From an optimization exercise on the open Yosys and OpenROAD flow, aimed at small area and a short achievable clock period; shortcuts taken in it are not production practice. Where RTL was checked, it was by simulation tests only, not by an equivalence proof against the original. Some runs may be left out. An edit can pass the tests and still lose a function that they never use. For runs 2, 3 and 13 to 15, only the layout was checked, not whether the RTL still works.

$ cat flow/design.v
`timescale 1ns / 1ps
module mod (
    input logic clk,
    input logic reset,
    input logic [15:0] samp,
    output logic pull,
    output logic pdata
);
    localparam logic signed [39:0] THRESHOLD = 28'h14CCCCC;
    typedef enum logic {
        RESET = 1'b0,
        SET = 1'b1
    } set_rest;
    set_rest state, next_state;
    logic [7:0] oversample_counter, next_oversample_oversample_counter;
    logic signed [39:0] sample_reg, next_sample_reg;
    logic dout, next_dout;
    logic signed [39:0] integrator_1, next_integrator_1;
    logic signed [39:0] integrator_2, next_integrator_2;
    logic signed [39:0] delta_1, delta_2;
    always_ff @(posedge clk or posedge reset) begin
        if (reset) begin
            state <= RESET;
            oversample_counter <= 0;
            sample_reg <= 0;
            integrator_1 <= 0;
            integrator_2 <= 0;
            dout <= 0;
        end else begin
            state <= next_state;
            oversample_counter <= next_oversample_oversample_counter;
            sample_reg <= next_sample_reg;
            integrator_1 <= next_integrator_1;
            integrator_2 <= next_integrator_2;
            dout <= next_dout;
        end
    end
    always @(*) begin
        next_state = state;
        if (state == RESET) begin
            next_state = SET;
        end 
    end
    always @(*) begin
        next_oversample_oversample_counter = oversample_counter;
        next_sample_reg = sample_reg;
        if (state == RESET) begin
            next_sample_reg = {16'b0, samp, 8'b0};
        end else if (state == SET) begin
            if (oversample_counter == 8'b11111111) begin
                next_oversample_oversample_counter = '0;
                next_sample_reg = {16'b0, samp, 8'b0};
            end else begin
                next_oversample_oversample_counter = oversample_counter + 1;
            end
        end
    end
    always @(*) begin
        next_integrator_1 = integrator_1;
        next_integrator_2 = integrator_2;
        next_dout = dout;
        delta_1 = 0;
        delta_2 = 0;
        if (state == SET) begin
            if (integrator_2 >= THRESHOLD) begin
                delta_2 = -THRESHOLD;
                delta_1 = -(2**24);
                next_dout = 1;
            end else begin
                delta_2 = 0;
                delta_1 = 0;
                next_dout = 0;
        end
        next_integrator_2 = integrator_2 + integrator_1 + delta_2;
        next_integrator_1 = integrator_1 + sample_reg + delta_1;
        end
    end
    assign pull = (state == RESET) || (oversample_counter == 8'hFF);
    assign pdata = dout;
endmodule
$ cat flow/run.sh
#!/bin/bash
# synth_recipe.tcl (not shown) runs the flow's synth.tcl, then flattens the netlist and writes it again
# the make line also repeats each setting of config.mk as NAME=value (left out here)
make -C /OpenROAD-flow-scripts/flow DESIGN_CONFIG=/design/flow/config.mk WORK_HOME=/design/flow/orfs CLKGATE_MAP_FILE= SYNTH_SCRIPT=/design/flow/synth_recipe.tcl finish
$ cat flow/config.mk
export PLATFORM = sky130hd
export DESIGN_NAME = mod
export DESIGN_NICKNAME = mod
export VERILOG_FILES = /design/flow/design.v
export SDC_FILE = /design/flow/constraint.sdc
export NUM_CORES = 4
export LEC_CHECK = 0
export CAP_MARGIN = 20
export CORE_MARGIN = 2
export CORE_UTILIZATION = 40
export SLEW_MARGIN = 20
$ cat flow/constraint.sdc
create_clock -name core_clock -period 5.2 [get_ports {clk}]
set_input_delay 1.0400 -clock core_clock [delete_from_list [all_inputs] [get_ports {clk}]]
set_output_delay 1.0400 -clock core_clock [all_outputs]
set_load 0.01 [all_outputs]
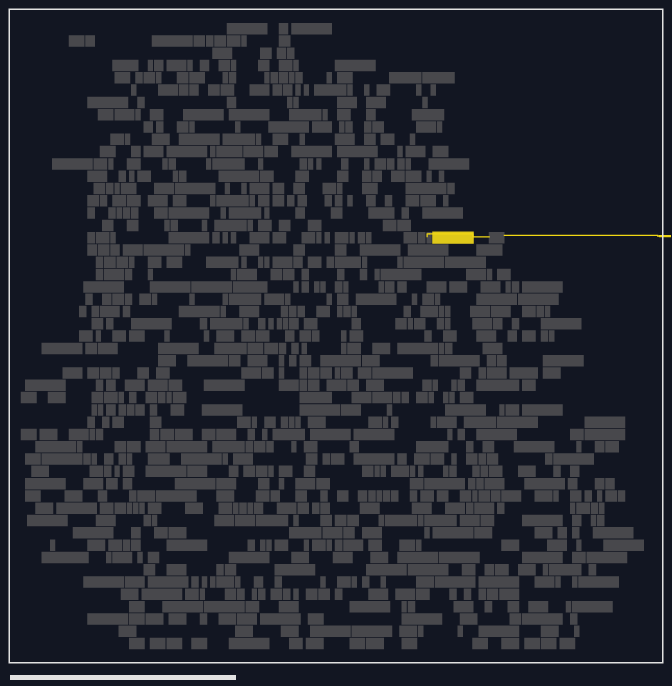
run_1/port_nets.png
Scale bar: 50 um.
Key: yellow = pdata [bits 1, direction output, edge right, end cells 1, wire 50.1 um]

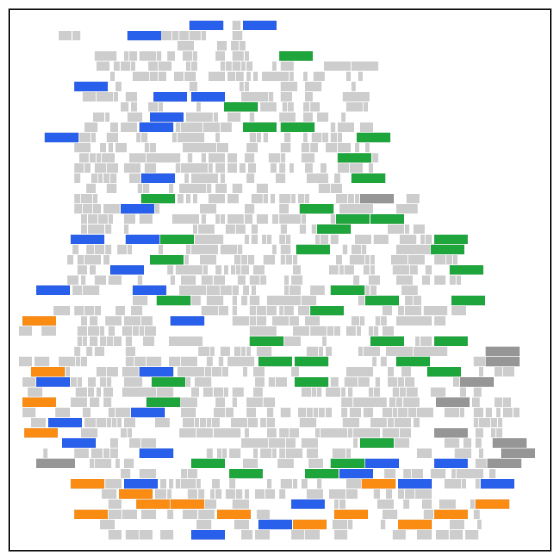
run_1/registers.png
Key: green = integrator_2 [flops 38]; orange = sample_reg [flops 16]; blue = integrator_1 [flops 32]
fraction of area in registers: 0.2751

==> summary.txt, run 1 <==
Synth Area in Adders 0.1852; dpl cells 1,119; Worst Setup SP integrator_2[32]; CTS tree built; n_diodes 0; FF-to-FF setup slack 310 ps; chip width 144.2 um; crit-path leading delay family compound AO/OA/AOI/OAI gates; met2 WL post-DR 7.728 mm; most frequent cell after synthesis dfrtp_1; Hold Path Cell Cnt 1; Worst EP required 5410 ps; Tot GR Track Use 0.1758; post-place setup slack 189.1 ps; Vias 5,971; CP max stage delay 480 ps; Crit Path Class flip-flop to flip-flop; vias in the first global route 5,879; crit path cell chain nor4_2 -> buf_4 -> nand4_1 -> nor4_2 -> o21ai_0 -> a21oi_1 -> a41o_2 -> buf_4 -> buf_4 -> fa_1 -> ha_1 -> a21oi_1 -> o21ai_1 -> a31oi_1 -> o21ai_0 -> or4b_1 -> a31oi_1 -> xor2_1 -> mux2i_1; number of vias per cell 5.261; Hold Buf Count CTS 0; outcome complete, no violations; final worst slack 306.3 ps; H-tree depth 3; clock slew at reported path FFs 80 ps; Most Used Layer, Global Route met2; initial antenna violation count 0; leading cell types by count after synthesis dfrtp_1, inv_1, ha_1; HPWL Detailed 12.88 mm; port bufs 19; Clock Skew 13.62 ps; Slew Limit Fails 0; latest clock arrival within the worst-skew pair 360 ps; Simple-Gate Fraction of Synth Area 0.1213; Worst Setup End Kind flip-flop; final setup fails 0; drt drc 0; worst hold path class flip-flop to flip-flop; Critical Path AT 5110 ps; synth top area cells dfrtp_1, ha_1, fa_1; sequential area share after synthesis 0.3055; setup_tns 0 ps; Endpoint, Worst Hold oversample_counter[7]; Synth Area in Compound Gates 0.1972; Die Y 144.2 um; FF-to-FF End integrator_2[38]; Max-Cap Viols 0; post-synthesis cell type count 70; GRT Residual Overflow 0; Worst path depth 19; Fmax 0.2043 GHz; CP Launch Type flip-flop; share of cells above drive strength 1 0.1080; post-synth top area share 0.3055
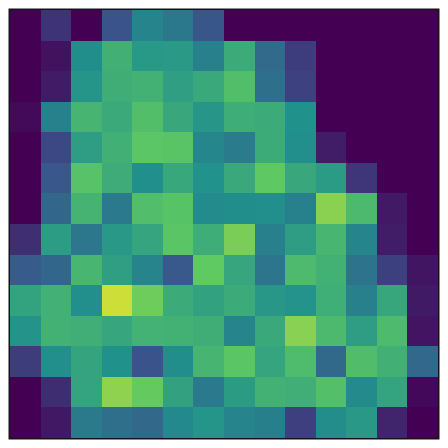
run_1/density.png
14 x 14 tiles, from dark purple (low) to yellow (high), 0 to 100% covered.
4.1% of the tiles are over 75% full. The emptiest ninth of the die: top right. The mean over all tiles is 41%. 18% of the tiles are nearly empty.

run 1: cells in the final DEF (no fill, tap or decap), types with 12 or more instances in the layout:
cell type	n
a21o_1	33
a21oi_1	67
buf_4	13
clkdlybuf4s50_1	19
dfrtp_1	95
fa_1	24
ha_1	78
inv_1	83
mux2_2	41
nand2_1	62
nand3_1	14
nand4_1	15
nor2_1	43
nor3_1	12
o21ai_0	41
xnor2_1	36
xor2_1	23
run 1: final cells by class:
| class | instances | area (um^2) |
|---|---|---|
| fill | 1911 | 10650 |
| multi-input combinational | 642 | 5095 |
| sequential | 96 | 2406 |
| tap | 265 | 331.6 |
| inverter | 84 | 317.8 |
| timing repair buffer | 32 | 287.8 |
| clock buffer | 10 | 239.0 |
| clock inverter | 6 | 67.56 |
run 1: what timing repair did:
action / CTS / global route
resized for setup: 0 / 5
setup endpoints to repair: 0 / 11
setup buffers: 0 / 0
run_1/metal_stack.png
Scale bar: 50 um. Only two layers are drawn.
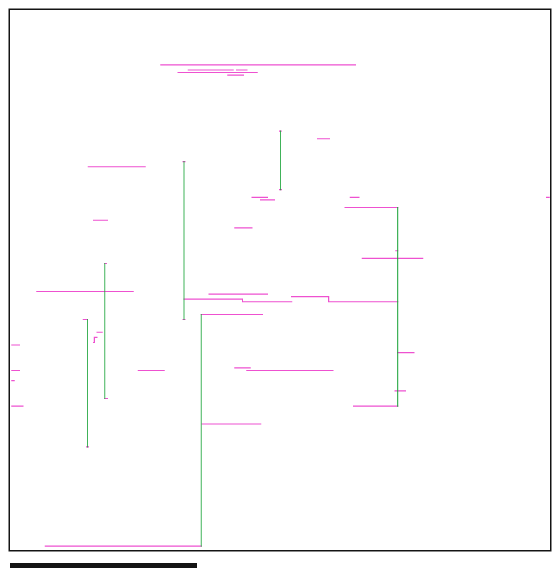

## Run 2: what changed since run 1
==> flow/design.v (replaced) <==
`timescale 1ns / 1ps
module mod (
    input logic clk,
    input logic reset,
    input logic [15:0] samp,
    output logic pull,
    output logic pdata
);
    localparam logic [39:0] TH  = 40'h00014CCCCC;
    localparam logic [39:0] ONE = 40'h0001000000;
    localparam logic [39:0] K   = ~(TH + ONE) + 40'd1;    
    logic [7:0]  cnt;
    logic [15:0] sv;
    logic [39:2] x;
    logic [39:8] p;
    logic        q;
    logic        c0, c1, q_n;
    logic [39:2] x_n;
    logic [39:8] p_n;
    assign c0 = ({x, 2'b00} >= TH) && !x[39];
    assign c1 = ({x, 2'b00} >= (TH << 1)) && ({x, 2'b00} < (40'h8000000000 + TH));
    assign q_n = q ? c1 : c0;
    assign x_n = x + {p, 6'b0} + (q ? K[39:2] : 38'd0);
    assign p_n = p + {{16{q}}, sv};
    always_ff @(posedge clk or posedge reset) begin
        if (reset) begin
            cnt <= 8'hFF;
            sv  <= '0;
            x   <= '0;
            p   <= '0;
            q   <= 1'b0;
        end else begin
            cnt <= cnt + 8'd1;
            if (cnt == 8'hFF) sv <= samp;
            x <= x_n;
            p <= p_n;
            q <= q_n;
        end
    end
    assign pull  = (cnt == 8'hFF);
    assign pdata = q;
endmodule
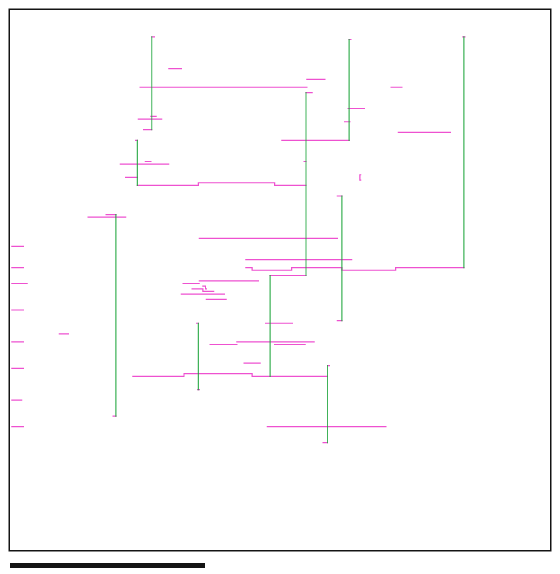
run_2/metal_stack.png
Scale bar: 50 um. Only two layers are drawn.
Key: magenta = met3 [wire length 510 um]; green = met4 [wire length 314 um]

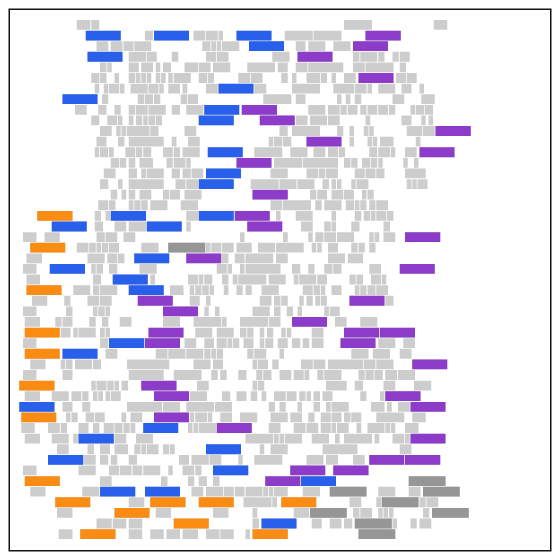
run_2/registers.png
Key: orange = sv [flops 16]; blue = p [flops 32]; purple = x [flops 38]
Another 9 sequential cells are not colored.

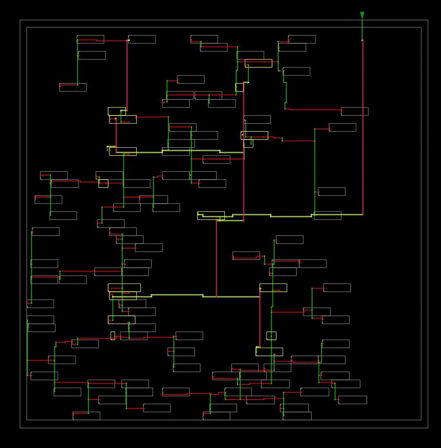
run_2/final_clocks.png
CTS Sinks: 95
Clock Skew: 12.23 ps
latest clock arrival within the worst-skew pair: 360 ps
Layout clock buffers: 10

==> run 2 against run 1 <==
Wire length fell by 3.5%. Utilization fell by 0.28 points. Worst hold slack got worse by 34 ps. Clock skew fell by 1.4 ps. Sequential cell count fell by 1. Via count fell by 6.8%. Synthesized cell count fell by 11%. Final cell count fell by 11%. Global-route usage rose by 0.33 points. First-iteration DRC count rose by 11%. Maximum frequency rose by 35%. Critical endpoint is now x[37]. Largest cell class unchanged.
==> summary.txt, run 2 <==
Vias 5,567 (was 5,971); HPWL Detailed 12.65 mm (was 12.88 mm); Synth Area in Compound Gates 0.2022 (was 0.1972); n_diodes 0 (unchanged); FF-to-FF End x[37] (was integrator_2[38]); Worst Setup End Kind flip-flop (unchanged); post-cts sizing count 0 (unchanged); initial antenna violation count 0 (unchanged); dpl cells 990 (was 1,119); CTS tree built (unchanged); Hold Path Cell Cnt 1 (unchanged); Max-Cap Viols 0 (unchanged); port bufs 19 (unchanged); Fmax 0.2752 GHz (was 0.2043 GHz); outcome complete, no violations (unchanged); synth top area cells dfrtp_1, ha_1, fa_1 (unchanged); H-tree depth 3 (unchanged); Critical Path AT 3920 ps (was 5110 ps); Crit Path Class flip-flop to flip-flop (unchanged); Endpoint, Worst Hold cnt[0] (was oversample_counter[7]); number of vias per cell 5.534 (was 5.261); setup_tns 0 ps (unchanged); Post-CTS Setup Bufs 0 (unchanged); final worst slack 1566 ps (was 306.3 ps); worst hold path class flip-flop to flip-flop (unchanged); vias in the first global route 5,572 (was 5,879); most frequent cells in the layout dfrtp_1, ha_1, a21oi_1, nand2_1 (was dfrtp_1, inv_1, ha_1, a21oi_1, nand2_1); FF-to-FF setup slack 1570 ps (was 310 ps); Hold Buf Count CTS 0 (unchanged); Synth Area in Adders 0.1996 (was 0.1852); share of cells above drive strength 1 0.06821 (was 0.1080); crit path cell chain buf_4 -> fa_1 -> ha_1 -> nand3_1 -> a2111oi_2 -> o311ai_1 -> a32oi_1 -> nand3_1 -> a311oi_2 -> xor2_1 (was nor4_2 -> buf_4 -> nand4_1 -> nor4_2 -> o21ai_0 -> a21oi_1 -> a41o_2 -> buf_4 -> buf_4 -> fa_1 -> ha_1 -> a21oi_1 -> o21ai_1 -> a31oi_1 -> o21ai_0 -> or4b_1 -> a31oi_1 -> xor2_1 -> mux2i_1); leading cell types by count after synthesis dfrtp_1, ha_1, a21oi_1 (was dfrtp_1, inv_1, ha_1); post-place setup slack 1620 ps (was 189.1 ps); commonest non-fill, non-tap cell in the layout dfrtp_1 (unchanged); Worst EP required 5480 ps (was 5410 ps); CP Launch Type flip-flop (unchanged); Slew Limit Fails 0 (unchanged); Simple-Gate Fraction of Synth Area 0.1273 (was 0.1213); chip width 138.5 um (was 144.2 um); CP max stage delay 540 ps (was 480 ps); final setup fails 0 (unchanged); GRT Residual Overflow 0 (unchanged); sequential area share after synthesis 0.3300 (was 0.3055); # fillers 1,683 (was 1,911)
-- run 2: cell count changes after synthesis, moves of 9 or more --
cell,previous run,this run
inv_1,84,50
mux2_2,41,16
a21o_1,33,24
dfrtp_1,96,87
o21ai_0,41,29
o211ai_1,2,15
mux2i_1,11,2
-- run 2: final cells by class --
class | count | area, um^2 | share of cell area
clock inverters | 6 | 80.08 | 0.01002
repair buffers | 22 | 212.7 | 0.02661
well taps | 229 | 286.5 | 0.03585
clock buffers | 10 | 229.0 | 0.02865
multi-input cells | 594 | 4606 | 0.5762
flip-flops and latches | 95 | 2389 | 0.2988
inverters | 50 | 190.2 | 0.02379
-- run 2: worst max-delay path by stage --
| stage | start | end | slack, ps |
|---|---|---|---|
| floorplan | q | x[39] | 660 |
| global placement | q | x[37] | 1690 |
| detailed placement | q | x[39] | 1620 |
| CTS | q | x[37] | 1610 |
| global route | q | x[37] | 1310 |
| finish | q | x[37] | 1570 |
run_2/density.png
14 x 14 tiles, from dark purple (low) to yellow (high), 0 to 100% covered.
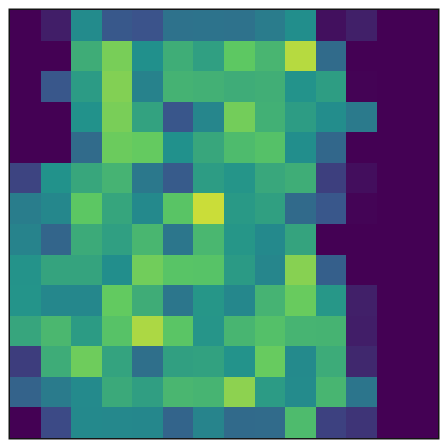

## Run 3: what changed since run 2
--- a/flow/config.mk
+++ b/flow/config.mk
@@ -9,3 +9,4 @@
 export CORE_MARGIN = 2
 export CORE_UTILIZATION = 40
+export SETUP_SLACK_MARGIN = 2.5
 export SLEW_MARGIN = 20
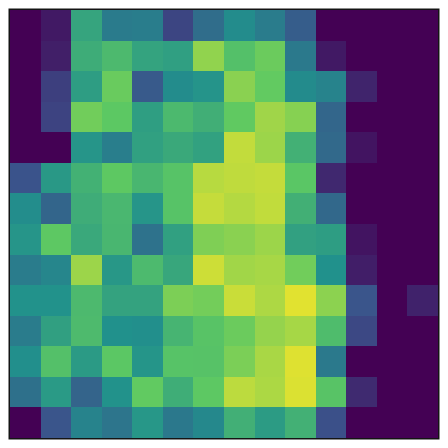
run_3/density.png
14 x 14 tiles, from dark purple (low) to yellow (high), 0 to 100% covered.
The emptiest ninth of the die: top right. 21% of the tiles are nearly empty. The fullest tile reaches 96%. 21% of the tiles are over 75% full. The mean over all tiles is 46%. The densest ninth of the die: middle.
core area: 0.01784 mm^2
initial core utilization: 0.4054

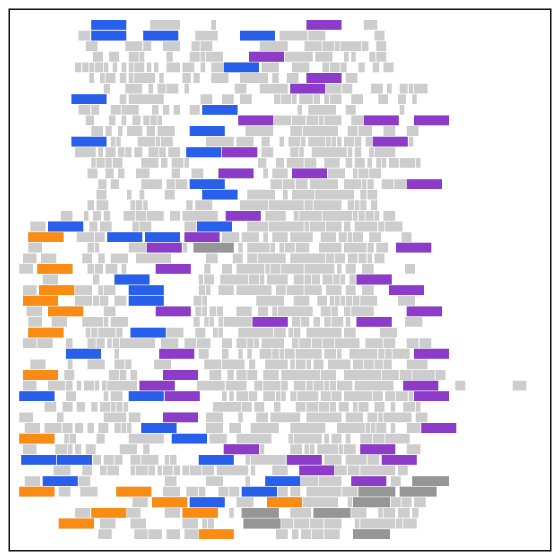
run_3/registers.png
Key: blue = p [flops 32]; orange = sv [flops 16, where bottom left]; purple = x [flops 38]
FF/Latch Area: 0.002391 mm^2
Util after Layout: 0.5085
fraction of area in registers: 0.2635

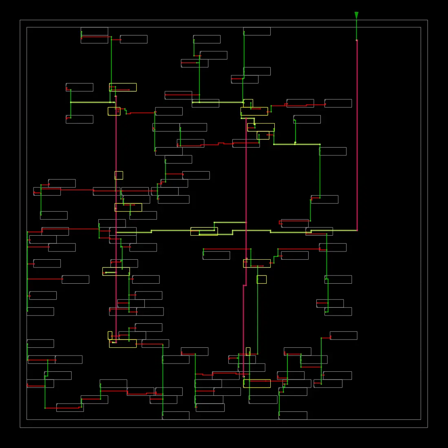
run_3/final_clocks.png
Clock Skew: 7.930 ps
Layout clock buffers: 11
FF+latch count: 95

==> run 3 against run 2 <==
Still clean. Sequential share of layout area is 3.5 points lower. Final cell count increased by 4.7%. Utilization is 6.1 points higher.
==> summary.txt, run 3 <==
outcome complete, no violations (unchanged); worst hold path class flip-flop to flip-flop (unchanged); area of the multi-input gates 0.005300 mm^2 (was 0.004606 mm^2); CTS Sinks 95 (unchanged); initial antenna violation count 1 (was 0); multi-input gates 594 (unchanged); GRT Residual Overflow 0 (unchanged); crit-path leading delay family compound AO/OA/AOI/OAI gates (unchanged); Slew Limit Fails 0 (unchanged); Tot GR Track Use 0.1879 (was 0.1792); post-synth top area share 0.3010 (unchanged); crit path cell chain clkinvlp_4 -> buf_6 -> fa_1 -> inv_2 -> ha_4 -> and4_1 -> buf_4 -> buf_4 -> nand3_1 -> o21ai_2 -> a31oi_4 -> o211a_1 -> a311oi_1 (was buf_4 -> fa_1 -> ha_1 -> nand3_1 -> a2111oi_2 -> o311ai_1 -> a32oi_1 -> nand3_1 -> a311oi_2 -> xor2_1); leading cell types by count after synthesis dfrtp_1, ha_1, a21oi_1 (unchanged); commonest non-fill, non-tap cell in the layout dfrtp_1 (unchanged); dpl cells 991 (was 990); dominant class by area multi-input gates (unchanged); most frequent cell after synthesis dfrtp_1 (unchanged); Worst Setup End Kind flip-flop (unchanged); final worst slack 1990 ps (was 1566 ps); Non-clock buffering overhead 0.06799 (was 0.02661); H-tree depth 3 (unchanged); post-place setup slack 1385 ps (was 1620 ps); number of vias per cell 5.622 (was 5.534); Most Used Layer, Global Route met2 (unchanged); Non-clock buffers 68 (was 22); drt drc 0 (unchanged); sequential area share after synthesis 0.3300 (unchanged); Layout clock area frac 0.03089 (was 0.03867); chip width 138.5 um (unchanged); CP Launch Type flip-flop (unchanged); latest clock arrival within the worst-skew pair 360 ps (about the same); setup_tns 0 ps (unchanged); post-synthesis cell type count 68 (unchanged); share of cells above drive strength 1 0.2321 (was 0.06821); vias in the first global route 5,824 (was 5,572); synth top area cells dfrtp_1, ha_1, fa_1 (unchanged); Critical Path AT 3470 ps (was 3920 ps); met2 WL post-DR 8.180 mm (was 7.078 mm); Max-Cap Viols 0 (unchanged); fraction of area in multi-input gates 0.5842 (was 0.5762); port bufs 19 (unchanged)
-- run 3: timing repair --
item,in CTS,in global routing
pin swaps,34,41
hold buffers,0,0
setup buffers,23,22
gates resized for setup,76,74
setup endpoints to repair,37,35
-- run 3: cells by family (layout without fill, tap and decap cells) --
logic type	Yosys count	after routing	synth area share
adder cells (fa/ha/maj)	101	101	0.1996
buffers and inverters	64	134	0.03321
AO/OA/AOI/OAI	218	218	0.2022
AND/OR/NAND/NOR	191	191	0.1273
multiplexers	18	18	0.02768
flip-flops	95	95	0.3300
other	0	1	0
XOR/XNOR	66	66	0.07992
-- run 3: path summary, 6_finish.rpt --
| path | cells past startpoint | end | from | slack (ps) |
|---|---|---|---|---|
| hold reg to reg | 1 | cnt[4] | cnt[4] | 500 |
| max in group asynchronous | 3 | cnt[7] | reset | 3150 |
| setup / recovery | 13 | x[39] | q | 1990 |
| min in group asynchronous | 2 | x[5] | reset | 1130 |
| hold / removal | 1 | cnt[4] | cnt[4] | 500 |
| setup reg to reg | 13 | x[39] | q | 1990 |
run_3/metal_stack.png
Scale bar: 50 um. Only two layers are drawn.
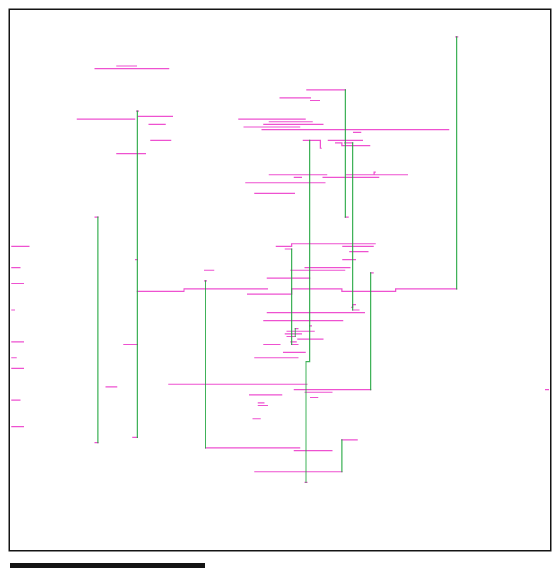

## Run 4: files that changed since run 3, shown whole
==> flow/design.v <==
`timescale 1ns / 1ps
module mod (
    input logic clk,
    input logic reset,
    input logic [15:0] samp,
    output logic pull,
    output logic pdata
);
    localparam logic [39:0] TH = 40'h00014CCCCC;
    logic [7:0]  cnt;
    logic [15:0] sv;
    logic [39:2] xb;
    logic [39:8] pb;
    logic [0:0] q;
    logic [5:1] cx, cx_n;
    logic [3:1] cp, cp_n;
    wire [39:0] xt = {xb, 2'b00} + ({39'd0, cx[1]} << 8) + ({39'd0, cx[2]} << 14) + ({39'd0, cx[3]} << 20) + ({39'd0, cx[4]} << 26) + ({39'd0, cx[5]} << 32);
    wire c0 = (xt >= TH) && !xt[39];
    wire c1 = (xt >= (TH << 1)) && (xt < (40'h8000000000 + TH));
    wire s1 = xb[8] ^ pb[8] ^ q[0];
    wire c2 = (xb[8] & pb[8]) | (xb[8] & q[0]) | (pb[8] & q[0]);
    wire s3 = xb[9] ^ pb[9] ^ q[0];
    wire c4 = (xb[9] & pb[9]) | (xb[9] & q[0]) | (pb[9] & q[0]);
    wire s5 = xb[10] ^ pb[10];
    wire c6 = xb[10] & pb[10];
    wire s7 = xb[11] ^ pb[11];
    wire c8 = xb[11] & pb[11];
    wire s9 = xb[12] ^ pb[12] ^ q[0];
    wire c10 = (xb[12] & pb[12]) | (xb[12] & q[0]) | (pb[12] & q[0]);
    wire s11 = xb[13] ^ pb[13] ^ q[0];
    wire c12 = (xb[13] & pb[13]) | (xb[13] & q[0]) | (pb[13] & q[0]);
    wire s13 = xb[14] ^ pb[14] ^ cp[1];
    wire c14 = (xb[14] & pb[14]) | (xb[14] & cp[1]) | (pb[14] & cp[1]);
    wire s15 = xb[15] ^ pb[15];
    wire c16 = xb[15] & pb[15];
    wire s17 = xb[16] ^ pb[16] ^ q[0];
    wire c18 = (xb[16] & pb[16]) | (xb[16] & q[0]) | (pb[16] & q[0]);
    wire s19 = xb[17] ^ pb[17] ^ q[0];
    wire c20 = (xb[17] & pb[17]) | (xb[17] & q[0]) | (pb[17] & q[0]);
    wire s21 = xb[18] ^ pb[18];
    wire c22 = xb[18] & pb[18];
    wire s23 = xb[19] ^ pb[19] ^ cp[2];
    wire c24 = (xb[19] & pb[19]) | (xb[19] & cp[2]) | (pb[19] & cp[2]);
    wire s25 = xb[20] ^ pb[20] ^ q[0];
    wire c26 = (xb[20] & pb[20]) | (xb[20] & q[0]) | (pb[20] & q[0]);
    wire s27 = xb[21] ^ pb[21] ^ q[0];
    wire c28 = (xb[21] & pb[21]) | (xb[21] & q[0]) | (pb[21] & q[0]);
    wire s29 = xb[22] ^ pb[22];
    wire c30 = xb[22] & pb[22];
    wire s31 = xb[23] ^ pb[23] ^ q[0];
    wire c32 = (xb[23] & pb[23]) | (xb[23] & q[0]) | (pb[23] & q[0]);
    wire s33 = xb[24] ^ pb[24] ^ q[0];
    wire c34 = (xb[24] & pb[24]) | (xb[24] & q[0]) | (pb[24] & q[0]);
    wire s35 = xb[25] ^ pb[25] ^ cp[3];
    wire c36 = (xb[25] & pb[25]) | (xb[25] & cp[3]) | (pb[25] & cp[3]);
    wire s37 = xb[26] ^ pb[26] ^ q[0];
    wire c38 = (xb[26] & pb[26]) | (xb[26] & q[0]) | (pb[26] & q[0]);
    wire s39 = xb[27] ^ pb[27] ^ q[0];
    wire c40 = (xb[27] & pb[27]) | (xb[27] & q[0]) | (pb[27] & q[0]);
    wire s41 = xb[28] ^ pb[28] ^ q[0];
    wire c42 = (xb[28] & pb[28]) | (xb[28] & q[0]) | (pb[28] & q[0]);
    wire s43 = xb[29] ^ pb[29] ^ q[0];
    wire c44 = (xb[29] & pb[29]) | (xb[29] & q[0]) | (pb[29] & q[0]);
    wire s45 = xb[30] ^ pb[30] ^ q[0];
    wire c46 = (xb[30] & pb[30]) | (xb[30] & q[0]) | (pb[30] & q[0]);
    wire s47 = xb[31] ^ pb[31] ^ q[0];
    wire c48 = (xb[31] & pb[31]) | (xb[31] & q[0]) | (pb[31] & q[0]);
    wire s49 = xb[32] ^ pb[32] ^ q[0];
    wire c50 = (xb[32] & pb[32]) | (xb[32] & q[0]) | (pb[32] & q[0]);
    wire s51 = xb[33] ^ pb[33] ^ q[0];
    wire c52 = (xb[33] & pb[33]) | (xb[33] & q[0]) | (pb[33] & q[0]);
    wire s53 = xb[34] ^ pb[34] ^ q[0];
    wire c54 = (xb[34] & pb[34]) | (xb[34] & q[0]) | (pb[34] & q[0]);
    wire s55 = xb[35] ^ pb[35] ^ q[0];
    wire c56 = (xb[35] & pb[35]) | (xb[35] & q[0]) | (pb[35] & q[0]);
    wire s57 = xb[36] ^ pb[36] ^ q[0];
    wire c58 = (xb[36] & pb[36]) | (xb[36] & q[0]) | (pb[36] & q[0]);
    wire s59 = xb[37] ^ pb[37] ^ q[0];
    wire c60 = (xb[37] & pb[37]) | (xb[37] & q[0]) | (pb[37] & q[0]);
    wire s61 = xb[38] ^ pb[38] ^ q[0];
    wire c62 = (xb[38] & pb[38]) | (xb[38] & q[0]) | (pb[38] & q[0]);
    wire s63 = xb[39] ^ pb[39] ^ q[0];
    wire c64 = (xb[39] & pb[39]) | (xb[39] & q[0]) | (pb[39] & q[0]);
    wire [6:0] xs65 = {1'b0, xb[7], xb[6], xb[5], xb[4], xb[3], xb[2]} + {1'b0, 1'b0, 1'b0, q[0], q[0], 1'b0, q[0]} + 7'(1'b0);
    assign cx_n[1] = xs65[6];
    wire [6:0] xs66 = {1'b0, s11, s9, s7, s5, s3, s1} + {1'b0, c10, c8, c6, c4, c2, 1'b0} + 7'(cx[1]);
    assign cx_n[2] = xs66[6];
    wire [6:0] xs67 = {1'b0, s23, s21, s19, s17, s15, s13} + {1'b0, c22, c20, c18, c16, c14, c12} + 7'(cx[2]);
    assign cx_n[3] = xs67[6];
    wire [6:0] xs68 = {1'b0, s35, s33, s31, s29, s27, s25} + {1'b0, c34, c32, c30, c28, c26, c24} + 7'(cx[3]);
    assign cx_n[4] = xs68[6];
    wire [6:0] xs69 = {1'b0, s47, s45, s43, s41, s39, s37} + {1'b0, c46, c44, c42, c40, c38, c36} + 7'(cx[4]);
    assign cx_n[5] = xs69[6];
    wire [8:0] xs70 = {1'b0, s63, s61, s59, s57, s55, s53, s51, s49} + {1'b0, c62, c60, c58, c56, c54, c52, c50, c48} + 9'(cx[5]);
    wire [6:0] ps71 = {1'b0, pb[13], pb[12], pb[11], pb[10], pb[9], pb[8]} + {1'b0, sv[5], sv[4], sv[3], sv[2], sv[1], sv[0]} + 7'(1'b0);
    assign cp_n[1] = ps71[6];
    wire [5:0] ps72 = {1'b0, pb[18], pb[17], pb[16], pb[15], pb[14]} + {1'b0, sv[10], sv[9], sv[8], sv[7], sv[6]} + 6'(cp[1]);
    assign cp_n[2] = ps72[5];
    wire [6:0] ps73 = {1'b0, pb[24], pb[23], pb[22], pb[21], pb[20], pb[19]} + {1'b0, q[0], sv[15], sv[14], sv[13], sv[12], sv[11]} + 7'(cp[2]);
    assign cp_n[3] = ps73[6];
    wire [15:0] ps74 = {1'b0, pb[39], pb[38], pb[37], pb[36], pb[35], pb[34], pb[33], pb[32], pb[31], pb[30], pb[29], pb[28], pb[27], pb[26], pb[25]} + {1'b0, q[0], q[0], q[0], q[0], q[0], q[0], q[0], q[0], q[0], q[0], q[0], q[0], q[0], q[0], q[0]} + 16'(cp[3]);
    wire [39:2] xb_n = {xs70[7], xs70[6], xs70[5], xs70[4], xs70[3], xs70[2], xs70[1], xs70[0], xs69[5], xs69[4], xs69[3], xs69[2], xs69[1], xs69[0], xs68[5], xs68[4], xs68[3], xs68[2], xs68[1], xs68[0], xs67[5], xs67[4], xs67[3], xs67[2], xs67[1], xs67[0], xs66[5], xs66[4], xs66[3], xs66[2], xs66[1], xs66[0], xs65[5], xs65[4], xs65[3], xs65[2], xs65[1], xs65[0]};
    wire [39:8] pb_n = {ps74[14], ps74[13], ps74[12], ps74[11], ps74[10], ps74[9], ps74[8], ps74[7], ps74[6], ps74[5], ps74[4], ps74[3], ps74[2], ps74[1], ps74[0], ps73[5], ps73[4], ps73[3], ps73[2], ps73[1], ps73[0], ps72[4], ps72[3], ps72[2], ps72[1], ps72[0], ps71[5], ps71[4], ps71[3], ps71[2], ps71[1], ps71[0]};
    always_ff @(posedge clk or posedge reset) begin
        if (reset) begin
            cnt <= 8'hFF;
            sv  <= '0;
            xb  <= '0;
            pb  <= '0;
            q   <= '0;
            cx  <= '0;
            cp  <= '0;
        end else begin
            cnt <= cnt + 8'd1;
            if (cnt == 8'hFF) sv <= samp;
            xb  <= xb_n;
            pb  <= pb_n;
            cx  <= cx_n;
            cp  <= cp_n;
            q[0] <= q[0] ? c1 : c0;
        end
    end
    assign pull  = (cnt == 8'hFF);
    assign pdata = q[0];
endmodule
==> flow/config.mk <==
export PLATFORM = sky130hd
export DESIGN_NAME = mod
export DESIGN_NICKNAME = mod
export VERILOG_FILES = /design/flow/design.v
export SDC_FILE = /design/flow/constraint.sdc
export NUM_CORES = 4
export LEC_CHECK = 0
export CAP_MARGIN = 20
export CORE_MARGIN = 2
export CORE_UTILIZATION = 40
export SLEW_MARGIN = 20
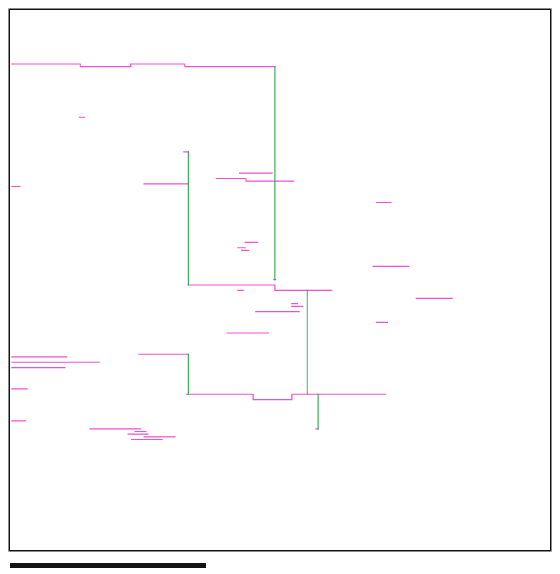
run_4/metal_stack.png
Scale bar: 50 um. Only two layers are drawn.
Key: green = met4 [wire length 134 um]; magenta = met3 [wire length 370 um]

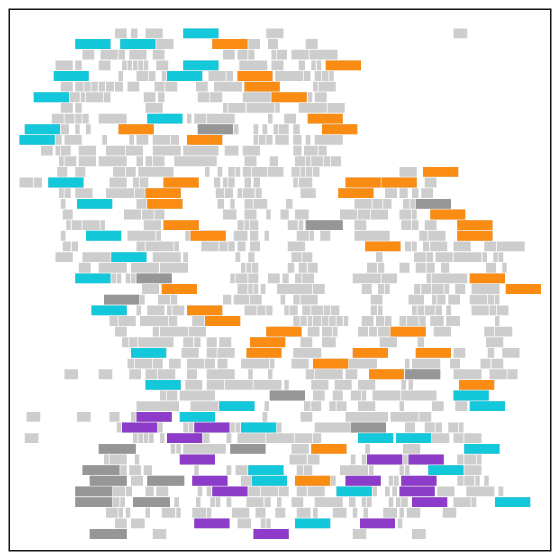
run_4/registers.png
Key: orange = xb [flops 38]; purple = sv [flops 16]; cyan = pb [flops 32, where all over the die]

==> run 4 against run 3 <==
Still clean. Register-to-register slack got worse by 120 ps. Clock-buffer cell count fell by 1. Utilization fell by 5.0 points. Synthesized cell count fell by 8.0%. Non-clock buffer count fell by 47. Clock skew rose by 1.6 ps. Worst hold slack got worse by 33 ps. Sequential share of layout area rose by 6.1 points. Largest cell class unchanged.
==> summary.txt, run 4 <==
outcome complete, no violations (unchanged); Fmax 0.2450 GHz (was 0.3115 GHz); Worst Setup End Kind primary output (was flip-flop); Util after Layout 0.4585 (was 0.5085); synth top area cells dfrtp_1, ha_1, fa_1 (unchanged); latest clock arrival within the worst-skew pair 360 ps (about the same); Crit Path Class flip-flop to primary output (was flip-flop to flip-flop); clock slew at reported path FFs 70 ps (about the same); CTS Sinks 103 (was 95); post-synthesis cell type count 64 (was 68); port bufs 19 (unchanged); initial antenna violation count 0 (was 1); core area 0.01742 mm^2 (was 0.01784 mm^2); Vias 4,958 (was 5,920); FF-to-FF setup slack 1870 ps (was 1990 ps); hold_sp cnt[0] (was cnt[4]); Hold Buf Count CTS 0 (unchanged); area of the multi-input gates 0.004260 mm^2 (was 0.005300 mm^2); Non-clock buffering overhead 0.02570 (was 0.06799); GRT Residual Overflow 0 (unchanged); FF/Latch Area 0.002589 mm^2 (was 0.002391 mm^2); Post-CTS Setup Bufs 0 (was 23); drt drc 0 (unchanged); HPWL Detailed 10.35 mm (was 12.62 mm); Worst Setup EP pull (was x[39]); post-synth top area share 0.3315 (was 0.3010); Layout clock buffers 10 (was 11); chip width 137.9 um (was 138.5 um); leading cell types by count after synthesis dfrtp_1, ha_1, inv_1 (was dfrtp_1, ha_1, a21oi_1); sequential area share after synthesis 0.3608 (was 0.3300); Critical R2R Launch q (unchanged); CTS tree built (unchanged); FF-to-FF End pb[39] (was x[39]); Critical Path AT 3040 ps (was 3470 ps); Clock Skew 9.490 ps (was 7.930 ps); Worst EP required 4160 ps (was 5460 ps); setup_tns 0 ps (unchanged); # fillers 1,628 (was 1,545); FF+latch count 103 (was 95); commonest non-fill, non-tap cell in the layout dfrtp_1 (unchanged)
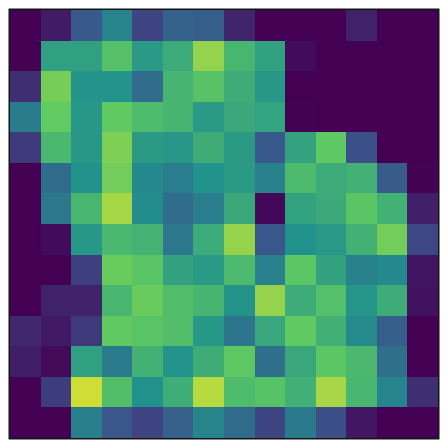
run_4/density.png
14 x 14 tiles, from dark purple (low) to yellow (high), 0 to 100% covered.
The fullest tile reaches 93%. The emptiest ninth of the die: top right. The mean over all tiles is 41%.

[run 4: changes by cell type in the layout (fill, tap and decap cells not counted), moves of 13 or more]
cell / delta
buf_4: -36
inv_1: +28
nor2_1: -20
fa_1: +19
mux2_2: -15
nand2_1: +15
a21oi_1: -14
ha_1: +14
ha_4: -13
[run 4: logic make-up after synthesis]
group                    after synthesis  synth area share
AND/OR/NAND/NOR                      169            0.1185
flip-flops                           103            0.3608
adder cells (fa/ha/maj)              114            0.2429
XOR/XNOR                              66           0.08061
multiplexers                           4          0.005758
AO/OA/AOI/OAI                        157            0.1464
buffers and inverters                 80           0.04502
[run 4: worst max-delay path, stage by stage, from the launching register on]
cell	delay (ps)
dfstp_2	560
nand3_1	80
nor2_1	190
nand4_1	530
inv_1	680
clkdlybuf4s50_1	650
[run 4: routing by layer]
| metal | vias up | track usage | part of all wire | routed length, um |
|---|---|---|---|---|
| li1 | 2444 | - | - | - |
| met1 | 2447 | 0.2202 | 0.47 | 6564 |
| met2 | 56 | 0.2643 | 0.49 | 6876 |
| met3 | 11 | 0.03765 | 0.027 | 370 |
| met4 | 0 | 0.03401 | 0.0095 | 133 |
| met5 | - | 0 | 0 | 0 |
run_4/final_clocks.png
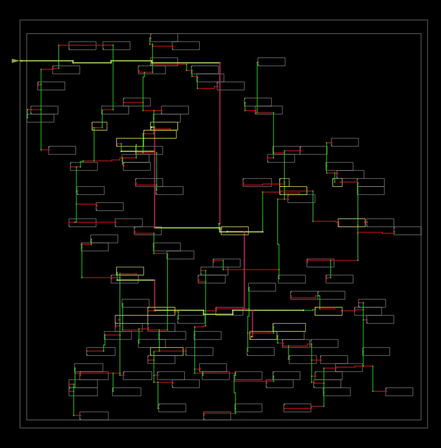

## Run 5: what changed since run 4
--- a/flow/config.mk
+++ b/flow/config.mk
@@ -9,3 +9,4 @@
 export CORE_MARGIN = 2
 export CORE_UTILIZATION = 40
+export SETUP_SLACK_MARGIN = 2.0
 export SLEW_MARGIN = 20
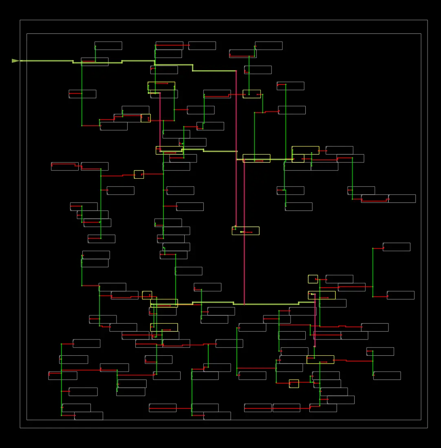
run_5/final_clocks.png
FF+latch count: 103
Layout clock buffers: 9

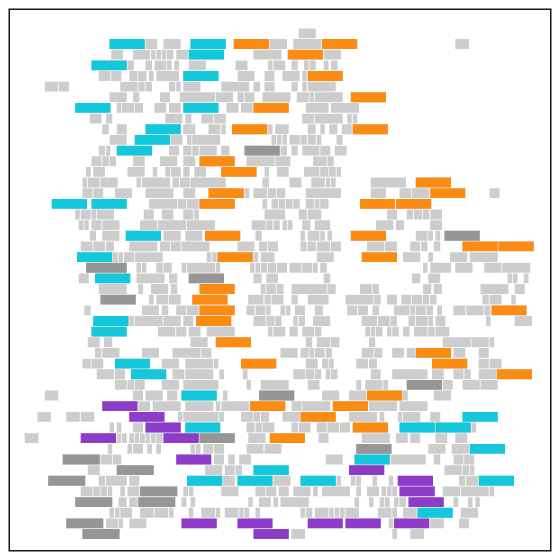
run_5/registers.png
Key: orange = xb [flops 38]; purple = sv [flops 16]; cyan = pb [flops 32, where all over the die]

==> run 5 against run 4 <==
Still clean on timing, DRC and antenna. Clock skew fell by 1.0 ps. Clock-buffer cell count fell by 1. Maximum frequency grew 33%. Non-clock buffer count increased by 8. Wire length is 0.93% lower. Synthesized area stayed put. Highest routed layer unchanged.
==> summary.txt, run 5 <==
drt drc 0 (unchanged); Buf+Inv Stages, Crit Path 2 (unchanged); Fmax 0.3246 GHz (was 0.2450 GHz); post-synth top area share 0.3315 (unchanged); Synth Area in Compound Gates 0.1464 (unchanged); Max-Cap Viols 0 (unchanged); Worst Setup End Kind flip-flop (was primary output); most frequent cells in the layout dfrtp_1, ha_1, inv_1, nand2_1, xnor2_1 (unchanged); vias in the first global route 5,092 (was 5,040); crit path cell chain inv_4 -> fa_1 -> inv_1 -> fa_1 -> a21o_1 -> a21oi_2 -> o21bai_1 -> a31oi_2 -> o21ai_0 -> o41ai_2 -> o21bai_1 -> a21oi_1 -> xor2_1 (was nand3_1 -> nor2_1 -> nand4_1 -> inv_1 -> clkdlybuf4s50_1); met3 usage 0.02961 (was 0.03765); chip width 137.9 um (unchanged); latest clock arrival within the worst-skew pair 360 ps (about the same); port bufs 19 (unchanged); Simple-Gate Fraction of Synth Area 0.1185 (unchanged); outcome complete, no violations (unchanged); Util after Layout 0.4605 (was 0.4585); Die Y 137.9 um (unchanged); n_diodes 0 (unchanged); commonest non-fill, non-tap cell in the layout dfrtp_1 (unchanged); sequential area share after synthesis 0.3608 (unchanged); clock slew at reported path FFs 80 ps (was 70 ps); post-synthesis mux area share 0.005758 (unchanged); met2 WL post-DR 6.678 mm (was 6.876 mm); H-tree depth 3 (unchanged); initial core utilization 0.4117 (unchanged); combinational family with the most area after synthesis adder cells (unchanged); GR Util met1 0.2219 (was 0.2202); initial antenna violation count 0 (unchanged); Crit Path Class flip-flop to flip-flop (was flip-flop to primary output); post-place setup slack 1500 ps (was 1490 ps); HPWL Detailed 10.25 mm (was 10.35 mm); setup_tns 0 ps (unchanged); Slew Limit Fails 0 (unchanged); dpl cells 932 (was 931); Hold Buf Count CTS 0 (unchanged); synth top area cells dfrtp_1, ha_1, fa_1 (unchanged); Clock Skew 8.441 ps (was 9.490 ps); Critical R2R Launch q (unchanged); final setup fails 0 (unchanged); met1 WL 6.643 mm (was 6.564 mm); CTS Sinks 103 (unchanged); grt met2 use 0.2602 (was 0.2643); Top Layer Used met4 (unchanged); share of cells above drive strength 1 0.08345 (was 0.05956); Critical Path AT 3360 ps (was 3040 ps)
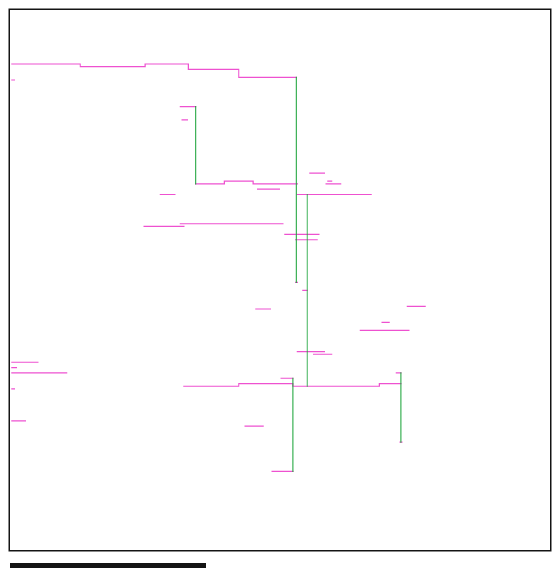
run_5/metal_stack.png
Scale bar: 50 um. Only two layers are drawn.
Key: green = met4 [wire length 163 um]; magenta = met3 [wire length 331 um]

[run 5: area by class of cell]
cell class                      instances  area (um^2)
Tap cell                              225        281.5
Timing Repair inverter                  1        5.005
Sequential cell                       103         2591
Clock inverter                          7        71.32
Multi-Input combinational cell        510         4298
Clock buffer                            9        225.2
Fill cell                            1604         9397
Inverter                               72        280.3
Timing Repair Buffer                   29        267.8
[run 5: timing repair]
action | in CTS | in global routing
setup buffers | 3 | 4
gates resized for setup | 3 | 10
gates cloned | 1 | 0
hold endpoints to repair | 0 | 0
setup endpoints to repair | 5 | 5
pin swaps | 1 | 2
[run 5: path summary, 6_finish.rpt]
kind / end / slack, ps / cells after the start
max in group asynchronous: cnt[6] / 3100 / 3
min in group asynchronous: pb[33] / 1140 / 2
max reg2reg: pb[39] / 2120 / 13
max: pb[39] / 2120 / 13
min reg2reg: cnt[0] / 480 / 1
min: cnt[0] / 480 / 1
run_5/port_nets.png
Scale bar: 50 um.
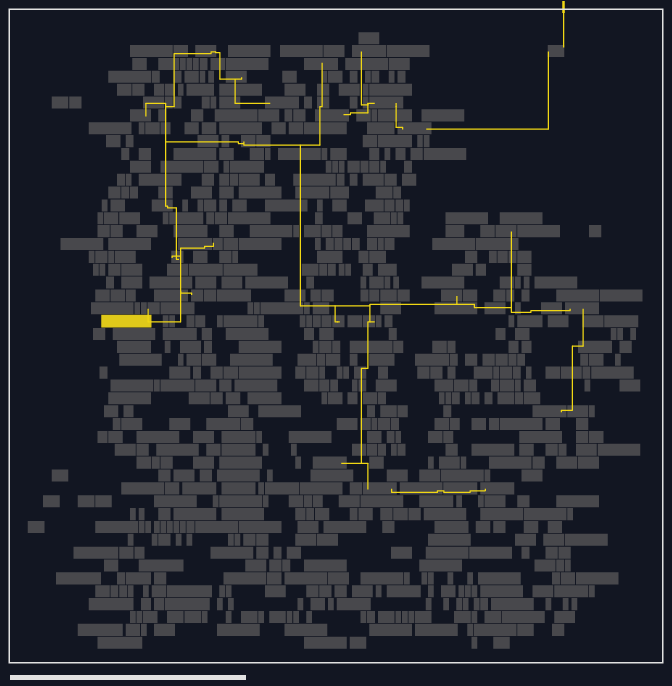

## Run 6: what changed since run 5
--- a/flow/config.mk
+++ b/flow/config.mk
@@ -9,4 +9,4 @@
 export CORE_MARGIN = 2
 export CORE_UTILIZATION = 40
-export SETUP_SLACK_MARGIN = 2.0
+export SETUP_SLACK_MARGIN = 2.7
 export SLEW_MARGIN = 20
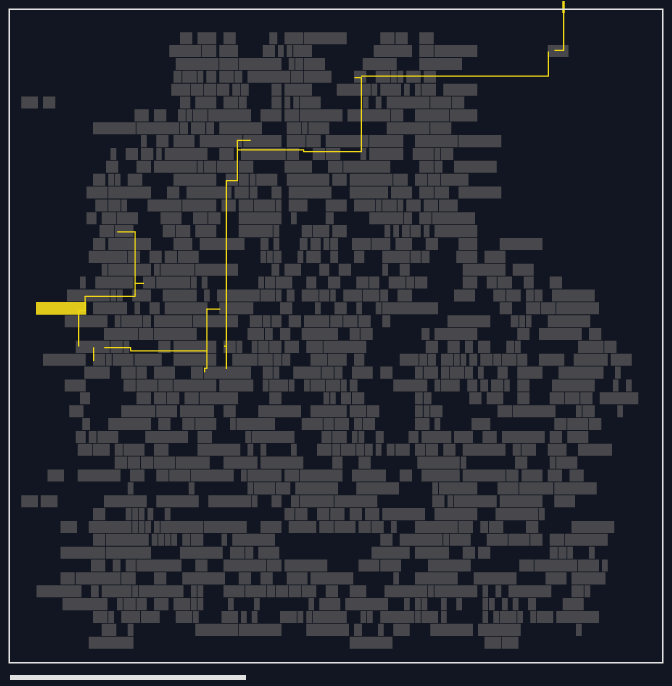
run_6/port_nets.png
Scale bar: 50 um.
Key: yellow = pdata [bits 1, direction output, edge top, end cells 1, wire 235 um]
io pins: 20
port bufs: 19

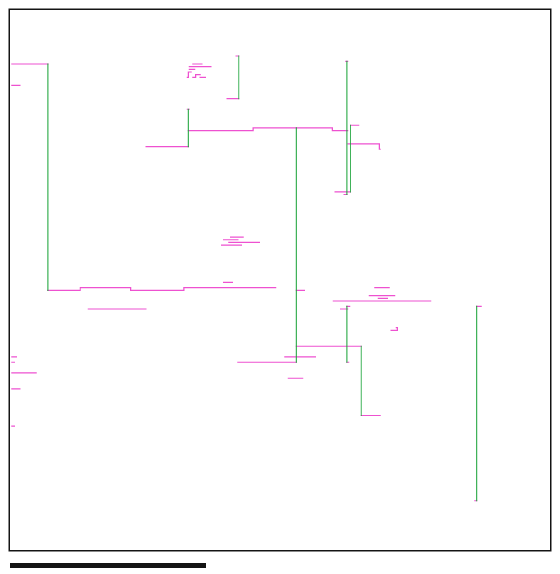
run_6/metal_stack.png
Scale bar: 50 um. Only two layers are drawn.
Key: green = met4 [wire length 271 um]; magenta = met3 [wire length 302 um]

==> run 6 against run 5 <==
Setup slack better by 250 ps. Worst hold slack improved by 13 ps. Critical path depth did not move. Global-route usage up 0.74 points. Clock-buffer cell count unchanged. Design area increased by 12%. Synthesized area unchanged.
==> summary.txt, run 6 <==
chip width 137.9 um (unchanged); Endpoint, Worst Hold sv[10] (was cnt[0]); post-synthesis cell type count 64 (unchanged); Util after Layout 0.5159 (was 0.4605); multi-input gates 510 (unchanged); Worst path depth 13 (unchanged); Critical R2R Launch q (unchanged); crit-path leading delay family compound AO/OA/AOI/OAI gates (unchanged); Slowest-stage cell, CP dfrtp_4 (unchanged); CP max stage delay 540 ps (was 510 ps); Tot GR Track Use 0.1681 (was 0.1607); Worst Setup EP pb[39] (unchanged); H-tree depth 3 (unchanged); dominant class by area multi-input gates (unchanged); Crit Path Class flip-flop to flip-flop (unchanged); n_diodes 0 (unchanged); FF/Latch Area 0.002597 mm^2 (was 0.002591 mm^2); Vias 5,294 (was 4,966); Critical Path AT 3110 ps (was 3360 ps); reg2reg path depth 13 (unchanged); area of the multi-input gates 0.004643 mm^2 (was 0.004298 mm^2); Clock Skew 11.97 ps (was 8.441 ps); core area 0.01742 mm^2 (unchanged); Die Y 137.9 um (unchanged); hold_sp sv[10] (was cnt[0]); number of vias per cell 5.200 (was 5.195); latest clock arrival within the worst-skew pair 360 ps (about the same); Layout clock area frac 0.03342 (was 0.03697); Hold Path Cell Cnt 2 (was 1); drt drc 0 (unchanged); Non-clock buffering overhead 0.09719 (was 0.03339); leading cell types by count after synthesis dfrtp_1, ha_1, inv_1 (unchanged); Max-Cap Viols 0 (unchanged); GRT Residual Overflow 0 (unchanged); dpl cells 932 (unchanged); final setup fails 0 (unchanged); Worst Setup End Kind flip-flop (unchanged); synth top area cells dfrtp_1, ha_1, fa_1 (unchanged); initial antenna violation count 0 (unchanged); outcome complete, no violations (unchanged); vias in the first global route 5,171 (was 5,092); Worst EP required 5480 ps (about the same); CTS tree built (unchanged); Slew Limit Fails 0 (unchanged)
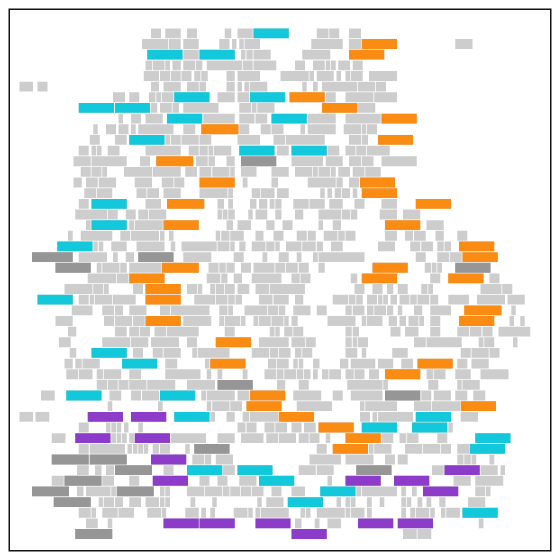
run_6/registers.png
Key: purple = sv [flops 16]; orange = xb [flops 38]; cyan = pb [flops 32, where all over the die]

## run 6: per-layer routing
metal	global-route usage	part of all wire	vias to the layer above
met2	0.2654	0.48	66
met4	0.05896	0.018	0
li1	-	-	2599
met1	0.2346	0.48	2608
met5	0	0	-
met3	0.02778	0.020	21
## run 6: cells by family (layout without fill, tap and decap cells)
| family | after synthesis | count (layout) | share of synthesized area |
|---|---|---|---|
| buffers and inverters | 80 | 180 | 0.04502 |
| muxes | 4 | 4 | 0.005758 |
| and+or+nand+nor | 169 | 169 | 0.1185 |
| AOI/OAI and AO/OA | 157 | 157 | 0.1464 |
| xor gates and xnor gates | 66 | 66 | 0.08061 |
| adders and majority gates | 114 | 114 | 0.2429 |
| DFF | 103 | 103 | 0.3608 |
## run 6: what timing repair did
action	CTS	global route
setup buffers	41	26
pin swaps	43	40
endpoints found under the setup margin	26	23
gates resized for setup	42	39
cloned	3	0
run_6/density.png
14 x 14 tiles, from dark purple (low) to yellow (high), 0 to 100% covered.
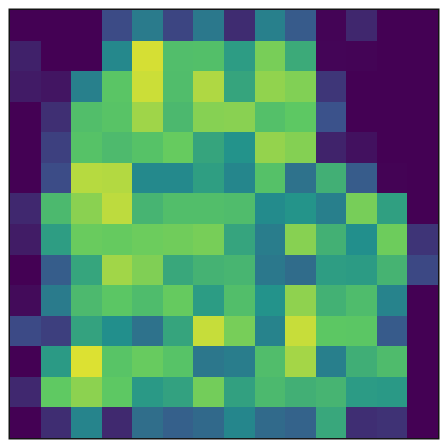

## Run 7: what changed since run 6
--- a/flow/config.mk
+++ b/flow/config.mk
@@ -6,4 +6,5 @@
 export NUM_CORES = 4
 export LEC_CHECK = 0
+export ABC_AREA = 1
 export CAP_MARGIN = 20
 export CORE_MARGIN = 2
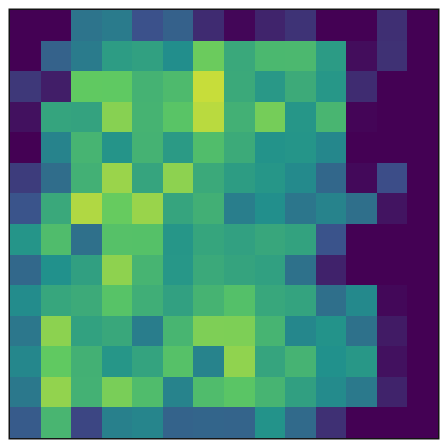
run_7/density.png
14 x 14 tiles, from dark purple (low) to yellow (high), 0 to 100% covered.
The mean over all tiles is 43%. 16% of the tiles are nearly empty. 10% of the tiles are over 75% full. The fullest tile reaches 92%.

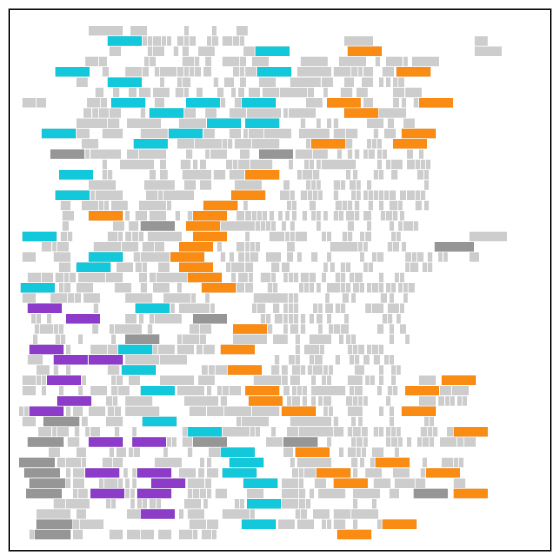
run_7/registers.png
Key: orange = xb [flops 38]; cyan = pb [flops 32]; purple = sv [flops 16, where bottom left]

==> run 7 against run 6 <==
Wire length grew 8.1%. Non-clock buffer count shrank 48. Worst hold slack lost 2.4 ps. Setup slack gained 220 ps. First-iteration DRC count grew 2.1%. Critical endpoint is now pull. Utilization shrank 3.3 points. Maximum frequency grew 8.6%. Highest routed layer unchanged. Still clean.
==> summary.txt, run 7 <==
core area 0.01883 mm^2 (was 0.01742 mm^2); most frequent cells in the layout nand2_1, inv_1, dfrtp_1, ha_1, nor2_1 (was dfrtp_1, nand2_1, inv_1, ha_1, buf_4); commonest non-fill, non-tap cell in the layout nand2_1 (was dfrtp_1); synth top area cells dfrtp_1, ha_1, nand2_1 (was dfrtp_1, ha_1, fa_1); most frequent cell after synthesis nand2_1 (was dfrtp_1); combinational family with the most area after synthesis simple AND/OR/NAND/NOR gates (was adder cells); post-synth top area share 0.3083 (was 0.3315); Die Y 142.8 um (was 137.9 um); sequential area share after synthesis 0.3356 (was 0.3608); final worst slack 2593 ps (was 2368 ps); GR Util met1 0.2457 (was 0.2346); dpl cells 1,208 (was 932); final setup fails 0 (unchanged); io pins 20 (unchanged); post-synthesis cell type count 31 (was 64); post-place setup slack 1553 ps (was 1523 ps); CTS tree built (unchanged); leading cell types by count after synthesis nand2_1, inv_1, dfrtp_1 (was dfrtp_1, ha_1, inv_1); GRT Residual Overflow 0 (unchanged); XOR/XNOR share of the synthesized area 0.06928 (was 0.08061); fraction of area in registers 0.2852 (was 0.2891); worst hold path class flip-flop to flip-flop (unchanged); Slew Limit Fails 0 (unchanged); H-tree depth 3 (unchanged); drt drc 0 (unchanged); outcome complete, no violations (unchanged); HPWL Detailed 12.19 mm (was 10.28 mm); vias in the first global route 5,739 (was 5,171); Most Used Layer, Global Route met2 (unchanged); Logic inverters 149 (was 73); Util after Layout 0.4825 (was 0.5159); number of vias per cell 4.699 (was 5.200); Simple-Gate Fraction of Synth Area 0.2343 (was 0.1185); Slowest-stage cell, CP dfstp_2 (was dfrtp_4); Non-clock buffering overhead 0.04627 (was 0.09719); latest clock arrival within the worst-skew pair 360 ps (about the same); CP max stage delay 560 ps (was 540 ps); initial antenna violation count 0 (unchanged); grt met2 use 0.2713 (was 0.2654); Non-clock buffers 43 (was 91); Clock Skew 11.43 ps (was 11.97 ps); post-synthesis mux area share 0 (was 0.005758); Fmax 0.3836 GHz (was 0.3531 GHz); area of the multi-input gates 0.004847 mm^2 (was 0.004643 mm^2); Worst Setup End Kind primary output (was flip-flop); tap cells 260 (was 225); Layout clock area frac 0.03581 (was 0.03342); port bufs 19 (unchanged); Worst EP required 4160 ps (was 5480 ps); Layout clock buffers 9 (unchanged); setup_tns 0 ps (unchanged); crit path cell chain ha_4 -> nand3_4 -> nor2_4 -> nand3_4 -> clkinvlp_4 -> buf_6 (was inv_8 -> fa_2 -> inv_2 -> fa_2 -> a21o_1 -> a21oi_2 -> o21bai_1 -> a31oi_1 -> o21ai_1 -> o41ai_2 -> o21bai_1 -> a21oi_2 -> xor2_1); initial core utilization 0.4095 (was 0.4117); Synth Area in Adders 0.2259 (was 0.2429)
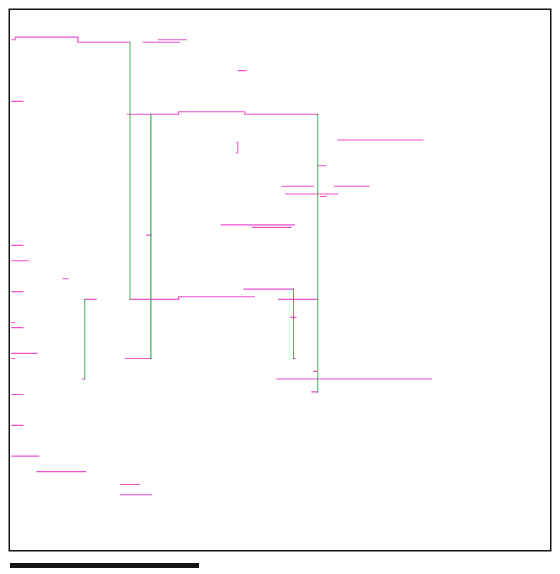
run_7/metal_stack.png
Scale bar: 50 um. Only two layers are drawn.
Key: green = met4 [wire length 246 um]; magenta = met3 [wire length 373 um]
Tot GR Track Use: 0.1714
WL final: 16.06 mm
routed len/inst: 12.89 um
Vias: 5,855

[run 7: changes by cell type after synthesis, sizes merged, moves of 31 or more]
cell | before | now
inv | 72 | 148
nand3 | 13 | 59
xnor2 | 43 | 11
nand2 | 65 | 252
a21o | 35 | 4
nor2 | 28 | 78
[run 7: per-layer routing]
layer | vias up | wire length [um] | share of wire
li1 | 3050 | - | -
met1 | 2726 | 8020 | 0.50
met2 | 66 | 7419 | 0.46
met3 | 13 | 372 | 0.023
met4 | 0 | 245 | 0.015
met5 | - | 0 | 0
[run 7: path summary, 6_finish.rpt]
path,from,to,slack [ps]
worst min register to register,sv[9],sv[9],490
worst max register to register,q,xb[38],2720
worst max-delay path,cnt[1],pull,2590
worst min-delay path,sv[9],sv[9],490
max in group asynchronous,reset,cnt[5],3140
min in group asynchronous,reset,pb[26],1120
run_7/final_clocks.png
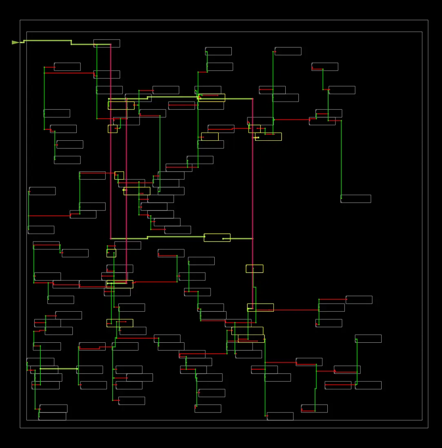

## Run 8: what changed since run 7
--- a/flow/config.mk
+++ b/flow/config.mk
@@ -10,4 +10,4 @@
 export CORE_MARGIN = 2
 export CORE_UTILIZATION = 40
-export SETUP_SLACK_MARGIN = 2.7
+export SETUP_SLACK_MARGIN = 2.5
 export SLEW_MARGIN = 20
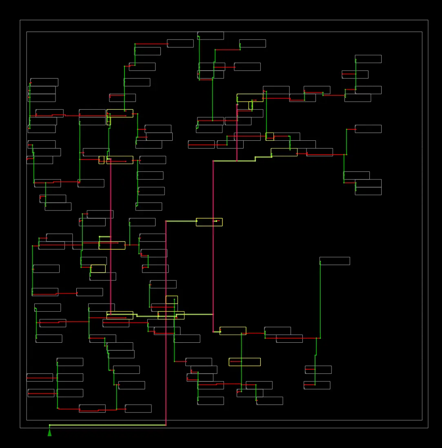
run_8/final_clocks.png
Clock Skew: 9.214 ps
CTS Buf Count: 9

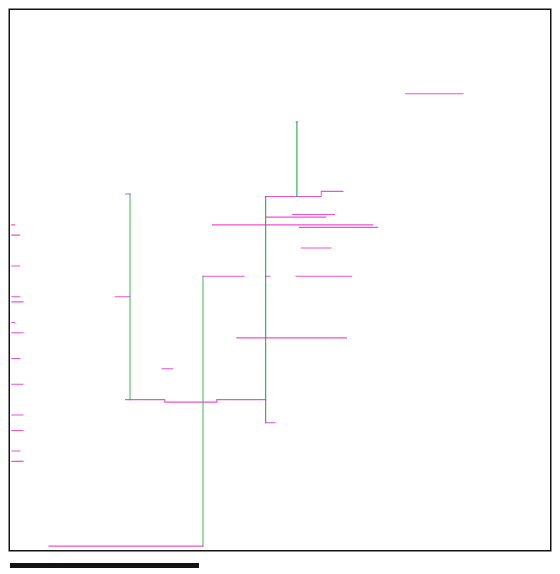
run_8/metal_stack.png
Scale bar: 50 um. Only two layers are drawn.
Key: green = met4 [wire length 205 um]; magenta = met3 [wire length 310 um]

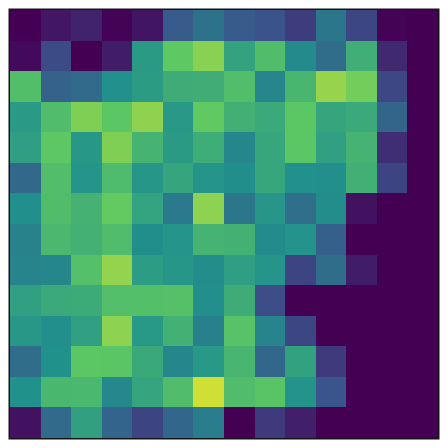
run_8/density.png
14 x 14 tiles, from dark purple (low) to yellow (high), 0 to 100% covered.
The mean over all tiles is 41%. 19% of the tiles are nearly empty. 6.1% of the tiles are over 75% full.

==> run 8 against run 7 <==
Wire length down 8.4%. Maximum frequency shrank 2.6%.
==> summary.txt, run 8 <==
number of vias per cell 4.588 (was 4.699); Buf+Inv Stages, Crit Path 2 (unchanged); WL final 14.71 mm (was 16.06 mm); Worst EP required 4160 ps (about the same); HPWL Detailed 11.55 mm (was 12.19 mm); Worst path most repeated cell nand3_4 (unchanged); crit path cell chain ha_2 -> nand3_4 -> nor2_4 -> nand3_4 -> clkinvlp_4 -> clkbuf_2 (was ha_4 -> nand3_4 -> nor2_4 -> nand3_4 -> clkinvlp_4 -> buf_6); post-synthesis cell type count 31 (unchanged); CTS tree built (unchanged); sequential area share after synthesis 0.3356 (unchanged); Fmax 0.3736 GHz (was 0.3836 GHz); latest clock arrival within the worst-skew pair 350 ps (was 360 ps); outcome complete, no violations (unchanged); Critical R2R Launch q (unchanged); post-synthesis mux area share 0 (unchanged); Synth Area in Compound Gates 0.06150 (unchanged); final setup fails 0 (unchanged); XOR/XNOR share of the synthesized area 0.06928 (unchanged); FF-to-FF End xb[38] (unchanged); # fillers 1,862 (was 1,805); share of cells above drive strength 1 0.09939 (was 0.1410); synth top area cells dfrtp_1, ha_1, nand2_1 (unchanged); most frequent cell after synthesis nand2_1 (unchanged); FF-to-FF setup slack 2660 ps (was 2720 ps); clock slew at reported path FFs 70 ps (was 80 ps); drt drc 0 (unchanged); Critical Path AT 1640 ps (was 1570 ps); Worst Setup End Kind primary output (unchanged); worst hold path class flip-flop to flip-flop (unchanged); setup_tns 0 ps (unchanged); final worst slack 2523 ps (was 2593 ps); Worst Setup SP cnt[0] (was cnt[1]); leading cell types by count after synthesis nand2_1, inv_1, dfrtp_1 (unchanged); Util after Layout 0.4657 (was 0.4825); chip width 142.8 um (unchanged); initial core utilization 0.4095 (unchanged); commonest non-fill, non-tap cell in the layout nand2_1 (unchanged); Die Y 142.8 um (unchanged); initial antenna violation count 0 (unchanged); Crit Path Class flip-flop to primary output (unchanged); routed len/inst 11.90 um (was 12.89 um); Worst Setup EP pull (unchanged); core area 0.01883 mm^2 (unchanged); CP max stage delay 550 ps (was 560 ps); n_diodes 0 (unchanged); Slew Limit Fails 0 (unchanged); GRT Residual Overflow 0 (unchanged)
==> run 8: area by class of cell <==
type	instances	area, um^2	share of cell area
Clock inverter	4	53.80	0.006135
Sequential cell	103	2591	0.2955
Multi-Input combinational cell	675	4666	0.5320
Clock buffer	12	246.5	0.02811
Timing Repair inverter	1	5.005	0.0005707
Timing Repair Buffer	33	319.1	0.03638
Tap cell	260	325.3	0.03710
Inverter	148	563.0	0.06420
==> run 8: per-layer routing <==
| layer | vias up | routed length, um | track usage |
|---|---|---|---|
| met5 | - | 0 | 0 |
| met4 | 0 | 205 | 0.05159 |
| met3 | 11 | 309 | 0.01610 |
| met2 | 43 | 6774 | 0.2632 |
| met1 | 2591 | 7424 | 0.2252 |
| li1 | 3026 | - | - |
==> run 8: repair_timing <==
action,in CTS,in global routing
gates cloned,1,0
endpoints found under the setup margin,12,9
resized for setup,10,15
hold buffers,0,0
pin swaps,2,5
buffers inserted,7,4
run_8/registers.png
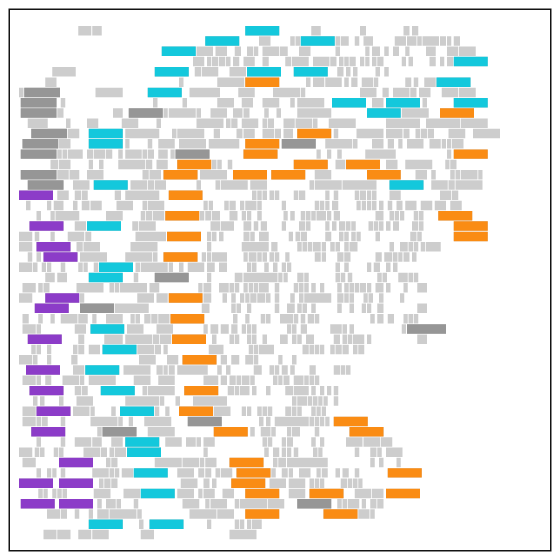

## Run 9: what changed since run 8
--- a/flow/config.mk
+++ b/flow/config.mk
@@ -6,5 +6,4 @@
 export NUM_CORES = 4
 export LEC_CHECK = 0
-export ABC_AREA = 1
 export CAP_MARGIN = 20
 export CORE_MARGIN = 2
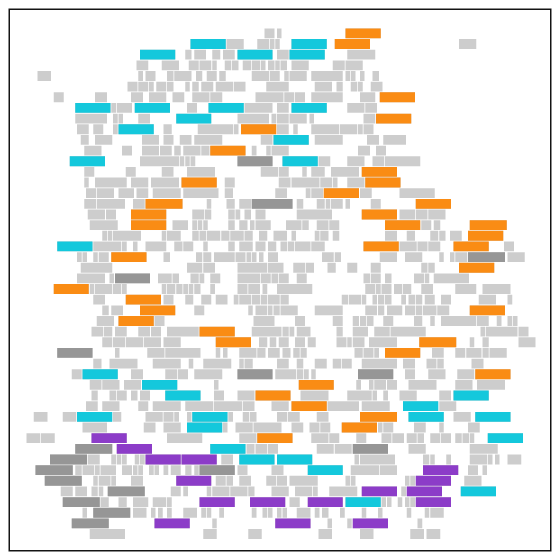
run_9/registers.png
Key: cyan = pb [flops 32, where all over the die]; purple = sv [flops 16]; orange = xb [flops 38]
Another 17 sequential cells are not colored.
Util after Layout: 0.4865
FF/Latch Area: 0.002597 mm^2

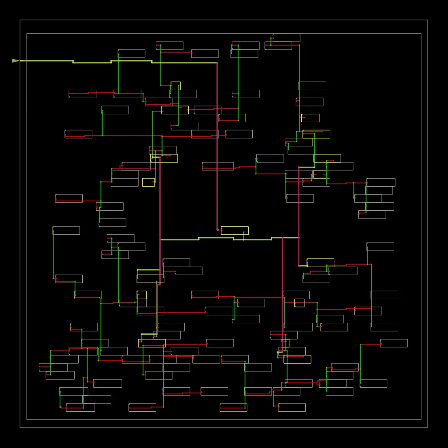
run_9/final_clocks.png
Clock Skew: 12.24 ps
CTS Sinks: 103

==> run 9 against run 8 <==
Clock skew grew 3.0 ps. Wire length shrank 1.7%. First-iteration DRC count grew 23%. Register-to-register slack lost 240 ps. Die area shrank 6.8%. Critical path depth grew 2. Synthesized cell count shrank 25%. Via count shrank 11%. Utilization grew 2.1 points. Critical path type is now flip-flop to flip-flop. Largest cell class unchanged. Highest routed layer unchanged.
==> summary.txt, run 9 <==
setup_tns 0 ps (unchanged); latest clock arrival within the worst-skew pair 360 ps (was 350 ps); sequential area share after synthesis 0.3608 (was 0.3356); Synth Area in Compound Gates 0.1464 (was 0.06150); vias in the first global route 5,206 (was 5,642); Die Y 137.9 um (was 142.8 um); final worst slack 2417 ps (was 2523 ps); worst hold path class flip-flop to flip-flop (unchanged); drt drc 0 (unchanged); CP max stage delay 540 ps (was 550 ps); combinational family with the most area after synthesis adder cells (was simple AND/OR/NAND/NOR gates); Synth Area in Adders 0.2429 (was 0.2259); Max-Cap Viols 0 (unchanged); Simple-Gate Fraction of Synth Area 0.1185 (was 0.2343); post-synth top area share 0.3315 (was 0.3083); Slowest-stage cell, CP or4_4 (was dfstp_2); HPWL Detailed 10.24 mm (was 11.55 mm); initial antenna violation count 0 (unchanged); post-cts sizing count 26 (was 10); outcome complete, no violations (unchanged); post-layout min period 2783 ps (was 2677 ps); chip width 137.9 um (was 142.8 um); Slew Limit Fails 0 (unchanged); GRT Residual Overflow 0 (unchanged); Critical Path AT 3030 ps (was 1640 ps); dpl cells 932 (was 1,208); core area 0.01742 mm^2 (was 0.01883 mm^2); Buf+Inv Stages, Crit Path 0 (was 2); post-place setup slack 1497 ps (was 1518 ps); clock slew at reported path FFs 80 ps (was 70 ps); commonest non-fill, non-tap cell in the layout dfrtp_1 (was nand2_1); H-tree depth 3 (unchanged); io pins 20 (unchanged); Biggest register xb (unchanged); port bufs 19 (unchanged); CTS tree built (unchanged); share of cells above drive strength 1 0.1695 (was 0.09939); Crit Path Class flip-flop to flip-flop (was flip-flop to primary output); final setup fails 0 (unchanged); final instance area 0.008473 mm^2 (was 0.008770 mm^2); leading cell types by count after synthesis dfrtp_1, ha_1, inv_1 (was nand2_1, inv_1, dfrtp_1); most frequent cells in the layout dfrtp_1, inv_1, ha_1, nand2_1, xnor2_1 (was nand2_1, inv_1, dfrtp_1, ha_1, nor2_1); most frequent cell after synthesis dfrtp_1 (was nand2_1); Worst Setup End Kind flip-flop (was primary output); Worst EP required 5440 ps (was 4160 ps); number of vias per cell 5.161 (was 4.588); crit path cell chain ha_4 -> and4_4 -> a211oi_4 -> nor2_4 -> a221o_1 -> o31a_1 -> or4_4 -> o22a_1 (was ha_2 -> nand3_4 -> nor2_4 -> nand3_4 -> clkinvlp_4 -> clkbuf_2); n_diodes 0 (unchanged); initial core utilization 0.4117 (was 0.4095); Post-CTS Setup Bufs 20 (was 7); CP Launch Type flip-flop (unchanged); CTS Buf Count 9 (unchanged); Fmax 0.3593 GHz (was 0.3736 GHz); crit-path leading delay family compound AO/OA/AOI/OAI gates (was flip-flops); post-synthesis cell type count 64 (was 31); Hold Buf Count CTS 0 (unchanged); post-synthesis mux area share 0.005758 (was 0)
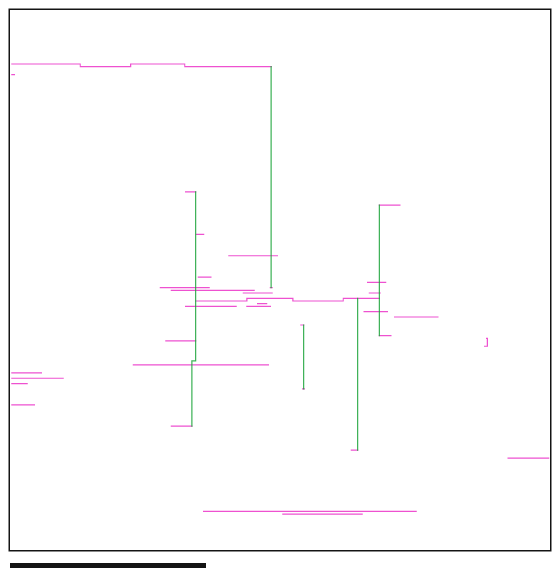
run_9/metal_stack.png
Scale bar: 50 um. Only two layers are drawn.
Key: magenta = met3 [wire length 401 um]; green = met4 [wire length 206 um]
routed len/inst: 14.76 um
Tot GR Track Use: 0.1655
WL final: 14.46 mm
Vias: 5,058

## run 9: area by class of cell
cell class / count / area, um^2
fill: 1614 / 8944
clock buffer: 9 / 225.2
inverter: 72 / 285.3
multi-input combinational: 510 / 4507
clock inverter: 7 / 72.57
tap: 225 / 281.5
timing repair inverter: 1 / 5.005
timing repair buffer: 53 / 499.2
sequential: 103 / 2597
## run 9: metal layers
metal / GRT usage / vias up / share of wire
met3: 0.02266 / 13 / 0.028
met5: 0 / - / 0
met2: 0.2662 / 52 / 0.48
li1: - / 2505 / -
met4: 0.05385 / 0 / 0.014
met1: 0.2318 / 2488 / 0.47
## run 9: path summary, 6_finish.rpt
kind                            startpoint  endpoint  slack, ps  depth (start not counted)
worst max-delay path                 cx[2]         q       2420                          8
worst min-delay path                cnt[0]    cnt[0]        490                          1
worst max register to register       cx[2]         q       2420                          8
worst min register to register      cnt[0]    cnt[0]        490                          1
max in group asynchronous            reset    cnt[6]       3030                          3
min in group asynchronous            reset    pb[27]       1210                          2
run_9/port_nets.png
Scale bar: 50 um.
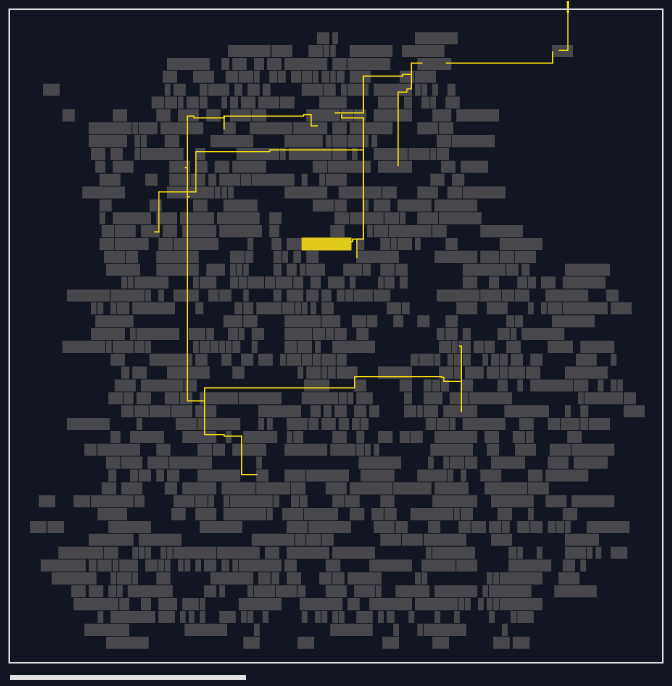

## Run 10: what changed since run 9
--- a/flow/config.mk
+++ b/flow/config.mk
@@ -9,4 +9,5 @@
 export CORE_MARGIN = 2
 export CORE_UTILIZATION = 40
+export PLACE_DENSITY = 0.75
 export SETUP_SLACK_MARGIN = 2.5
 export SLEW_MARGIN = 20
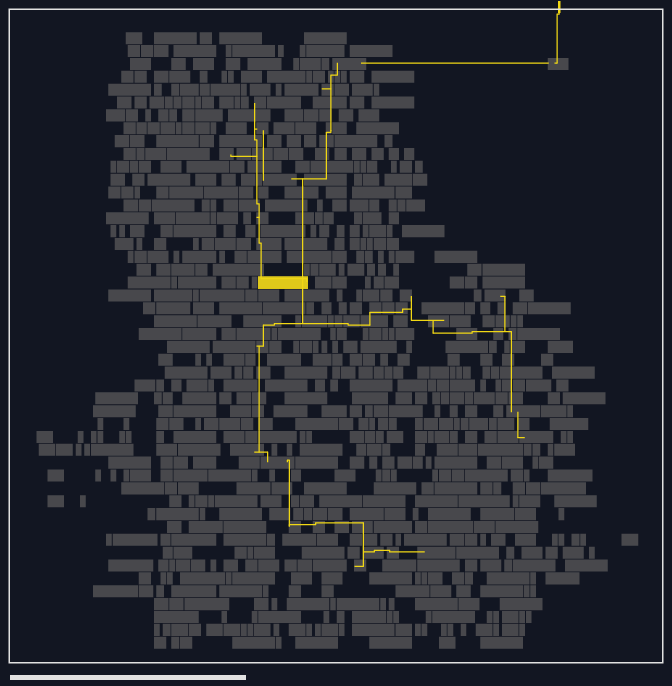
run_10/port_nets.png
Scale bar: 50 um.
Key: yellow = pdata [bits 1, direction output, edge top, end cells 1, wire 372 um]

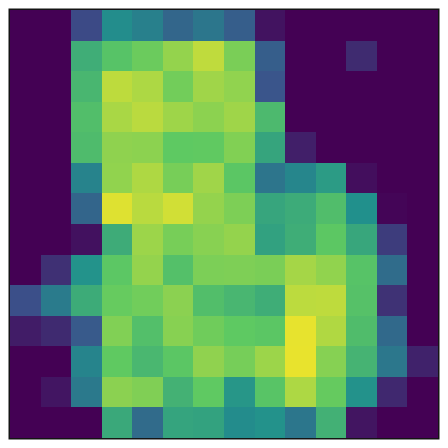
run_10/density.png
14 x 14 tiles, from dark purple (low) to yellow (high), 0 to 100% covered.
The fullest tile reaches 97%. The mean over all tiles is 44%. The emptiest ninth of the die: top right. 29% of the tiles are nearly empty. 30% of the tiles are over 75% full.
initial core utilization: 0.4117
core area: 0.01742 mm^2

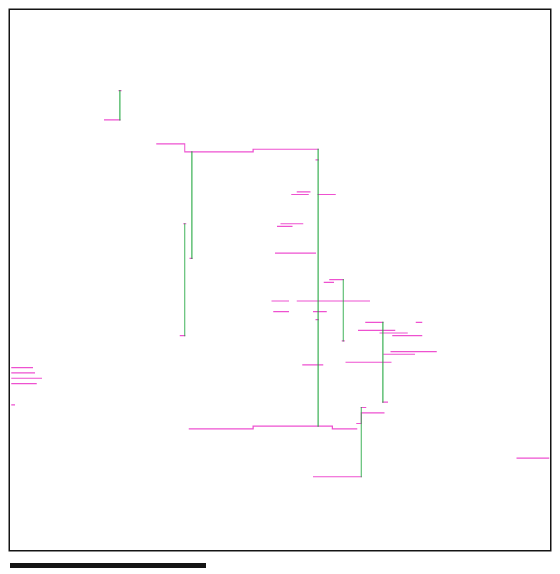
run_10/metal_stack.png
Scale bar: 50 um. Only two layers are drawn.
Key: green = met4 [wire length 188 um]; magenta = met3 [wire length 284 um]
routed len/inst: 14.63 um
WL final: 14.64 mm
Tot GR Track Use: 0.1620

==> run 10 against run 9 <==
Still clean. Synthesized area unchanged. Global-route usage decreased by 0.35 points. Synthesized cell count unchanged. Setup slack got worse by 19 ps. Critical endpoint is now pb[39].
==> summary.txt, run 10 <==
outcome complete, no violations (unchanged); combinational family with the most area after synthesis adder cells (unchanged); most frequent cells in the layout dfrtp_1, inv_1, nand2_1, ha_1, buf_4 (was dfrtp_1, inv_1, ha_1, nand2_1, xnor2_1); final worst slack 2398 ps (was 2417 ps); n_diodes 0 (unchanged); initial antenna violation count 0 (unchanged); Util after Layout 0.4994 (was 0.4865); latest clock arrival within the worst-skew pair 360 ps (about the same); Slowest-stage cell, CP dfrtp_4 (was or4_4); final setup fails 0 (unchanged); drt drc 0 (unchanged); post-cts sizing count 34 (was 26); post-layout min period 2802 ps (was 2783 ps); CP max stage delay 530 ps (was 540 ps); Vias 5,225 (was 5,058); number of vias per cell 5.220 (was 5.161); area of the multi-input gates 0.004542 mm^2 (was 0.004507 mm^2); sequential area share after synthesis 0.3608 (unchanged); clock slew at reported path FFs 70 ps (was 80 ps); commonest non-fill, non-tap cell in the layout dfrtp_1 (unchanged); met3 wire length 283 um (was 401 um); synth top area cells dfrtp_1, ha_1, fa_1 (unchanged); worst hold path class flip-flop to flip-flop (unchanged); CTS Sinks 103 (unchanged); most frequent cell after synthesis dfrtp_1 (unchanged); leading cell types by count after synthesis dfrtp_1, ha_1, inv_1 (unchanged); crit path cell chain clkinv_4 -> fa_2 -> inv_2 -> fa_2 -> a21o_1 -> a21oi_2 -> o21bai_1 -> a31oi_1 -> o21ai_1 -> o41ai_2 -> o21bai_1 -> a21oi_1 -> xor2_1 (was ha_4 -> and4_4 -> a211oi_4 -> nor2_4 -> a221o_1 -> o31a_1 -> or4_4 -> o22a_1); CTS Buf Count 9 (unchanged); met3 usage 0.02449 (was 0.02266); Synth Area in Adders 0.2429 (unchanged); port bufs 19 (unchanged); Worst EP required 5480 ps (was 5440 ps); share of cells above drive strength 1 0.2023 (was 0.1695); met2 WL post-DR 7.511 mm (was 6.986 mm); CTS tree built (unchanged); Max-Cap Viols 0 (unchanged); post-synthesis cell type count 64 (unchanged); hold_sp sv[4] (was cnt[0]); Worst Setup End Kind flip-flop (unchanged); Post-CTS Setup Bufs 33 (was 20); Simple-Gate Fraction of Synth Area 0.1185 (unchanged); met1 WL 6.658 mm (was 6.869 mm); FF-to-FF setup slack 2400 ps (was 2420 ps); Critical Path AT 3080 ps (was 3030 ps)
==> run 10: cell types whose count changed in the layout (fill, tap and decap cells not counted), sizes merged <==
cell      before  now
clkinvlp       4    2
clkbuf        10   11
buf           34   57
bufinv         0    2
inv           75   72
==> run 10: layout make-up <==
type | instances | share of cell area
Sequential cell | 103 | 0.2991
Timing Repair Buffer | 75 | 0.07638
Clock buffer | 11 | 0.02791
Tap cell | 225 | 0.03236
Inverter | 72 | 0.03208
Clock inverter | 5 | 0.01007
Multi-Input combinational cell | 510 | 0.5222
==> run 10: worst max path at each step <==
| stage | from | endpoint | slack, ps | cells past startpoint |
|---|---|---|---|---|
| 2_1_floorplan | q | pb[39] | 2120 | 13 |
| 3_3_place_gp | q | cx[5] | 2110 | 11 |
| 6_report | q | pb[39] | 2400 | 13 |
| 5_1_grt | q | pb[39] | 2180 | 13 |
| 3_5_place_dp | q | cx[5] | 2020 | 11 |
| 4_1_cts | q | pb[39] | 2450 | 13 |
==> run 10: worst max-delay path, delay by kind of cell (launching register included) <==
kind            cells  cell delay, ps
xor+xnor            1             170
buf+inv             2             110
fa+ha+maj           2             530
flops               1             530
compound gates      8            1400
run_10/registers.png
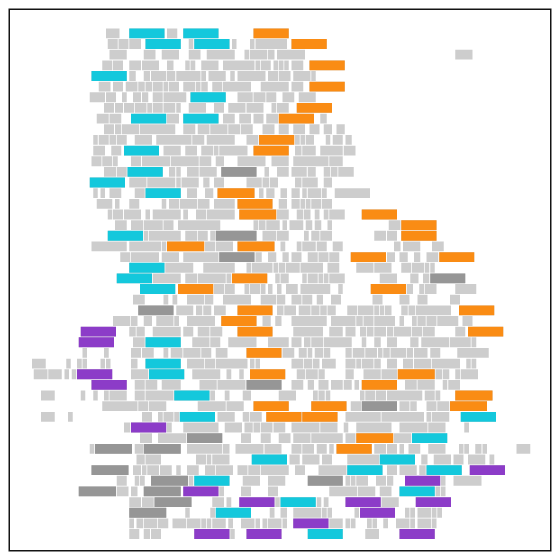

## Run 11: what changed since run 10
--- a/flow/config.mk
+++ b/flow/config.mk
@@ -8,6 +8,5 @@
 export CAP_MARGIN = 20
 export CORE_MARGIN = 2
-export CORE_UTILIZATION = 40
-export PLACE_DENSITY = 0.75
+export CORE_UTILIZATION = 60
 export SETUP_SLACK_MARGIN = 2.5
 export SLEW_MARGIN = 20
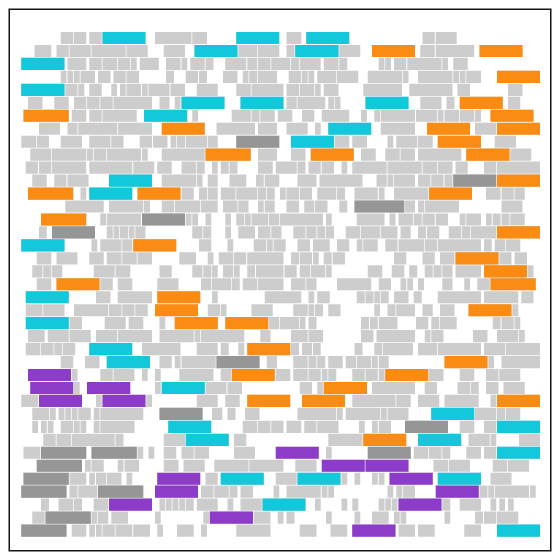
run_11/registers.png
Key: cyan = pb [flops 32, where all over the die]; orange = xb [flops 38]; purple = sv [flops 16]
Another 17 sequential cells are not colored.
fraction of area in registers: 0.3014
Util after Layout: 0.7452

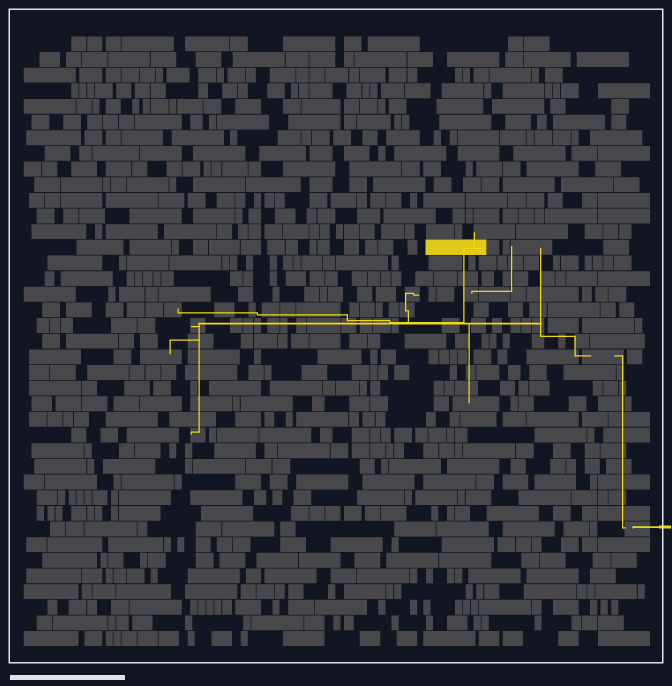
run_11/port_nets.png
Scale bar: 20 um.
Key: yellow = pdata [bits 1, direction output, edge right, end cells 1, wire 261 um]

==> run 11 against run 10 <==
Non-clock buffer count is 4 higher. Final cell count down 7.7%. Synthesized cell count is the same. Setup slack improved by 29 ps. Critical path type unchanged.
==> summary.txt, run 11 <==
outcome complete, no violations (unchanged); Vias 5,266 (was 5,225); routed len/inst 16.48 um (was 14.63 um); chip width 113.3 um (was 137.9 um); sequential area share after synthesis 0.3608 (unchanged); Slowest-stage cell, CP or4_4 (was dfrtp_4); Crit Path Class flip-flop to flip-flop (unchanged); post-layout min period 2773 ps (was 2802 ps); met2 WL post-DR 7.547 mm (was 7.511 mm); share of cells above drive strength 1 0.2087 (was 0.2023); FF-to-FF setup slack 2430 ps (was 2400 ps); post-synth top area share 0.3315 (unchanged); Hold Path Cell Cnt 1 (was 2); core area 0.01156 mm^2 (was 0.01742 mm^2); drt drc 0 (unchanged); post-synthesis cell type count 64 (unchanged); met1 WL 7.098 mm (was 6.658 mm); initial antenna violation count 0 (unchanged); commonest non-fill, non-tap cell in the layout dfrtp_1 (unchanged); post-place setup slack 1505 ps (was 2019 ps); Tot GR Track Use 0.2499 (was 0.1620); CP Launch Type flip-flop (unchanged); Die Y 113.3 um (was 137.9 um); Worst EP required 5440 ps (was 5480 ps); Critical Path AT 3020 ps (was 3080 ps); GRT Residual Overflow 0 (unchanged); Most Used Layer, Global Route met2 (unchanged); most frequent cell after synthesis dfrtp_1 (unchanged); dpl cells 849 (was 933); WL final 15.23 mm (was 14.64 mm); Max-Cap Viols 0 (unchanged); most frequent cells in the layout dfrtp_1, inv_1, nand2_1, ha_1, buf_4 (unchanged); CTS Buf Count 9 (unchanged); port bufs 19 (unchanged); clock slew at reported path FFs 70 ps (about the same); H-tree depth 3 (unchanged); io pins 20 (unchanged); latest clock arrival within the worst-skew pair 360 ps (about the same); final setup fails 0 (unchanged); final worst slack 2427 ps (was 2398 ps)
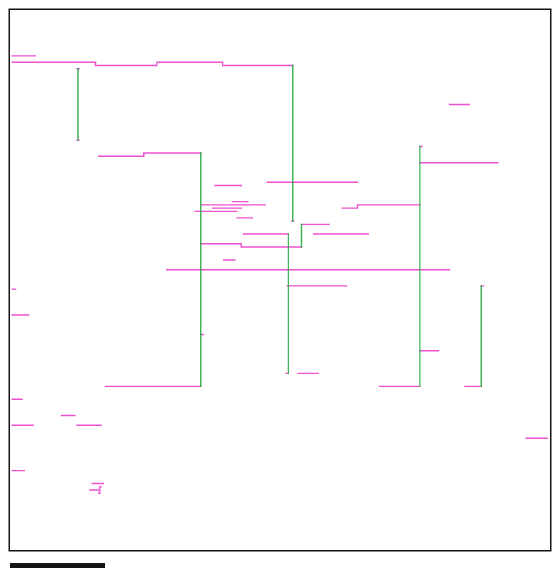
run_11/metal_stack.png
Scale bar: 20 um. Only two layers are drawn.
Key: green = met4 [wire length 202 um]; magenta = met3 [wire length 380 um]

-- run 11: logic make-up after synthesis --
kind of cell | after synthesis | synth area share
simple gates | 169 | 0.1185
compound gates | 157 | 0.1464
fa+ha+maj | 114 | 0.2429
flops | 103 | 0.3608
buf+inv | 80 | 0.04502
xor+xnor | 66 | 0.08061
mux | 4 | 0.005758
-- run 11: stage by stage --
stage	hold WS, ps	util
after floorplan	439.8	-
after CTS	490.5	0.7183
after global routing	506.5	0.7452
after global placement	454.1	0.6555
final	492.1	0.7452
after detailed placement	455.7	0.6555
-- run 11: layout make-up --
| cell class | count | area, um^2 |
|---|---|---|
| Timing Repair Buffer | 79 | 701.9 |
| Fill cell | 833 | 2947 |
| Tap cell | 143 | 178.9 |
| Timing Repair inverter | 1 | 5.005 |
| Multi-Input combinational cell | 510 | 4573 |
| Sequential cell | 103 | 2597 |
| Clock buffer | 9 | 225.2 |
| Inverter | 72 | 282.8 |
| Clock inverter | 7 | 53.80 |
-- run 11: critical path, delay by kind of cell (launching register included) --
kind                     cells  cell delay (ps)
AND/OR/NAND/NOR              3              820
AO/OA/AOI/OAI                4             1160
adder cells (fa/ha/maj)      1              260
flip-flops                   1              420
run_11/density.png
11 x 11 tiles, from dark purple (low) to yellow (high), 0 to 100% covered.
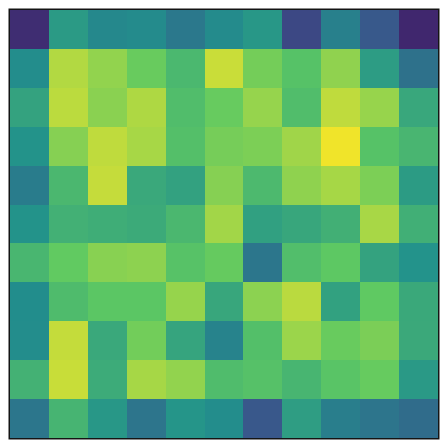

## Run 12: what changed since run 11
--- a/flow/config.mk
+++ b/flow/config.mk
@@ -8,5 +8,6 @@
 export CAP_MARGIN = 20
 export CORE_MARGIN = 2
-export CORE_UTILIZATION = 60
+export CORE_UTILIZATION = 40
+export CTS_BUF_LIST = sky130_fd_sc_hd__clkbuf_4 sky130_fd_sc_hd__clkbuf_8
 export SETUP_SLACK_MARGIN = 2.5
 export SLEW_MARGIN = 20
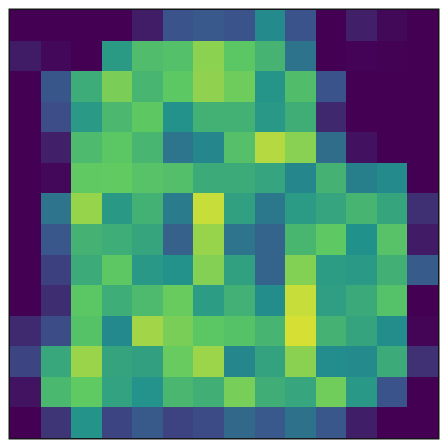
run_12/density.png
14 x 14 tiles, from dark purple (low) to yellow (high), 0 to 100% covered.
The emptiest ninth of the die: top right. The mean over all tiles is 43%. The fullest tile reaches 94%. 13% of the tiles are over 75% full.

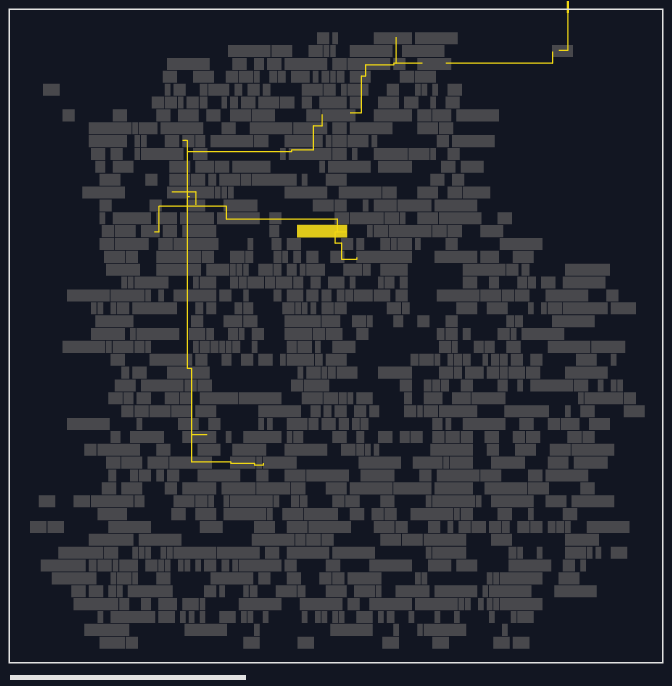
run_12/port_nets.png
Scale bar: 50 um.
Key: yellow = pdata [bits 1, direction output, edge top, end cells 1, wire 263 um]

==> run 12 against run 11 <==
Via count decreased by 2.8%. Utilization down 25 points. Global-route usage down 8.1 points. Setup slack worse by 52 ps. Critical path type unchanged. Largest cell class unchanged. First-iteration DRC count rose by 29%. Clock skew grew 8.1 ps. Worst hold slack better by 13 ps.
==> summary.txt, run 12 <==
FF-to-FF End pb[39] (was q); drt drc 0 (unchanged); Biggest register xb (unchanged); Worst Setup End Kind flip-flop (unchanged); final instance area 0.008539 mm^2 (was 0.008618 mm^2); post-layout min period 2825 ps (was 2773 ps); Vias 5,119 (was 5,266); GR Util met1 0.2351 (was 0.3461); core area 0.01742 mm^2 (was 0.01156 mm^2); Hold Path Cell Cnt 1 (unchanged); grt met2 use 0.2706 (was 0.4112); leading cell types by count after synthesis dfrtp_1, ha_1, inv_1 (unchanged); clock slew at reported path FFs 120 ps (was 70 ps); Slew Limit Fails 0 (unchanged); post-synthesis cell type count 64 (unchanged); Worst Setup EP pb[39] (was q); XOR/XNOR share of the synthesized area 0.08061 (unchanged); routed len/inst 14.81 um (was 16.48 um); Tot GR Track Use 0.1686 (was 0.2499); most frequent cell after synthesis dfrtp_1 (unchanged); HPWL Detailed 10.24 mm (was 10.09 mm); Die Y 137.9 um (was 113.3 um); port bufs 19 (unchanged); Worst EP required 5530 ps (was 5440 ps); synth top area cells dfrtp_1, ha_1, fa_1 (unchanged); CTS Buf Count 9 (unchanged); WHS 505.2 ps (was 492.1 ps); Worst path most repeated cell buf_4; Synth Area in Compound Gates 0.1464 (unchanged); Endpoint, Worst Hold cnt[7] (was cnt[0]); outcome complete, no violations (unchanged); Buf+Inv Stages, Crit Path 3 (was 0); initial core utilization 0.4117 (was 0.6200); CTS tree built (unchanged); post-place setup slack 1497 ps (was 1505 ps); CP Launch Type flip-flop (unchanged); met2 WL post-DR 7.015 mm (was 7.547 mm); n_diodes 0 (unchanged); crit path cell chain buf_4 -> buf_4 -> ha_1 -> a21o_1 -> a21oi_2 -> o21bai_1 -> a31oi_2 -> o21ai_2 -> o41ai_2 -> buf_4 -> o21bai_1 -> a21oi_2 -> xor2_1 (was ha_4 -> and4_4 -> a211oi_4 -> nor2_4 -> a221o_1 -> o31a_1 -> or4_4 -> o22a_1); CTS Sinks 103 (unchanged); met3 usage 0.02303 (was 0.04339); CP max stage delay 550 ps (was 530 ps); Max-Cap Viols 0 (unchanged); H-tree depth 3 (unchanged); Fmax 0.3540 GHz (was 0.3606 GHz); met1 WL 7.022 mm (was 7.098 mm); most frequent cells in the layout dfrtp_1, nand2_1, ha_1, inv_1, xnor2_1 (was dfrtp_1, inv_1, nand2_1, ha_1, buf_4)
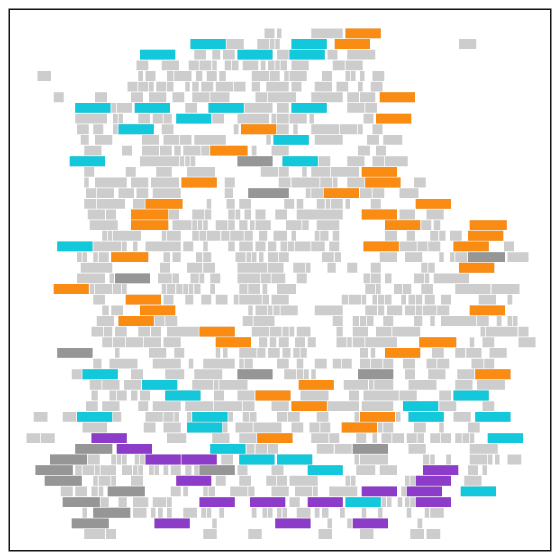
run_12/registers.png
Key: orange = xb [flops 38]; cyan = pb [flops 32, where all over the die]; purple = sv [flops 16]
Another 17 sequential cells are not colored.
fraction of area in registers: 0.3046
FF/Latch Area: 0.002601 mm^2
Util after Layout: 0.4903

run 12: cell counts after synthesis:
Identical to the previous run, type by type.
run 12: logic make-up after synthesis:
logic type      count (synthesis)
fa+ha+maj                     114
xor+xnor                       66
compound gates                157
mux                             4
flops                         103
buf+inv                        80
simple gates                  169
run 12: timing repair:
| action | CTS | global route |
|---|---|---|
| buffers inserted | 27 | 11 |
| hold buffers | 0 | 0 |
| pin swaps | 31 | 38 |
| gates resized for setup | 33 | 54 |
| gates cloned | 2 | 0 |
| setup endpoints to repair | 21 | 18 |
run 12: area by class of cell:
cell class | count | area (um^2)
Tap cell | 225 | 281.5
Timing Repair Buffer | 61 | 603.1
Inverter | 72 | 285.3
Multi-Input combinational cell | 510 | 4567
Sequential cell | 103 | 2601
Clock buffer | 9 | 123.9
Fill cell | 1616 | 8877
Clock inverter | 7 | 72.57
Timing Repair inverter | 1 | 5.005
run_12/final_clocks.png
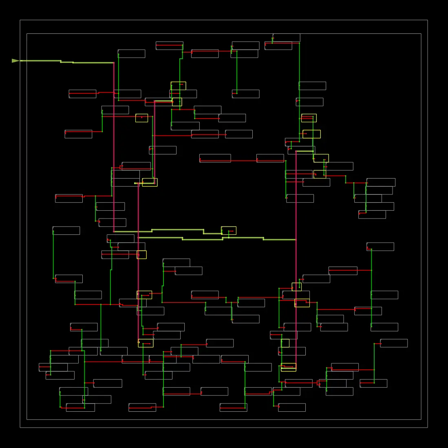

## Run 13: what changed since run 12
--- a/flow/design.v
+++ b/flow/design.v
@@ -15,4 +15,6 @@
     logic [5:1] cx, cx_n;
     logic [3:1] cp, cp_n;
+    logic        q_out;     
+    logic        pull_r;    
     wire [39:0] xt = {xb, 2'b00} + ({39'd0, cx[1]} << 8) + ({39'd0, cx[2]} << 14) + ({39'd0, cx[3]} << 20) + ({39'd0, cx[4]} << 26) + ({39'd0, cx[5]} << 32);
     wire c0 = (xt >= TH) && !xt[39];
@@ -105,12 +107,15 @@
         if (reset) begin
             cnt <= 8'hFF;
+            pull_r <= 1'b1;
             sv  <= '0;
             xb  <= '0;
             pb  <= '0;
             q   <= '0;
+            q_out <= 1'b0;
             cx  <= '0;
             cp  <= '0;
         end else begin
             cnt <= cnt + 8'd1;
+            pull_r <= (cnt == 8'hFE);
             if (cnt == 8'hFF) sv <= samp;
             xb  <= xb_n;
@@ -119,7 +124,8 @@
             cp  <= cp_n;
             q[0] <= q[0] ? c1 : c0;
+            q_out <= q_out ? c1 : c0;
         end
     end
-    assign pull  = (cnt == 8'hFF);
-    assign pdata = q[0];
+    assign pull  = pull_r;
+    assign pdata = q_out;
 endmodule
--- a/flow/config.mk
+++ b/flow/config.mk
@@ -6,8 +6,8 @@
 export NUM_CORES = 4
 export LEC_CHECK = 0
+export ABC_AREA = 1
 export CAP_MARGIN = 20
 export CORE_MARGIN = 2
 export CORE_UTILIZATION = 40
-export CTS_BUF_LIST = sky130_fd_sc_hd__clkbuf_4 sky130_fd_sc_hd__clkbuf_8
 export SETUP_SLACK_MARGIN = 2.5
 export SLEW_MARGIN = 20
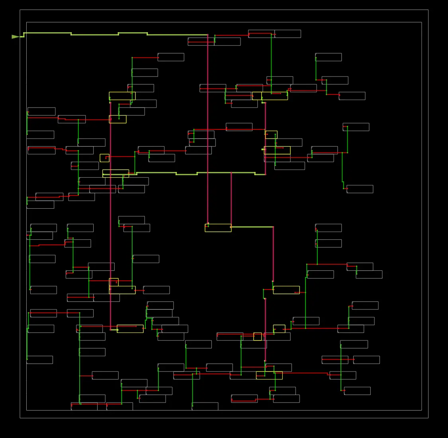
run_13/final_clocks.png
FF+latch count: 105

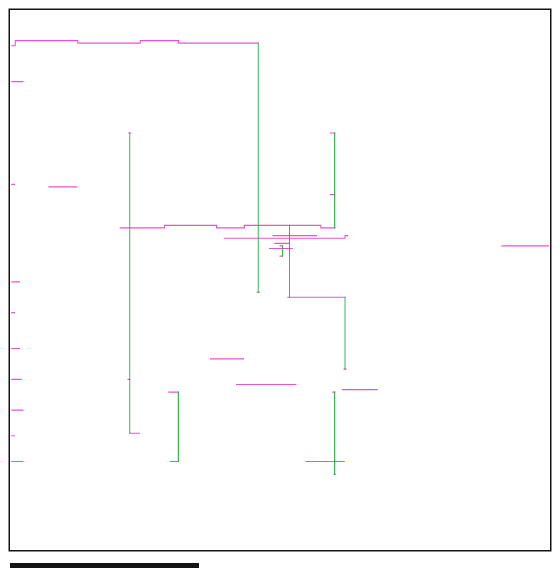
run_13/metal_stack.png
Scale bar: 50 um. Only two layers are drawn.
Key: magenta = met3 [wire length 291 um]; green = met4 [wire length 252 um]

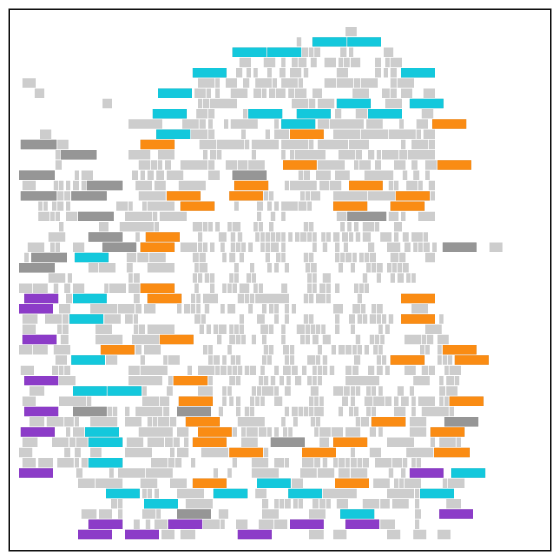
run_13/registers.png
Key: cyan = pb [flops 32, where all over the die]; orange = xb [flops 38]; purple = sv [flops 16]
FF/Latch Area: 0.002644 mm^2
fraction of area in registers: 0.3054
Util after Layout: 0.4597

==> run 13 against run 12 <==
Synthesized cell count is 31% higher. Die area is 7.7% higher. Clock skew is 7.3 ps lower. Sequential share of layout area is 0.082 points higher. Sequential cell count is 2 higher. Design area is 1.4% higher. Via count is 11% higher. Global-route usage is 0.41 points lower. Clock-buffer cell count stayed put. First-iteration DRC count is 23% lower.
==> summary.txt, run 13 <==
outcome complete, no violations (unchanged); Max-Cap Viols 0 (unchanged); io pins 20 (unchanged); core area 0.01883 mm^2 (was 0.01742 mm^2); final instance area 0.008656 mm^2 (was 0.008539 mm^2); met2 WL post-DR 6.661 mm (was 7.015 mm); chip width 143.1 um (was 137.9 um); H-tree depth 3 (unchanged); post-layout min period 2592 ps (was 2825 ps); most frequent cells in the layout nand2_1, inv_1, dfrtp_1, nor2_1, ha_1 (was dfrtp_1, nand2_1, ha_1, inv_1, xnor2_1); Most Used Layer, Global Route met2 (unchanged); WHS 477.1 ps (was 505.2 ps); commonest non-fill, non-tap cell in the layout nand2_1 (was dfrtp_1); grt met2 use 0.2629 (was 0.2706); sequential area share after synthesis 0.3410 (was 0.3608); post-synth top area share 0.3104 (was 0.3315); area of the multi-input gates 0.004606 mm^2 (was 0.004567 mm^2); n_diodes 0 (unchanged); Crit Path Class flip-flop to flip-flop (unchanged); Clock Skew 9.794 ps (was 17.13 ps); met3 usage 0.02113 (was 0.02303); HPWL Detailed 11.84 mm (was 10.24 mm); CTS tree built (unchanged); vias in the first global route 5,826 (was 5,241); setup_tns 0 ps (unchanged); leading cell types by count after synthesis nand2_1, inv_1, dfrtp_1 (was dfrtp_1, ha_1, inv_1); clock slew at reported path FFs 70 ps (was 120 ps); share of cells above drive strength 1 0.08114 (was 0.2110); GRT Residual Overflow 0 (unchanged); CP Launch Type flip-flop (unchanged); routed len/inst 12.24 um (was 14.81 um); synth top area cells dfrtp_1, ha_1, fa_1 (unchanged); WL final 14.79 mm (was 14.63 mm); crit path cell chain buf_4 -> fa_1 -> fa_2 -> fa_2 -> a31oi_4 -> nor2_1 -> o21ai_1 -> nand2_1 -> xor2_1 (was buf_4 -> buf_4 -> ha_1 -> a21o_1 -> a21oi_2 -> o21bai_1 -> a31oi_2 -> o21ai_2 -> o41ai_2 -> buf_4 -> o21bai_1 -> a21oi_2 -> xor2_1); Worst EP required 5450 ps (was 5530 ps); met1 WL 7.589 mm (was 7.022 mm); Worst Setup End Kind flip-flop (unchanged); initial antenna violation count 0 (unchanged); met3 wire length 290 um (was 359 um); most frequent cell after synthesis nand2_1 (was dfrtp_1); Slew Limit Fails 0 (unchanged); number of vias per cell 4.701 (was 5.181); post-place setup slack 2271 ps (was 1497 ps); Top Layer Used met4 (unchanged); dpl cells 1,188 (was 932); worst hold path class flip-flop to flip-flop (unchanged); CP max stage delay 530 ps (was 550 ps)
## run 13: what timing repair did
item,4_1_cts,5_1_grt
endpoints found under the setup margin,8,10
pin swaps,0,1
hold buffers,0,0
gates resized for setup,2,8
buffers inserted,2,3
## run 13: cell families (layout without fill, tap and decap cells)
family                     count (synthesis)  count (layout)  share of synthesized area
and+or+nand+nor                          377             377                     0.2066
buffers and inverters                    140             182                    0.06791
adders and majority gates                115             115                     0.2267
DFF                                      105             105                     0.3410
AOI/OAI and AO/OA                         91              91                    0.06419
xor gates and xnor gates                  66              66                    0.07470
muxes                                     13              13                    0.01892
## run 13: area by class of cell
class                      instances  share of cell area
multi-input combinational        662              0.5321
sequential                       105              0.3054
tap                              260             0.03758
clock buffer                       9             0.02602
timing repair buffer              27             0.02978
inverter                         139             0.06071
clock inverter                     7            0.008384
## run 13: path summary, 6_finish.rpt
path	start	end	slack [ps]	cells past startpoint
max	q	xb[38]	2610	9
min	cnt[0]	cnt[0]	480	1
max reg2reg	q	xb[38]	2610	9
min reg2reg	cnt[0]	cnt[0]	480	1
max in group asynchronous	reset	q	3300	3
min in group asynchronous	reset	sv[10]	980	2
run_13/density.png
14 x 14 tiles, from dark purple (low) to yellow (high), 0 to 100% covered.
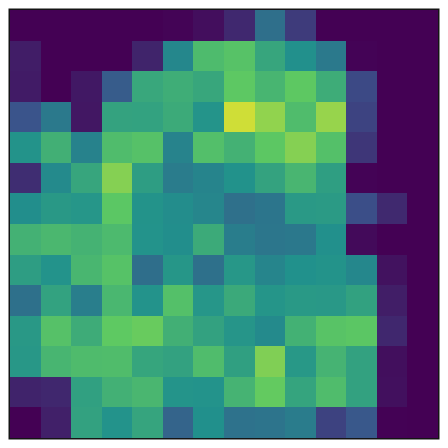

## Run 14: what changed since run 13
--- a/flow/config.mk
+++ b/flow/config.mk
@@ -10,4 +10,4 @@
 export CORE_MARGIN = 2
 export CORE_UTILIZATION = 40
-export SETUP_SLACK_MARGIN = 2.5
+export SETUP_SLACK_MARGIN = 2.8
 export SLEW_MARGIN = 20
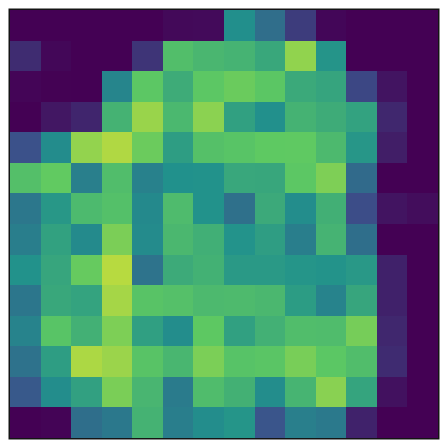
run_14/density.png
14 x 14 tiles, from dark purple (low) to yellow (high), 0 to 100% covered.
18% of the tiles are nearly empty. The emptiest ninth of the die: top left. The fullest tile reaches 89%. 12% of the tiles are over 75% full. The mean over all tiles is 45%.
initial core utilization: 0.4110
Util after Layout: 0.5030

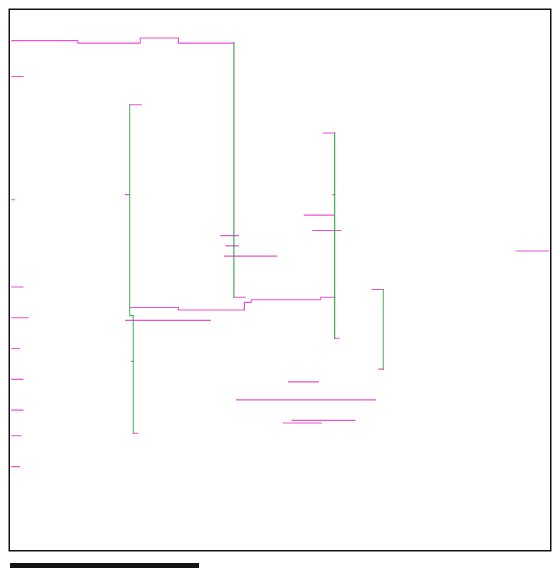
run_14/metal_stack.png
Scale bar: 50 um. Only two layers are drawn.
Key: magenta = met3 [wire length 301 um]; green = met4 [wire length 231 um]

==> run 14 against run 13 <==
Register-to-register slack better by 70 ps. Sequential share of layout area is 2.6 points lower. Worst hold slack better by 3.1 ps. First-iteration DRC count is 19% lower. Non-clock buffer count is 30 higher. Maximum frequency is 2.9% higher. Via count is 1.7% higher. Utilization is 4.3 points higher. Clock skew is 2.6 ps higher. Critical path type unchanged.
==> summary.txt, run 14 <==
outcome complete, no violations (unchanged); GR Util met1 0.2369 (was 0.2292); grt met2 use 0.2496 (was 0.2629); initial antenna violation count 0 (unchanged); leading cell types by count after synthesis nand2_1, inv_1, dfrtp_1 (unchanged); post-synthesis cell type count 31 (unchanged); Worst Setup End Kind flip-flop (unchanged); Crit Path Class flip-flop to flip-flop (unchanged); Worst Setup EP xb[39] (was xb[38]); drt drc 0 (unchanged); Slew Limit Fails 0 (unchanged); most frequent cells in the layout nand2_1, inv_1, dfrtp_1, nor2_1, ha_1 (unchanged); share of cells above drive strength 1 0.1971 (was 0.08114); Most Used Layer, Global Route met2 (unchanged); Max-Cap Viols 0 (unchanged); final instance area 0.009472 mm^2 (was 0.008656 mm^2); Endpoint, Worst Hold cnt[0] (unchanged); number of vias per cell 4.663 (was 4.701); CP max stage delay 560 ps (was 530 ps); FF-to-FF setup slack 2680 ps (was 2610 ps); Biggest register xb (unchanged); hold_sp cnt[0] (unchanged); XOR/XNOR share of the synthesized area 0.07470 (unchanged); met3 usage 0.02012 (was 0.02113); Hold Buf Count CTS 0 (unchanged); Tot GR Track Use 0.1619 (was 0.1645); CTS Buf Count 9 (unchanged); chip width 143.1 um (unchanged); vias in the first global route 5,591 (was 5,826); routed len/inst 12.80 um (was 12.24 um); post-synthesis mux area share 0.01892 (unchanged); port bufs 19 (unchanged); Critical Path AT 2800 ps (was 2840 ps); worst hold path class flip-flop to flip-flop (unchanged); Vias 5,778 (was 5,683); Worst Setup SP q (unchanged); Die Y 143.1 um (unchanged); post-synth top area share 0.3104 (unchanged); reg2reg path depth 11 (was 9); synth top area cells dfrtp_1, ha_1, fa_1 (unchanged); # fillers 1,776 (was 1,859); GRT Residual Overflow 0 (unchanged); final worst slack 2681 ps (was 2608 ps)
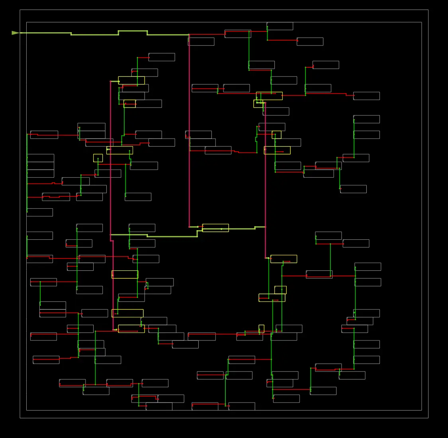
run_14/final_clocks.png
CTS Sinks: 105
Clock Skew: 12.42 ps

## run 14: cell counts after synthesis
Identical to the previous run, type by type.
## run 14: what timing repair did
| item | 4_1_cts | 5_1_grt |
|---|---|---|
| cloned | 0 | 2 |
| pin swaps | 2 | 46 |
| setup endpoints to repair | 37 | 32 |
| setup buffers | 5 | 27 |
| resized for setup | 23 | 106 |
## run 14: layer usage
| metal | routed length (um) | vias to the layer above |
|---|---|---|
| li1 | - | 3038 |
| met1 | 8081 | 2686 |
| met2 | 7242 | 41 |
| met3 | 300 | 13 |
| met4 | 230 | 0 |
| met5 | 0 | - |
## run 14: layout make-up
type,count,area (um^2),area share
Clock inverter,7,83.83,0.008851
Clock buffer,9,225.2,0.02378
Timing Repair Buffer,57,591.8,0.06248
Multi-Input combinational cell,662,5067,0.5350
Sequential cell,105,2648,0.2795
Inverter,139,530.5,0.05601
Tap cell,260,325.3,0.03435
## run 14: critical path, delay by kind of cell, from the launching register on
kind / cells / cell delay, ps
XOR/XNOR: 1 / 130
AND/OR/NAND/NOR: 3 / 280
buffers and inverters: 1 / 160
flip-flops: 1 / 540
adder cells (fa/ha/maj): 2 / 790
AO/OA/AOI/OAI: 4 / 540
run_14/registers.png
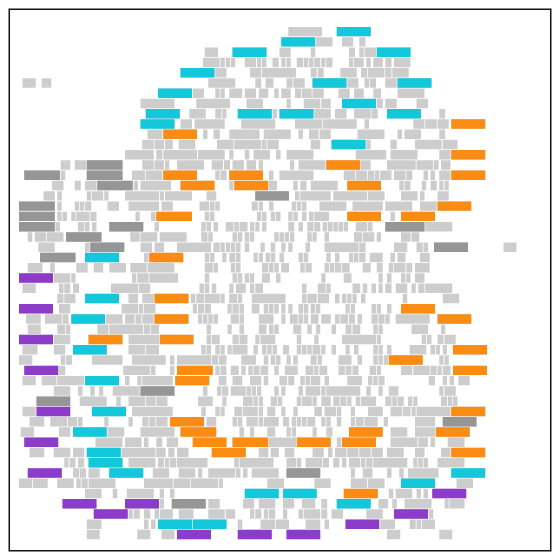

## Run 15: what changed since run 14
==> flow/flow/run.sh (new file) <==
#!/bin/bash
# The standard layout (standard.sh), but without Yosys's full-adder
# extraction (ADDER_MAP_FILE empty): ABC then maps the adders itself, into
# faster gates than the fixed sky130 fa/ha cells. Registers are unchanged.
set -euo pipefail
bash standard.sh ADDER_MAP_FILE=  finish > standard_flow.log 2>&1
==> flow/standard.sh (new file) <==
#!/bin/bash
# synth_recipe.tcl (not shown) runs the flow's synth.tcl, then flattens the netlist and writes it again
# the make line also repeats each setting of config.mk as NAME=value (left out here)
make -C /OpenROAD-flow-scripts/flow DESIGN_CONFIG=/design/flow/config.mk WORK_HOME=/design/flow/orfs CLKGATE_MAP_FILE= SYNTH_SCRIPT=/design/flow/synth_recipe.tcl "${@:-finish}"
removed: flow/run.sh
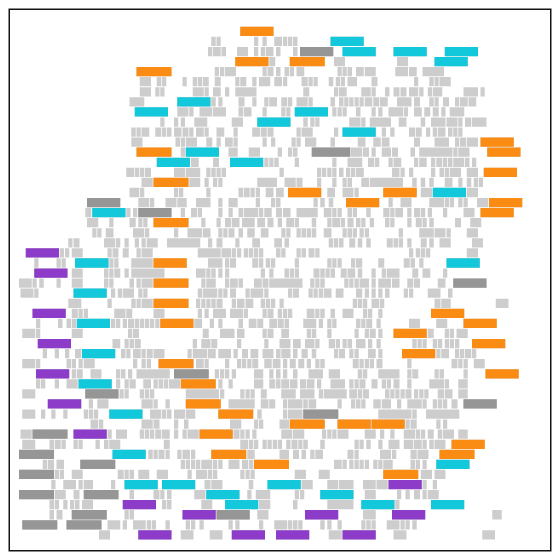
run_15/registers.png
Key: cyan = pb [flops 32, where all over the die]; purple = sv [flops 16]; orange = xb [flops 38, where all over the die]

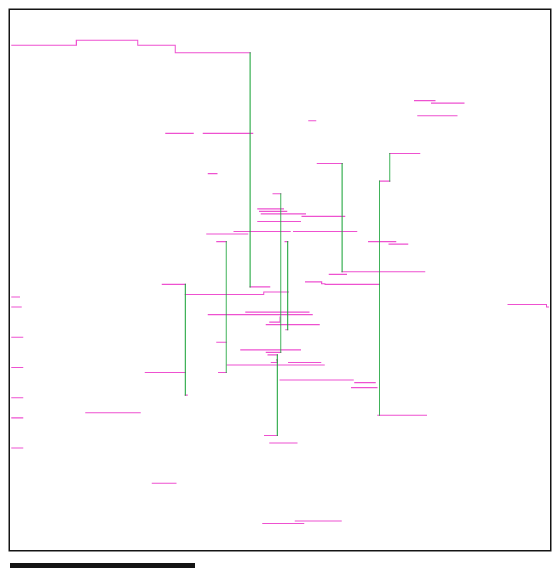
run_15/metal_stack.png
Scale bar: 50 um. Only two layers are drawn.
Key: green = met4 [wire length 317 um]; magenta = met3 [wire length 605 um]
Vias: 7,051
Tot GR Track Use: 0.1689
routed len/inst: 11.28 um
WL final: 17.09 mm

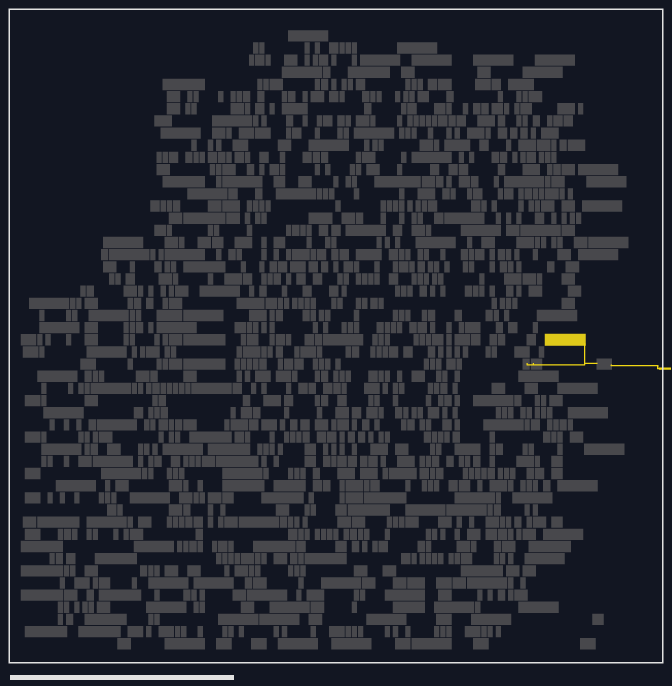
run_15/port_nets.png
Scale bar: 50 um.
Key: yellow = pdata [bits 1, direction output, edge right, end cells 1, wire 32.8 um]

==> run 15 against run 14 <==
Via count increased by 22%. Global-route usage increased by 0.70 points. Utilization decreased by 3.5 points. Register-to-register slack improved by 250 ps. Critical path depth decreased by 10. Synthesized cell count increased by 32%. Sequential share of layout area increased by 1.1 points. Highest routed layer unchanged. Die area increased by 3.9%. Design area decreased by 3.3%. Final cell count increased by 22%.
==> summary.txt, run 15 <==
Synth Area in Compound Gates 0.06171 (was 0.06419); final instance area 0.009161 mm^2 (was 0.009472 mm^2); grt met2 use 0.2684 (was 0.2496); latest clock arrival within the worst-skew pair 360 ps (about the same); met3 usage 0.02696 (was 0.02012); vias in the first global route 6,484 (was 5,591); Slew Limit Fails 0 (unchanged); CP max stage delay 540 ps (was 560 ps); most frequent cells in the layout nand2_1, nor2_1, inv_1, xor2_1, dfrtp_1 (was nand2_1, inv_1, dfrtp_1, nor2_1, ha_1); CTS tree built (unchanged); post-synthesis cell type count 45 (was 31); Top Layer Used met4 (unchanged); worst hold path class flip-flop to flip-flop (unchanged); setup_tns 0 ps (unchanged); leading cell types by count after synthesis nand2_1, nor2_1, inv_1 (was nand2_1, inv_1, dfrtp_1); initial core utilization 0.4109 (was 0.4110); H-tree depth 3 (unchanged); post-synthesis mux area share 0 (was 0.01892); Non-clock buffering overhead 0.04671 (was 0.06248); Fmax 0.4351 GHz (was 0.3971 GHz); CTS Sinks 105 (unchanged); Most Used Layer, Global Route met2 (unchanged); initial antenna violation count 0 (unchanged); FF+latch count 105 (unchanged); fraction of area in multi-input gates 0.5246 (was 0.5350); multi-input gates 922 (was 662); core area 0.01959 mm^2 (was 0.01883 mm^2); fraction of area in registers 0.2909 (was 0.2795); outcome complete, no violations (unchanged); FF/Latch Area 0.002665 mm^2 (was 0.002648 mm^2); synth top area cells dfrtp_1, nand2_1, xor2_1 (was dfrtp_1, ha_1, fa_1); drt drc 0 (unchanged); Critical Path AT 1260 ps (was 2800 ps); Clock Skew 10.11 ps (was 12.42 ps); chip width 145.9 um (was 143.1 um)
run 15: worst paths after layout:
kind,slack (ps),cells after the start,to,startpoint
max,2900,1,pdata,q_out
min,490,1,cnt[0],cnt[0]
max reg2reg,2930,13,xb[39],q
min reg2reg,490,1,cnt[0],cnt[0]
max in group asynchronous,3180,3,cnt[7],reset
min in group asynchronous,1190,2,pb[9],reset
run 15: cell families (layout without fill, tap and decap cells):
| kind of cell | after synthesis | after routing |
|---|---|---|
| AOI/OAI and AO/OA | 85 | 85 |
| buffers and inverters | 174 | 223 |
| DFF | 105 | 105 |
| xor gates and xnor gates | 102 | 102 |
| adders and majority gates | 5 | 5 |
| and+or+nand+nor | 730 | 730 |

==> re-timing with driven ports <==
No port has a modelled driver above. Below, the same layouts with a new extraction and two added sets of constraints.
Step 1 assumes that a clkbuf_16 drives the clock port and a buf_2 every other input.
Step 2 also shifts input and output timing later by t, the mid clock arrival at the registers, as if the neighbouring blocks saw the same clock.
Slacks: ideal ports / drivers / drivers and shift; pairs: ideal ports / drivers.
| run | shift t [ns] | setup slack, ns | latest minus earliest clock arrival (ns) | worst slew at a driven data input, ns |
|---|---|---|---|---|
| run 1 | 0.393 | 0.306 / 0.306 / 0.306 | 0.014 / 0.014 | 0.03 |
| run 2 | 0.395 | 1.566 / 1.566 / 1.566 | 0.013 / 0.012 | 0.04 |
| run 3 | 0.396 | 1.990 / 1.990 / 1.990 | 0.008 / 0.008 | 0.04 |
| run 4 | 0.398 | 1.118 / 1.074 / 1.472 | 0.013 / 0.013 | 0.04 |
| run 5 | 0.399 | 2.119 / 2.119 / 2.119 | 0.014 / 0.013 | 0.04 |
| run 6 | 0.401 | 2.368 / 2.368 / 2.368 | 0.014 / 0.014 | 0.04 |
| run 7 | 0.399 | 2.593 / 2.549 / 2.719 | 0.012 / 0.012 | 0.04 |
| run 8 | 0.385 | 2.523 / 2.482 / 2.663 | 0.009 / 0.009 | 0.04 |
| run 9 | 0.400 | 2.417 / 2.417 / 2.417 | 0.015 / 0.015 | 0.04 |
| run 10 | 0.392 | 2.398 / 2.398 / 2.398 | 0.011 / 0.011 | 0.03 |
| run 11 | 0.395 | 2.427 / 2.427 / 2.427 | 0.009 / 0.010 | 0.04 |
| run 12 | 0.434 | 2.375 / 2.375 / 2.375 | 0.021 / 0.022 | 0.04 |
| run 13 | 0.401 | 2.608 / 2.608 / 2.608 | 0.012 / 0.011 | 0.03 |
| run 14 | 0.396 | 2.681 / 2.681 / 2.681 | 0.014 / 0.014 | 0.04 |
| run 15 | 0.400 | 2.902 / 2.856 / 2.802 | 0.012 / 0.012 | 0.03 |
After both steps every run listed still meets setup and hold. The setup slack of run 15, which loses most, moves by -0.046 ns with the drivers and by -0.100 ns with both steps. The worst setup slack also covers recovery checks on asynchronous resets.
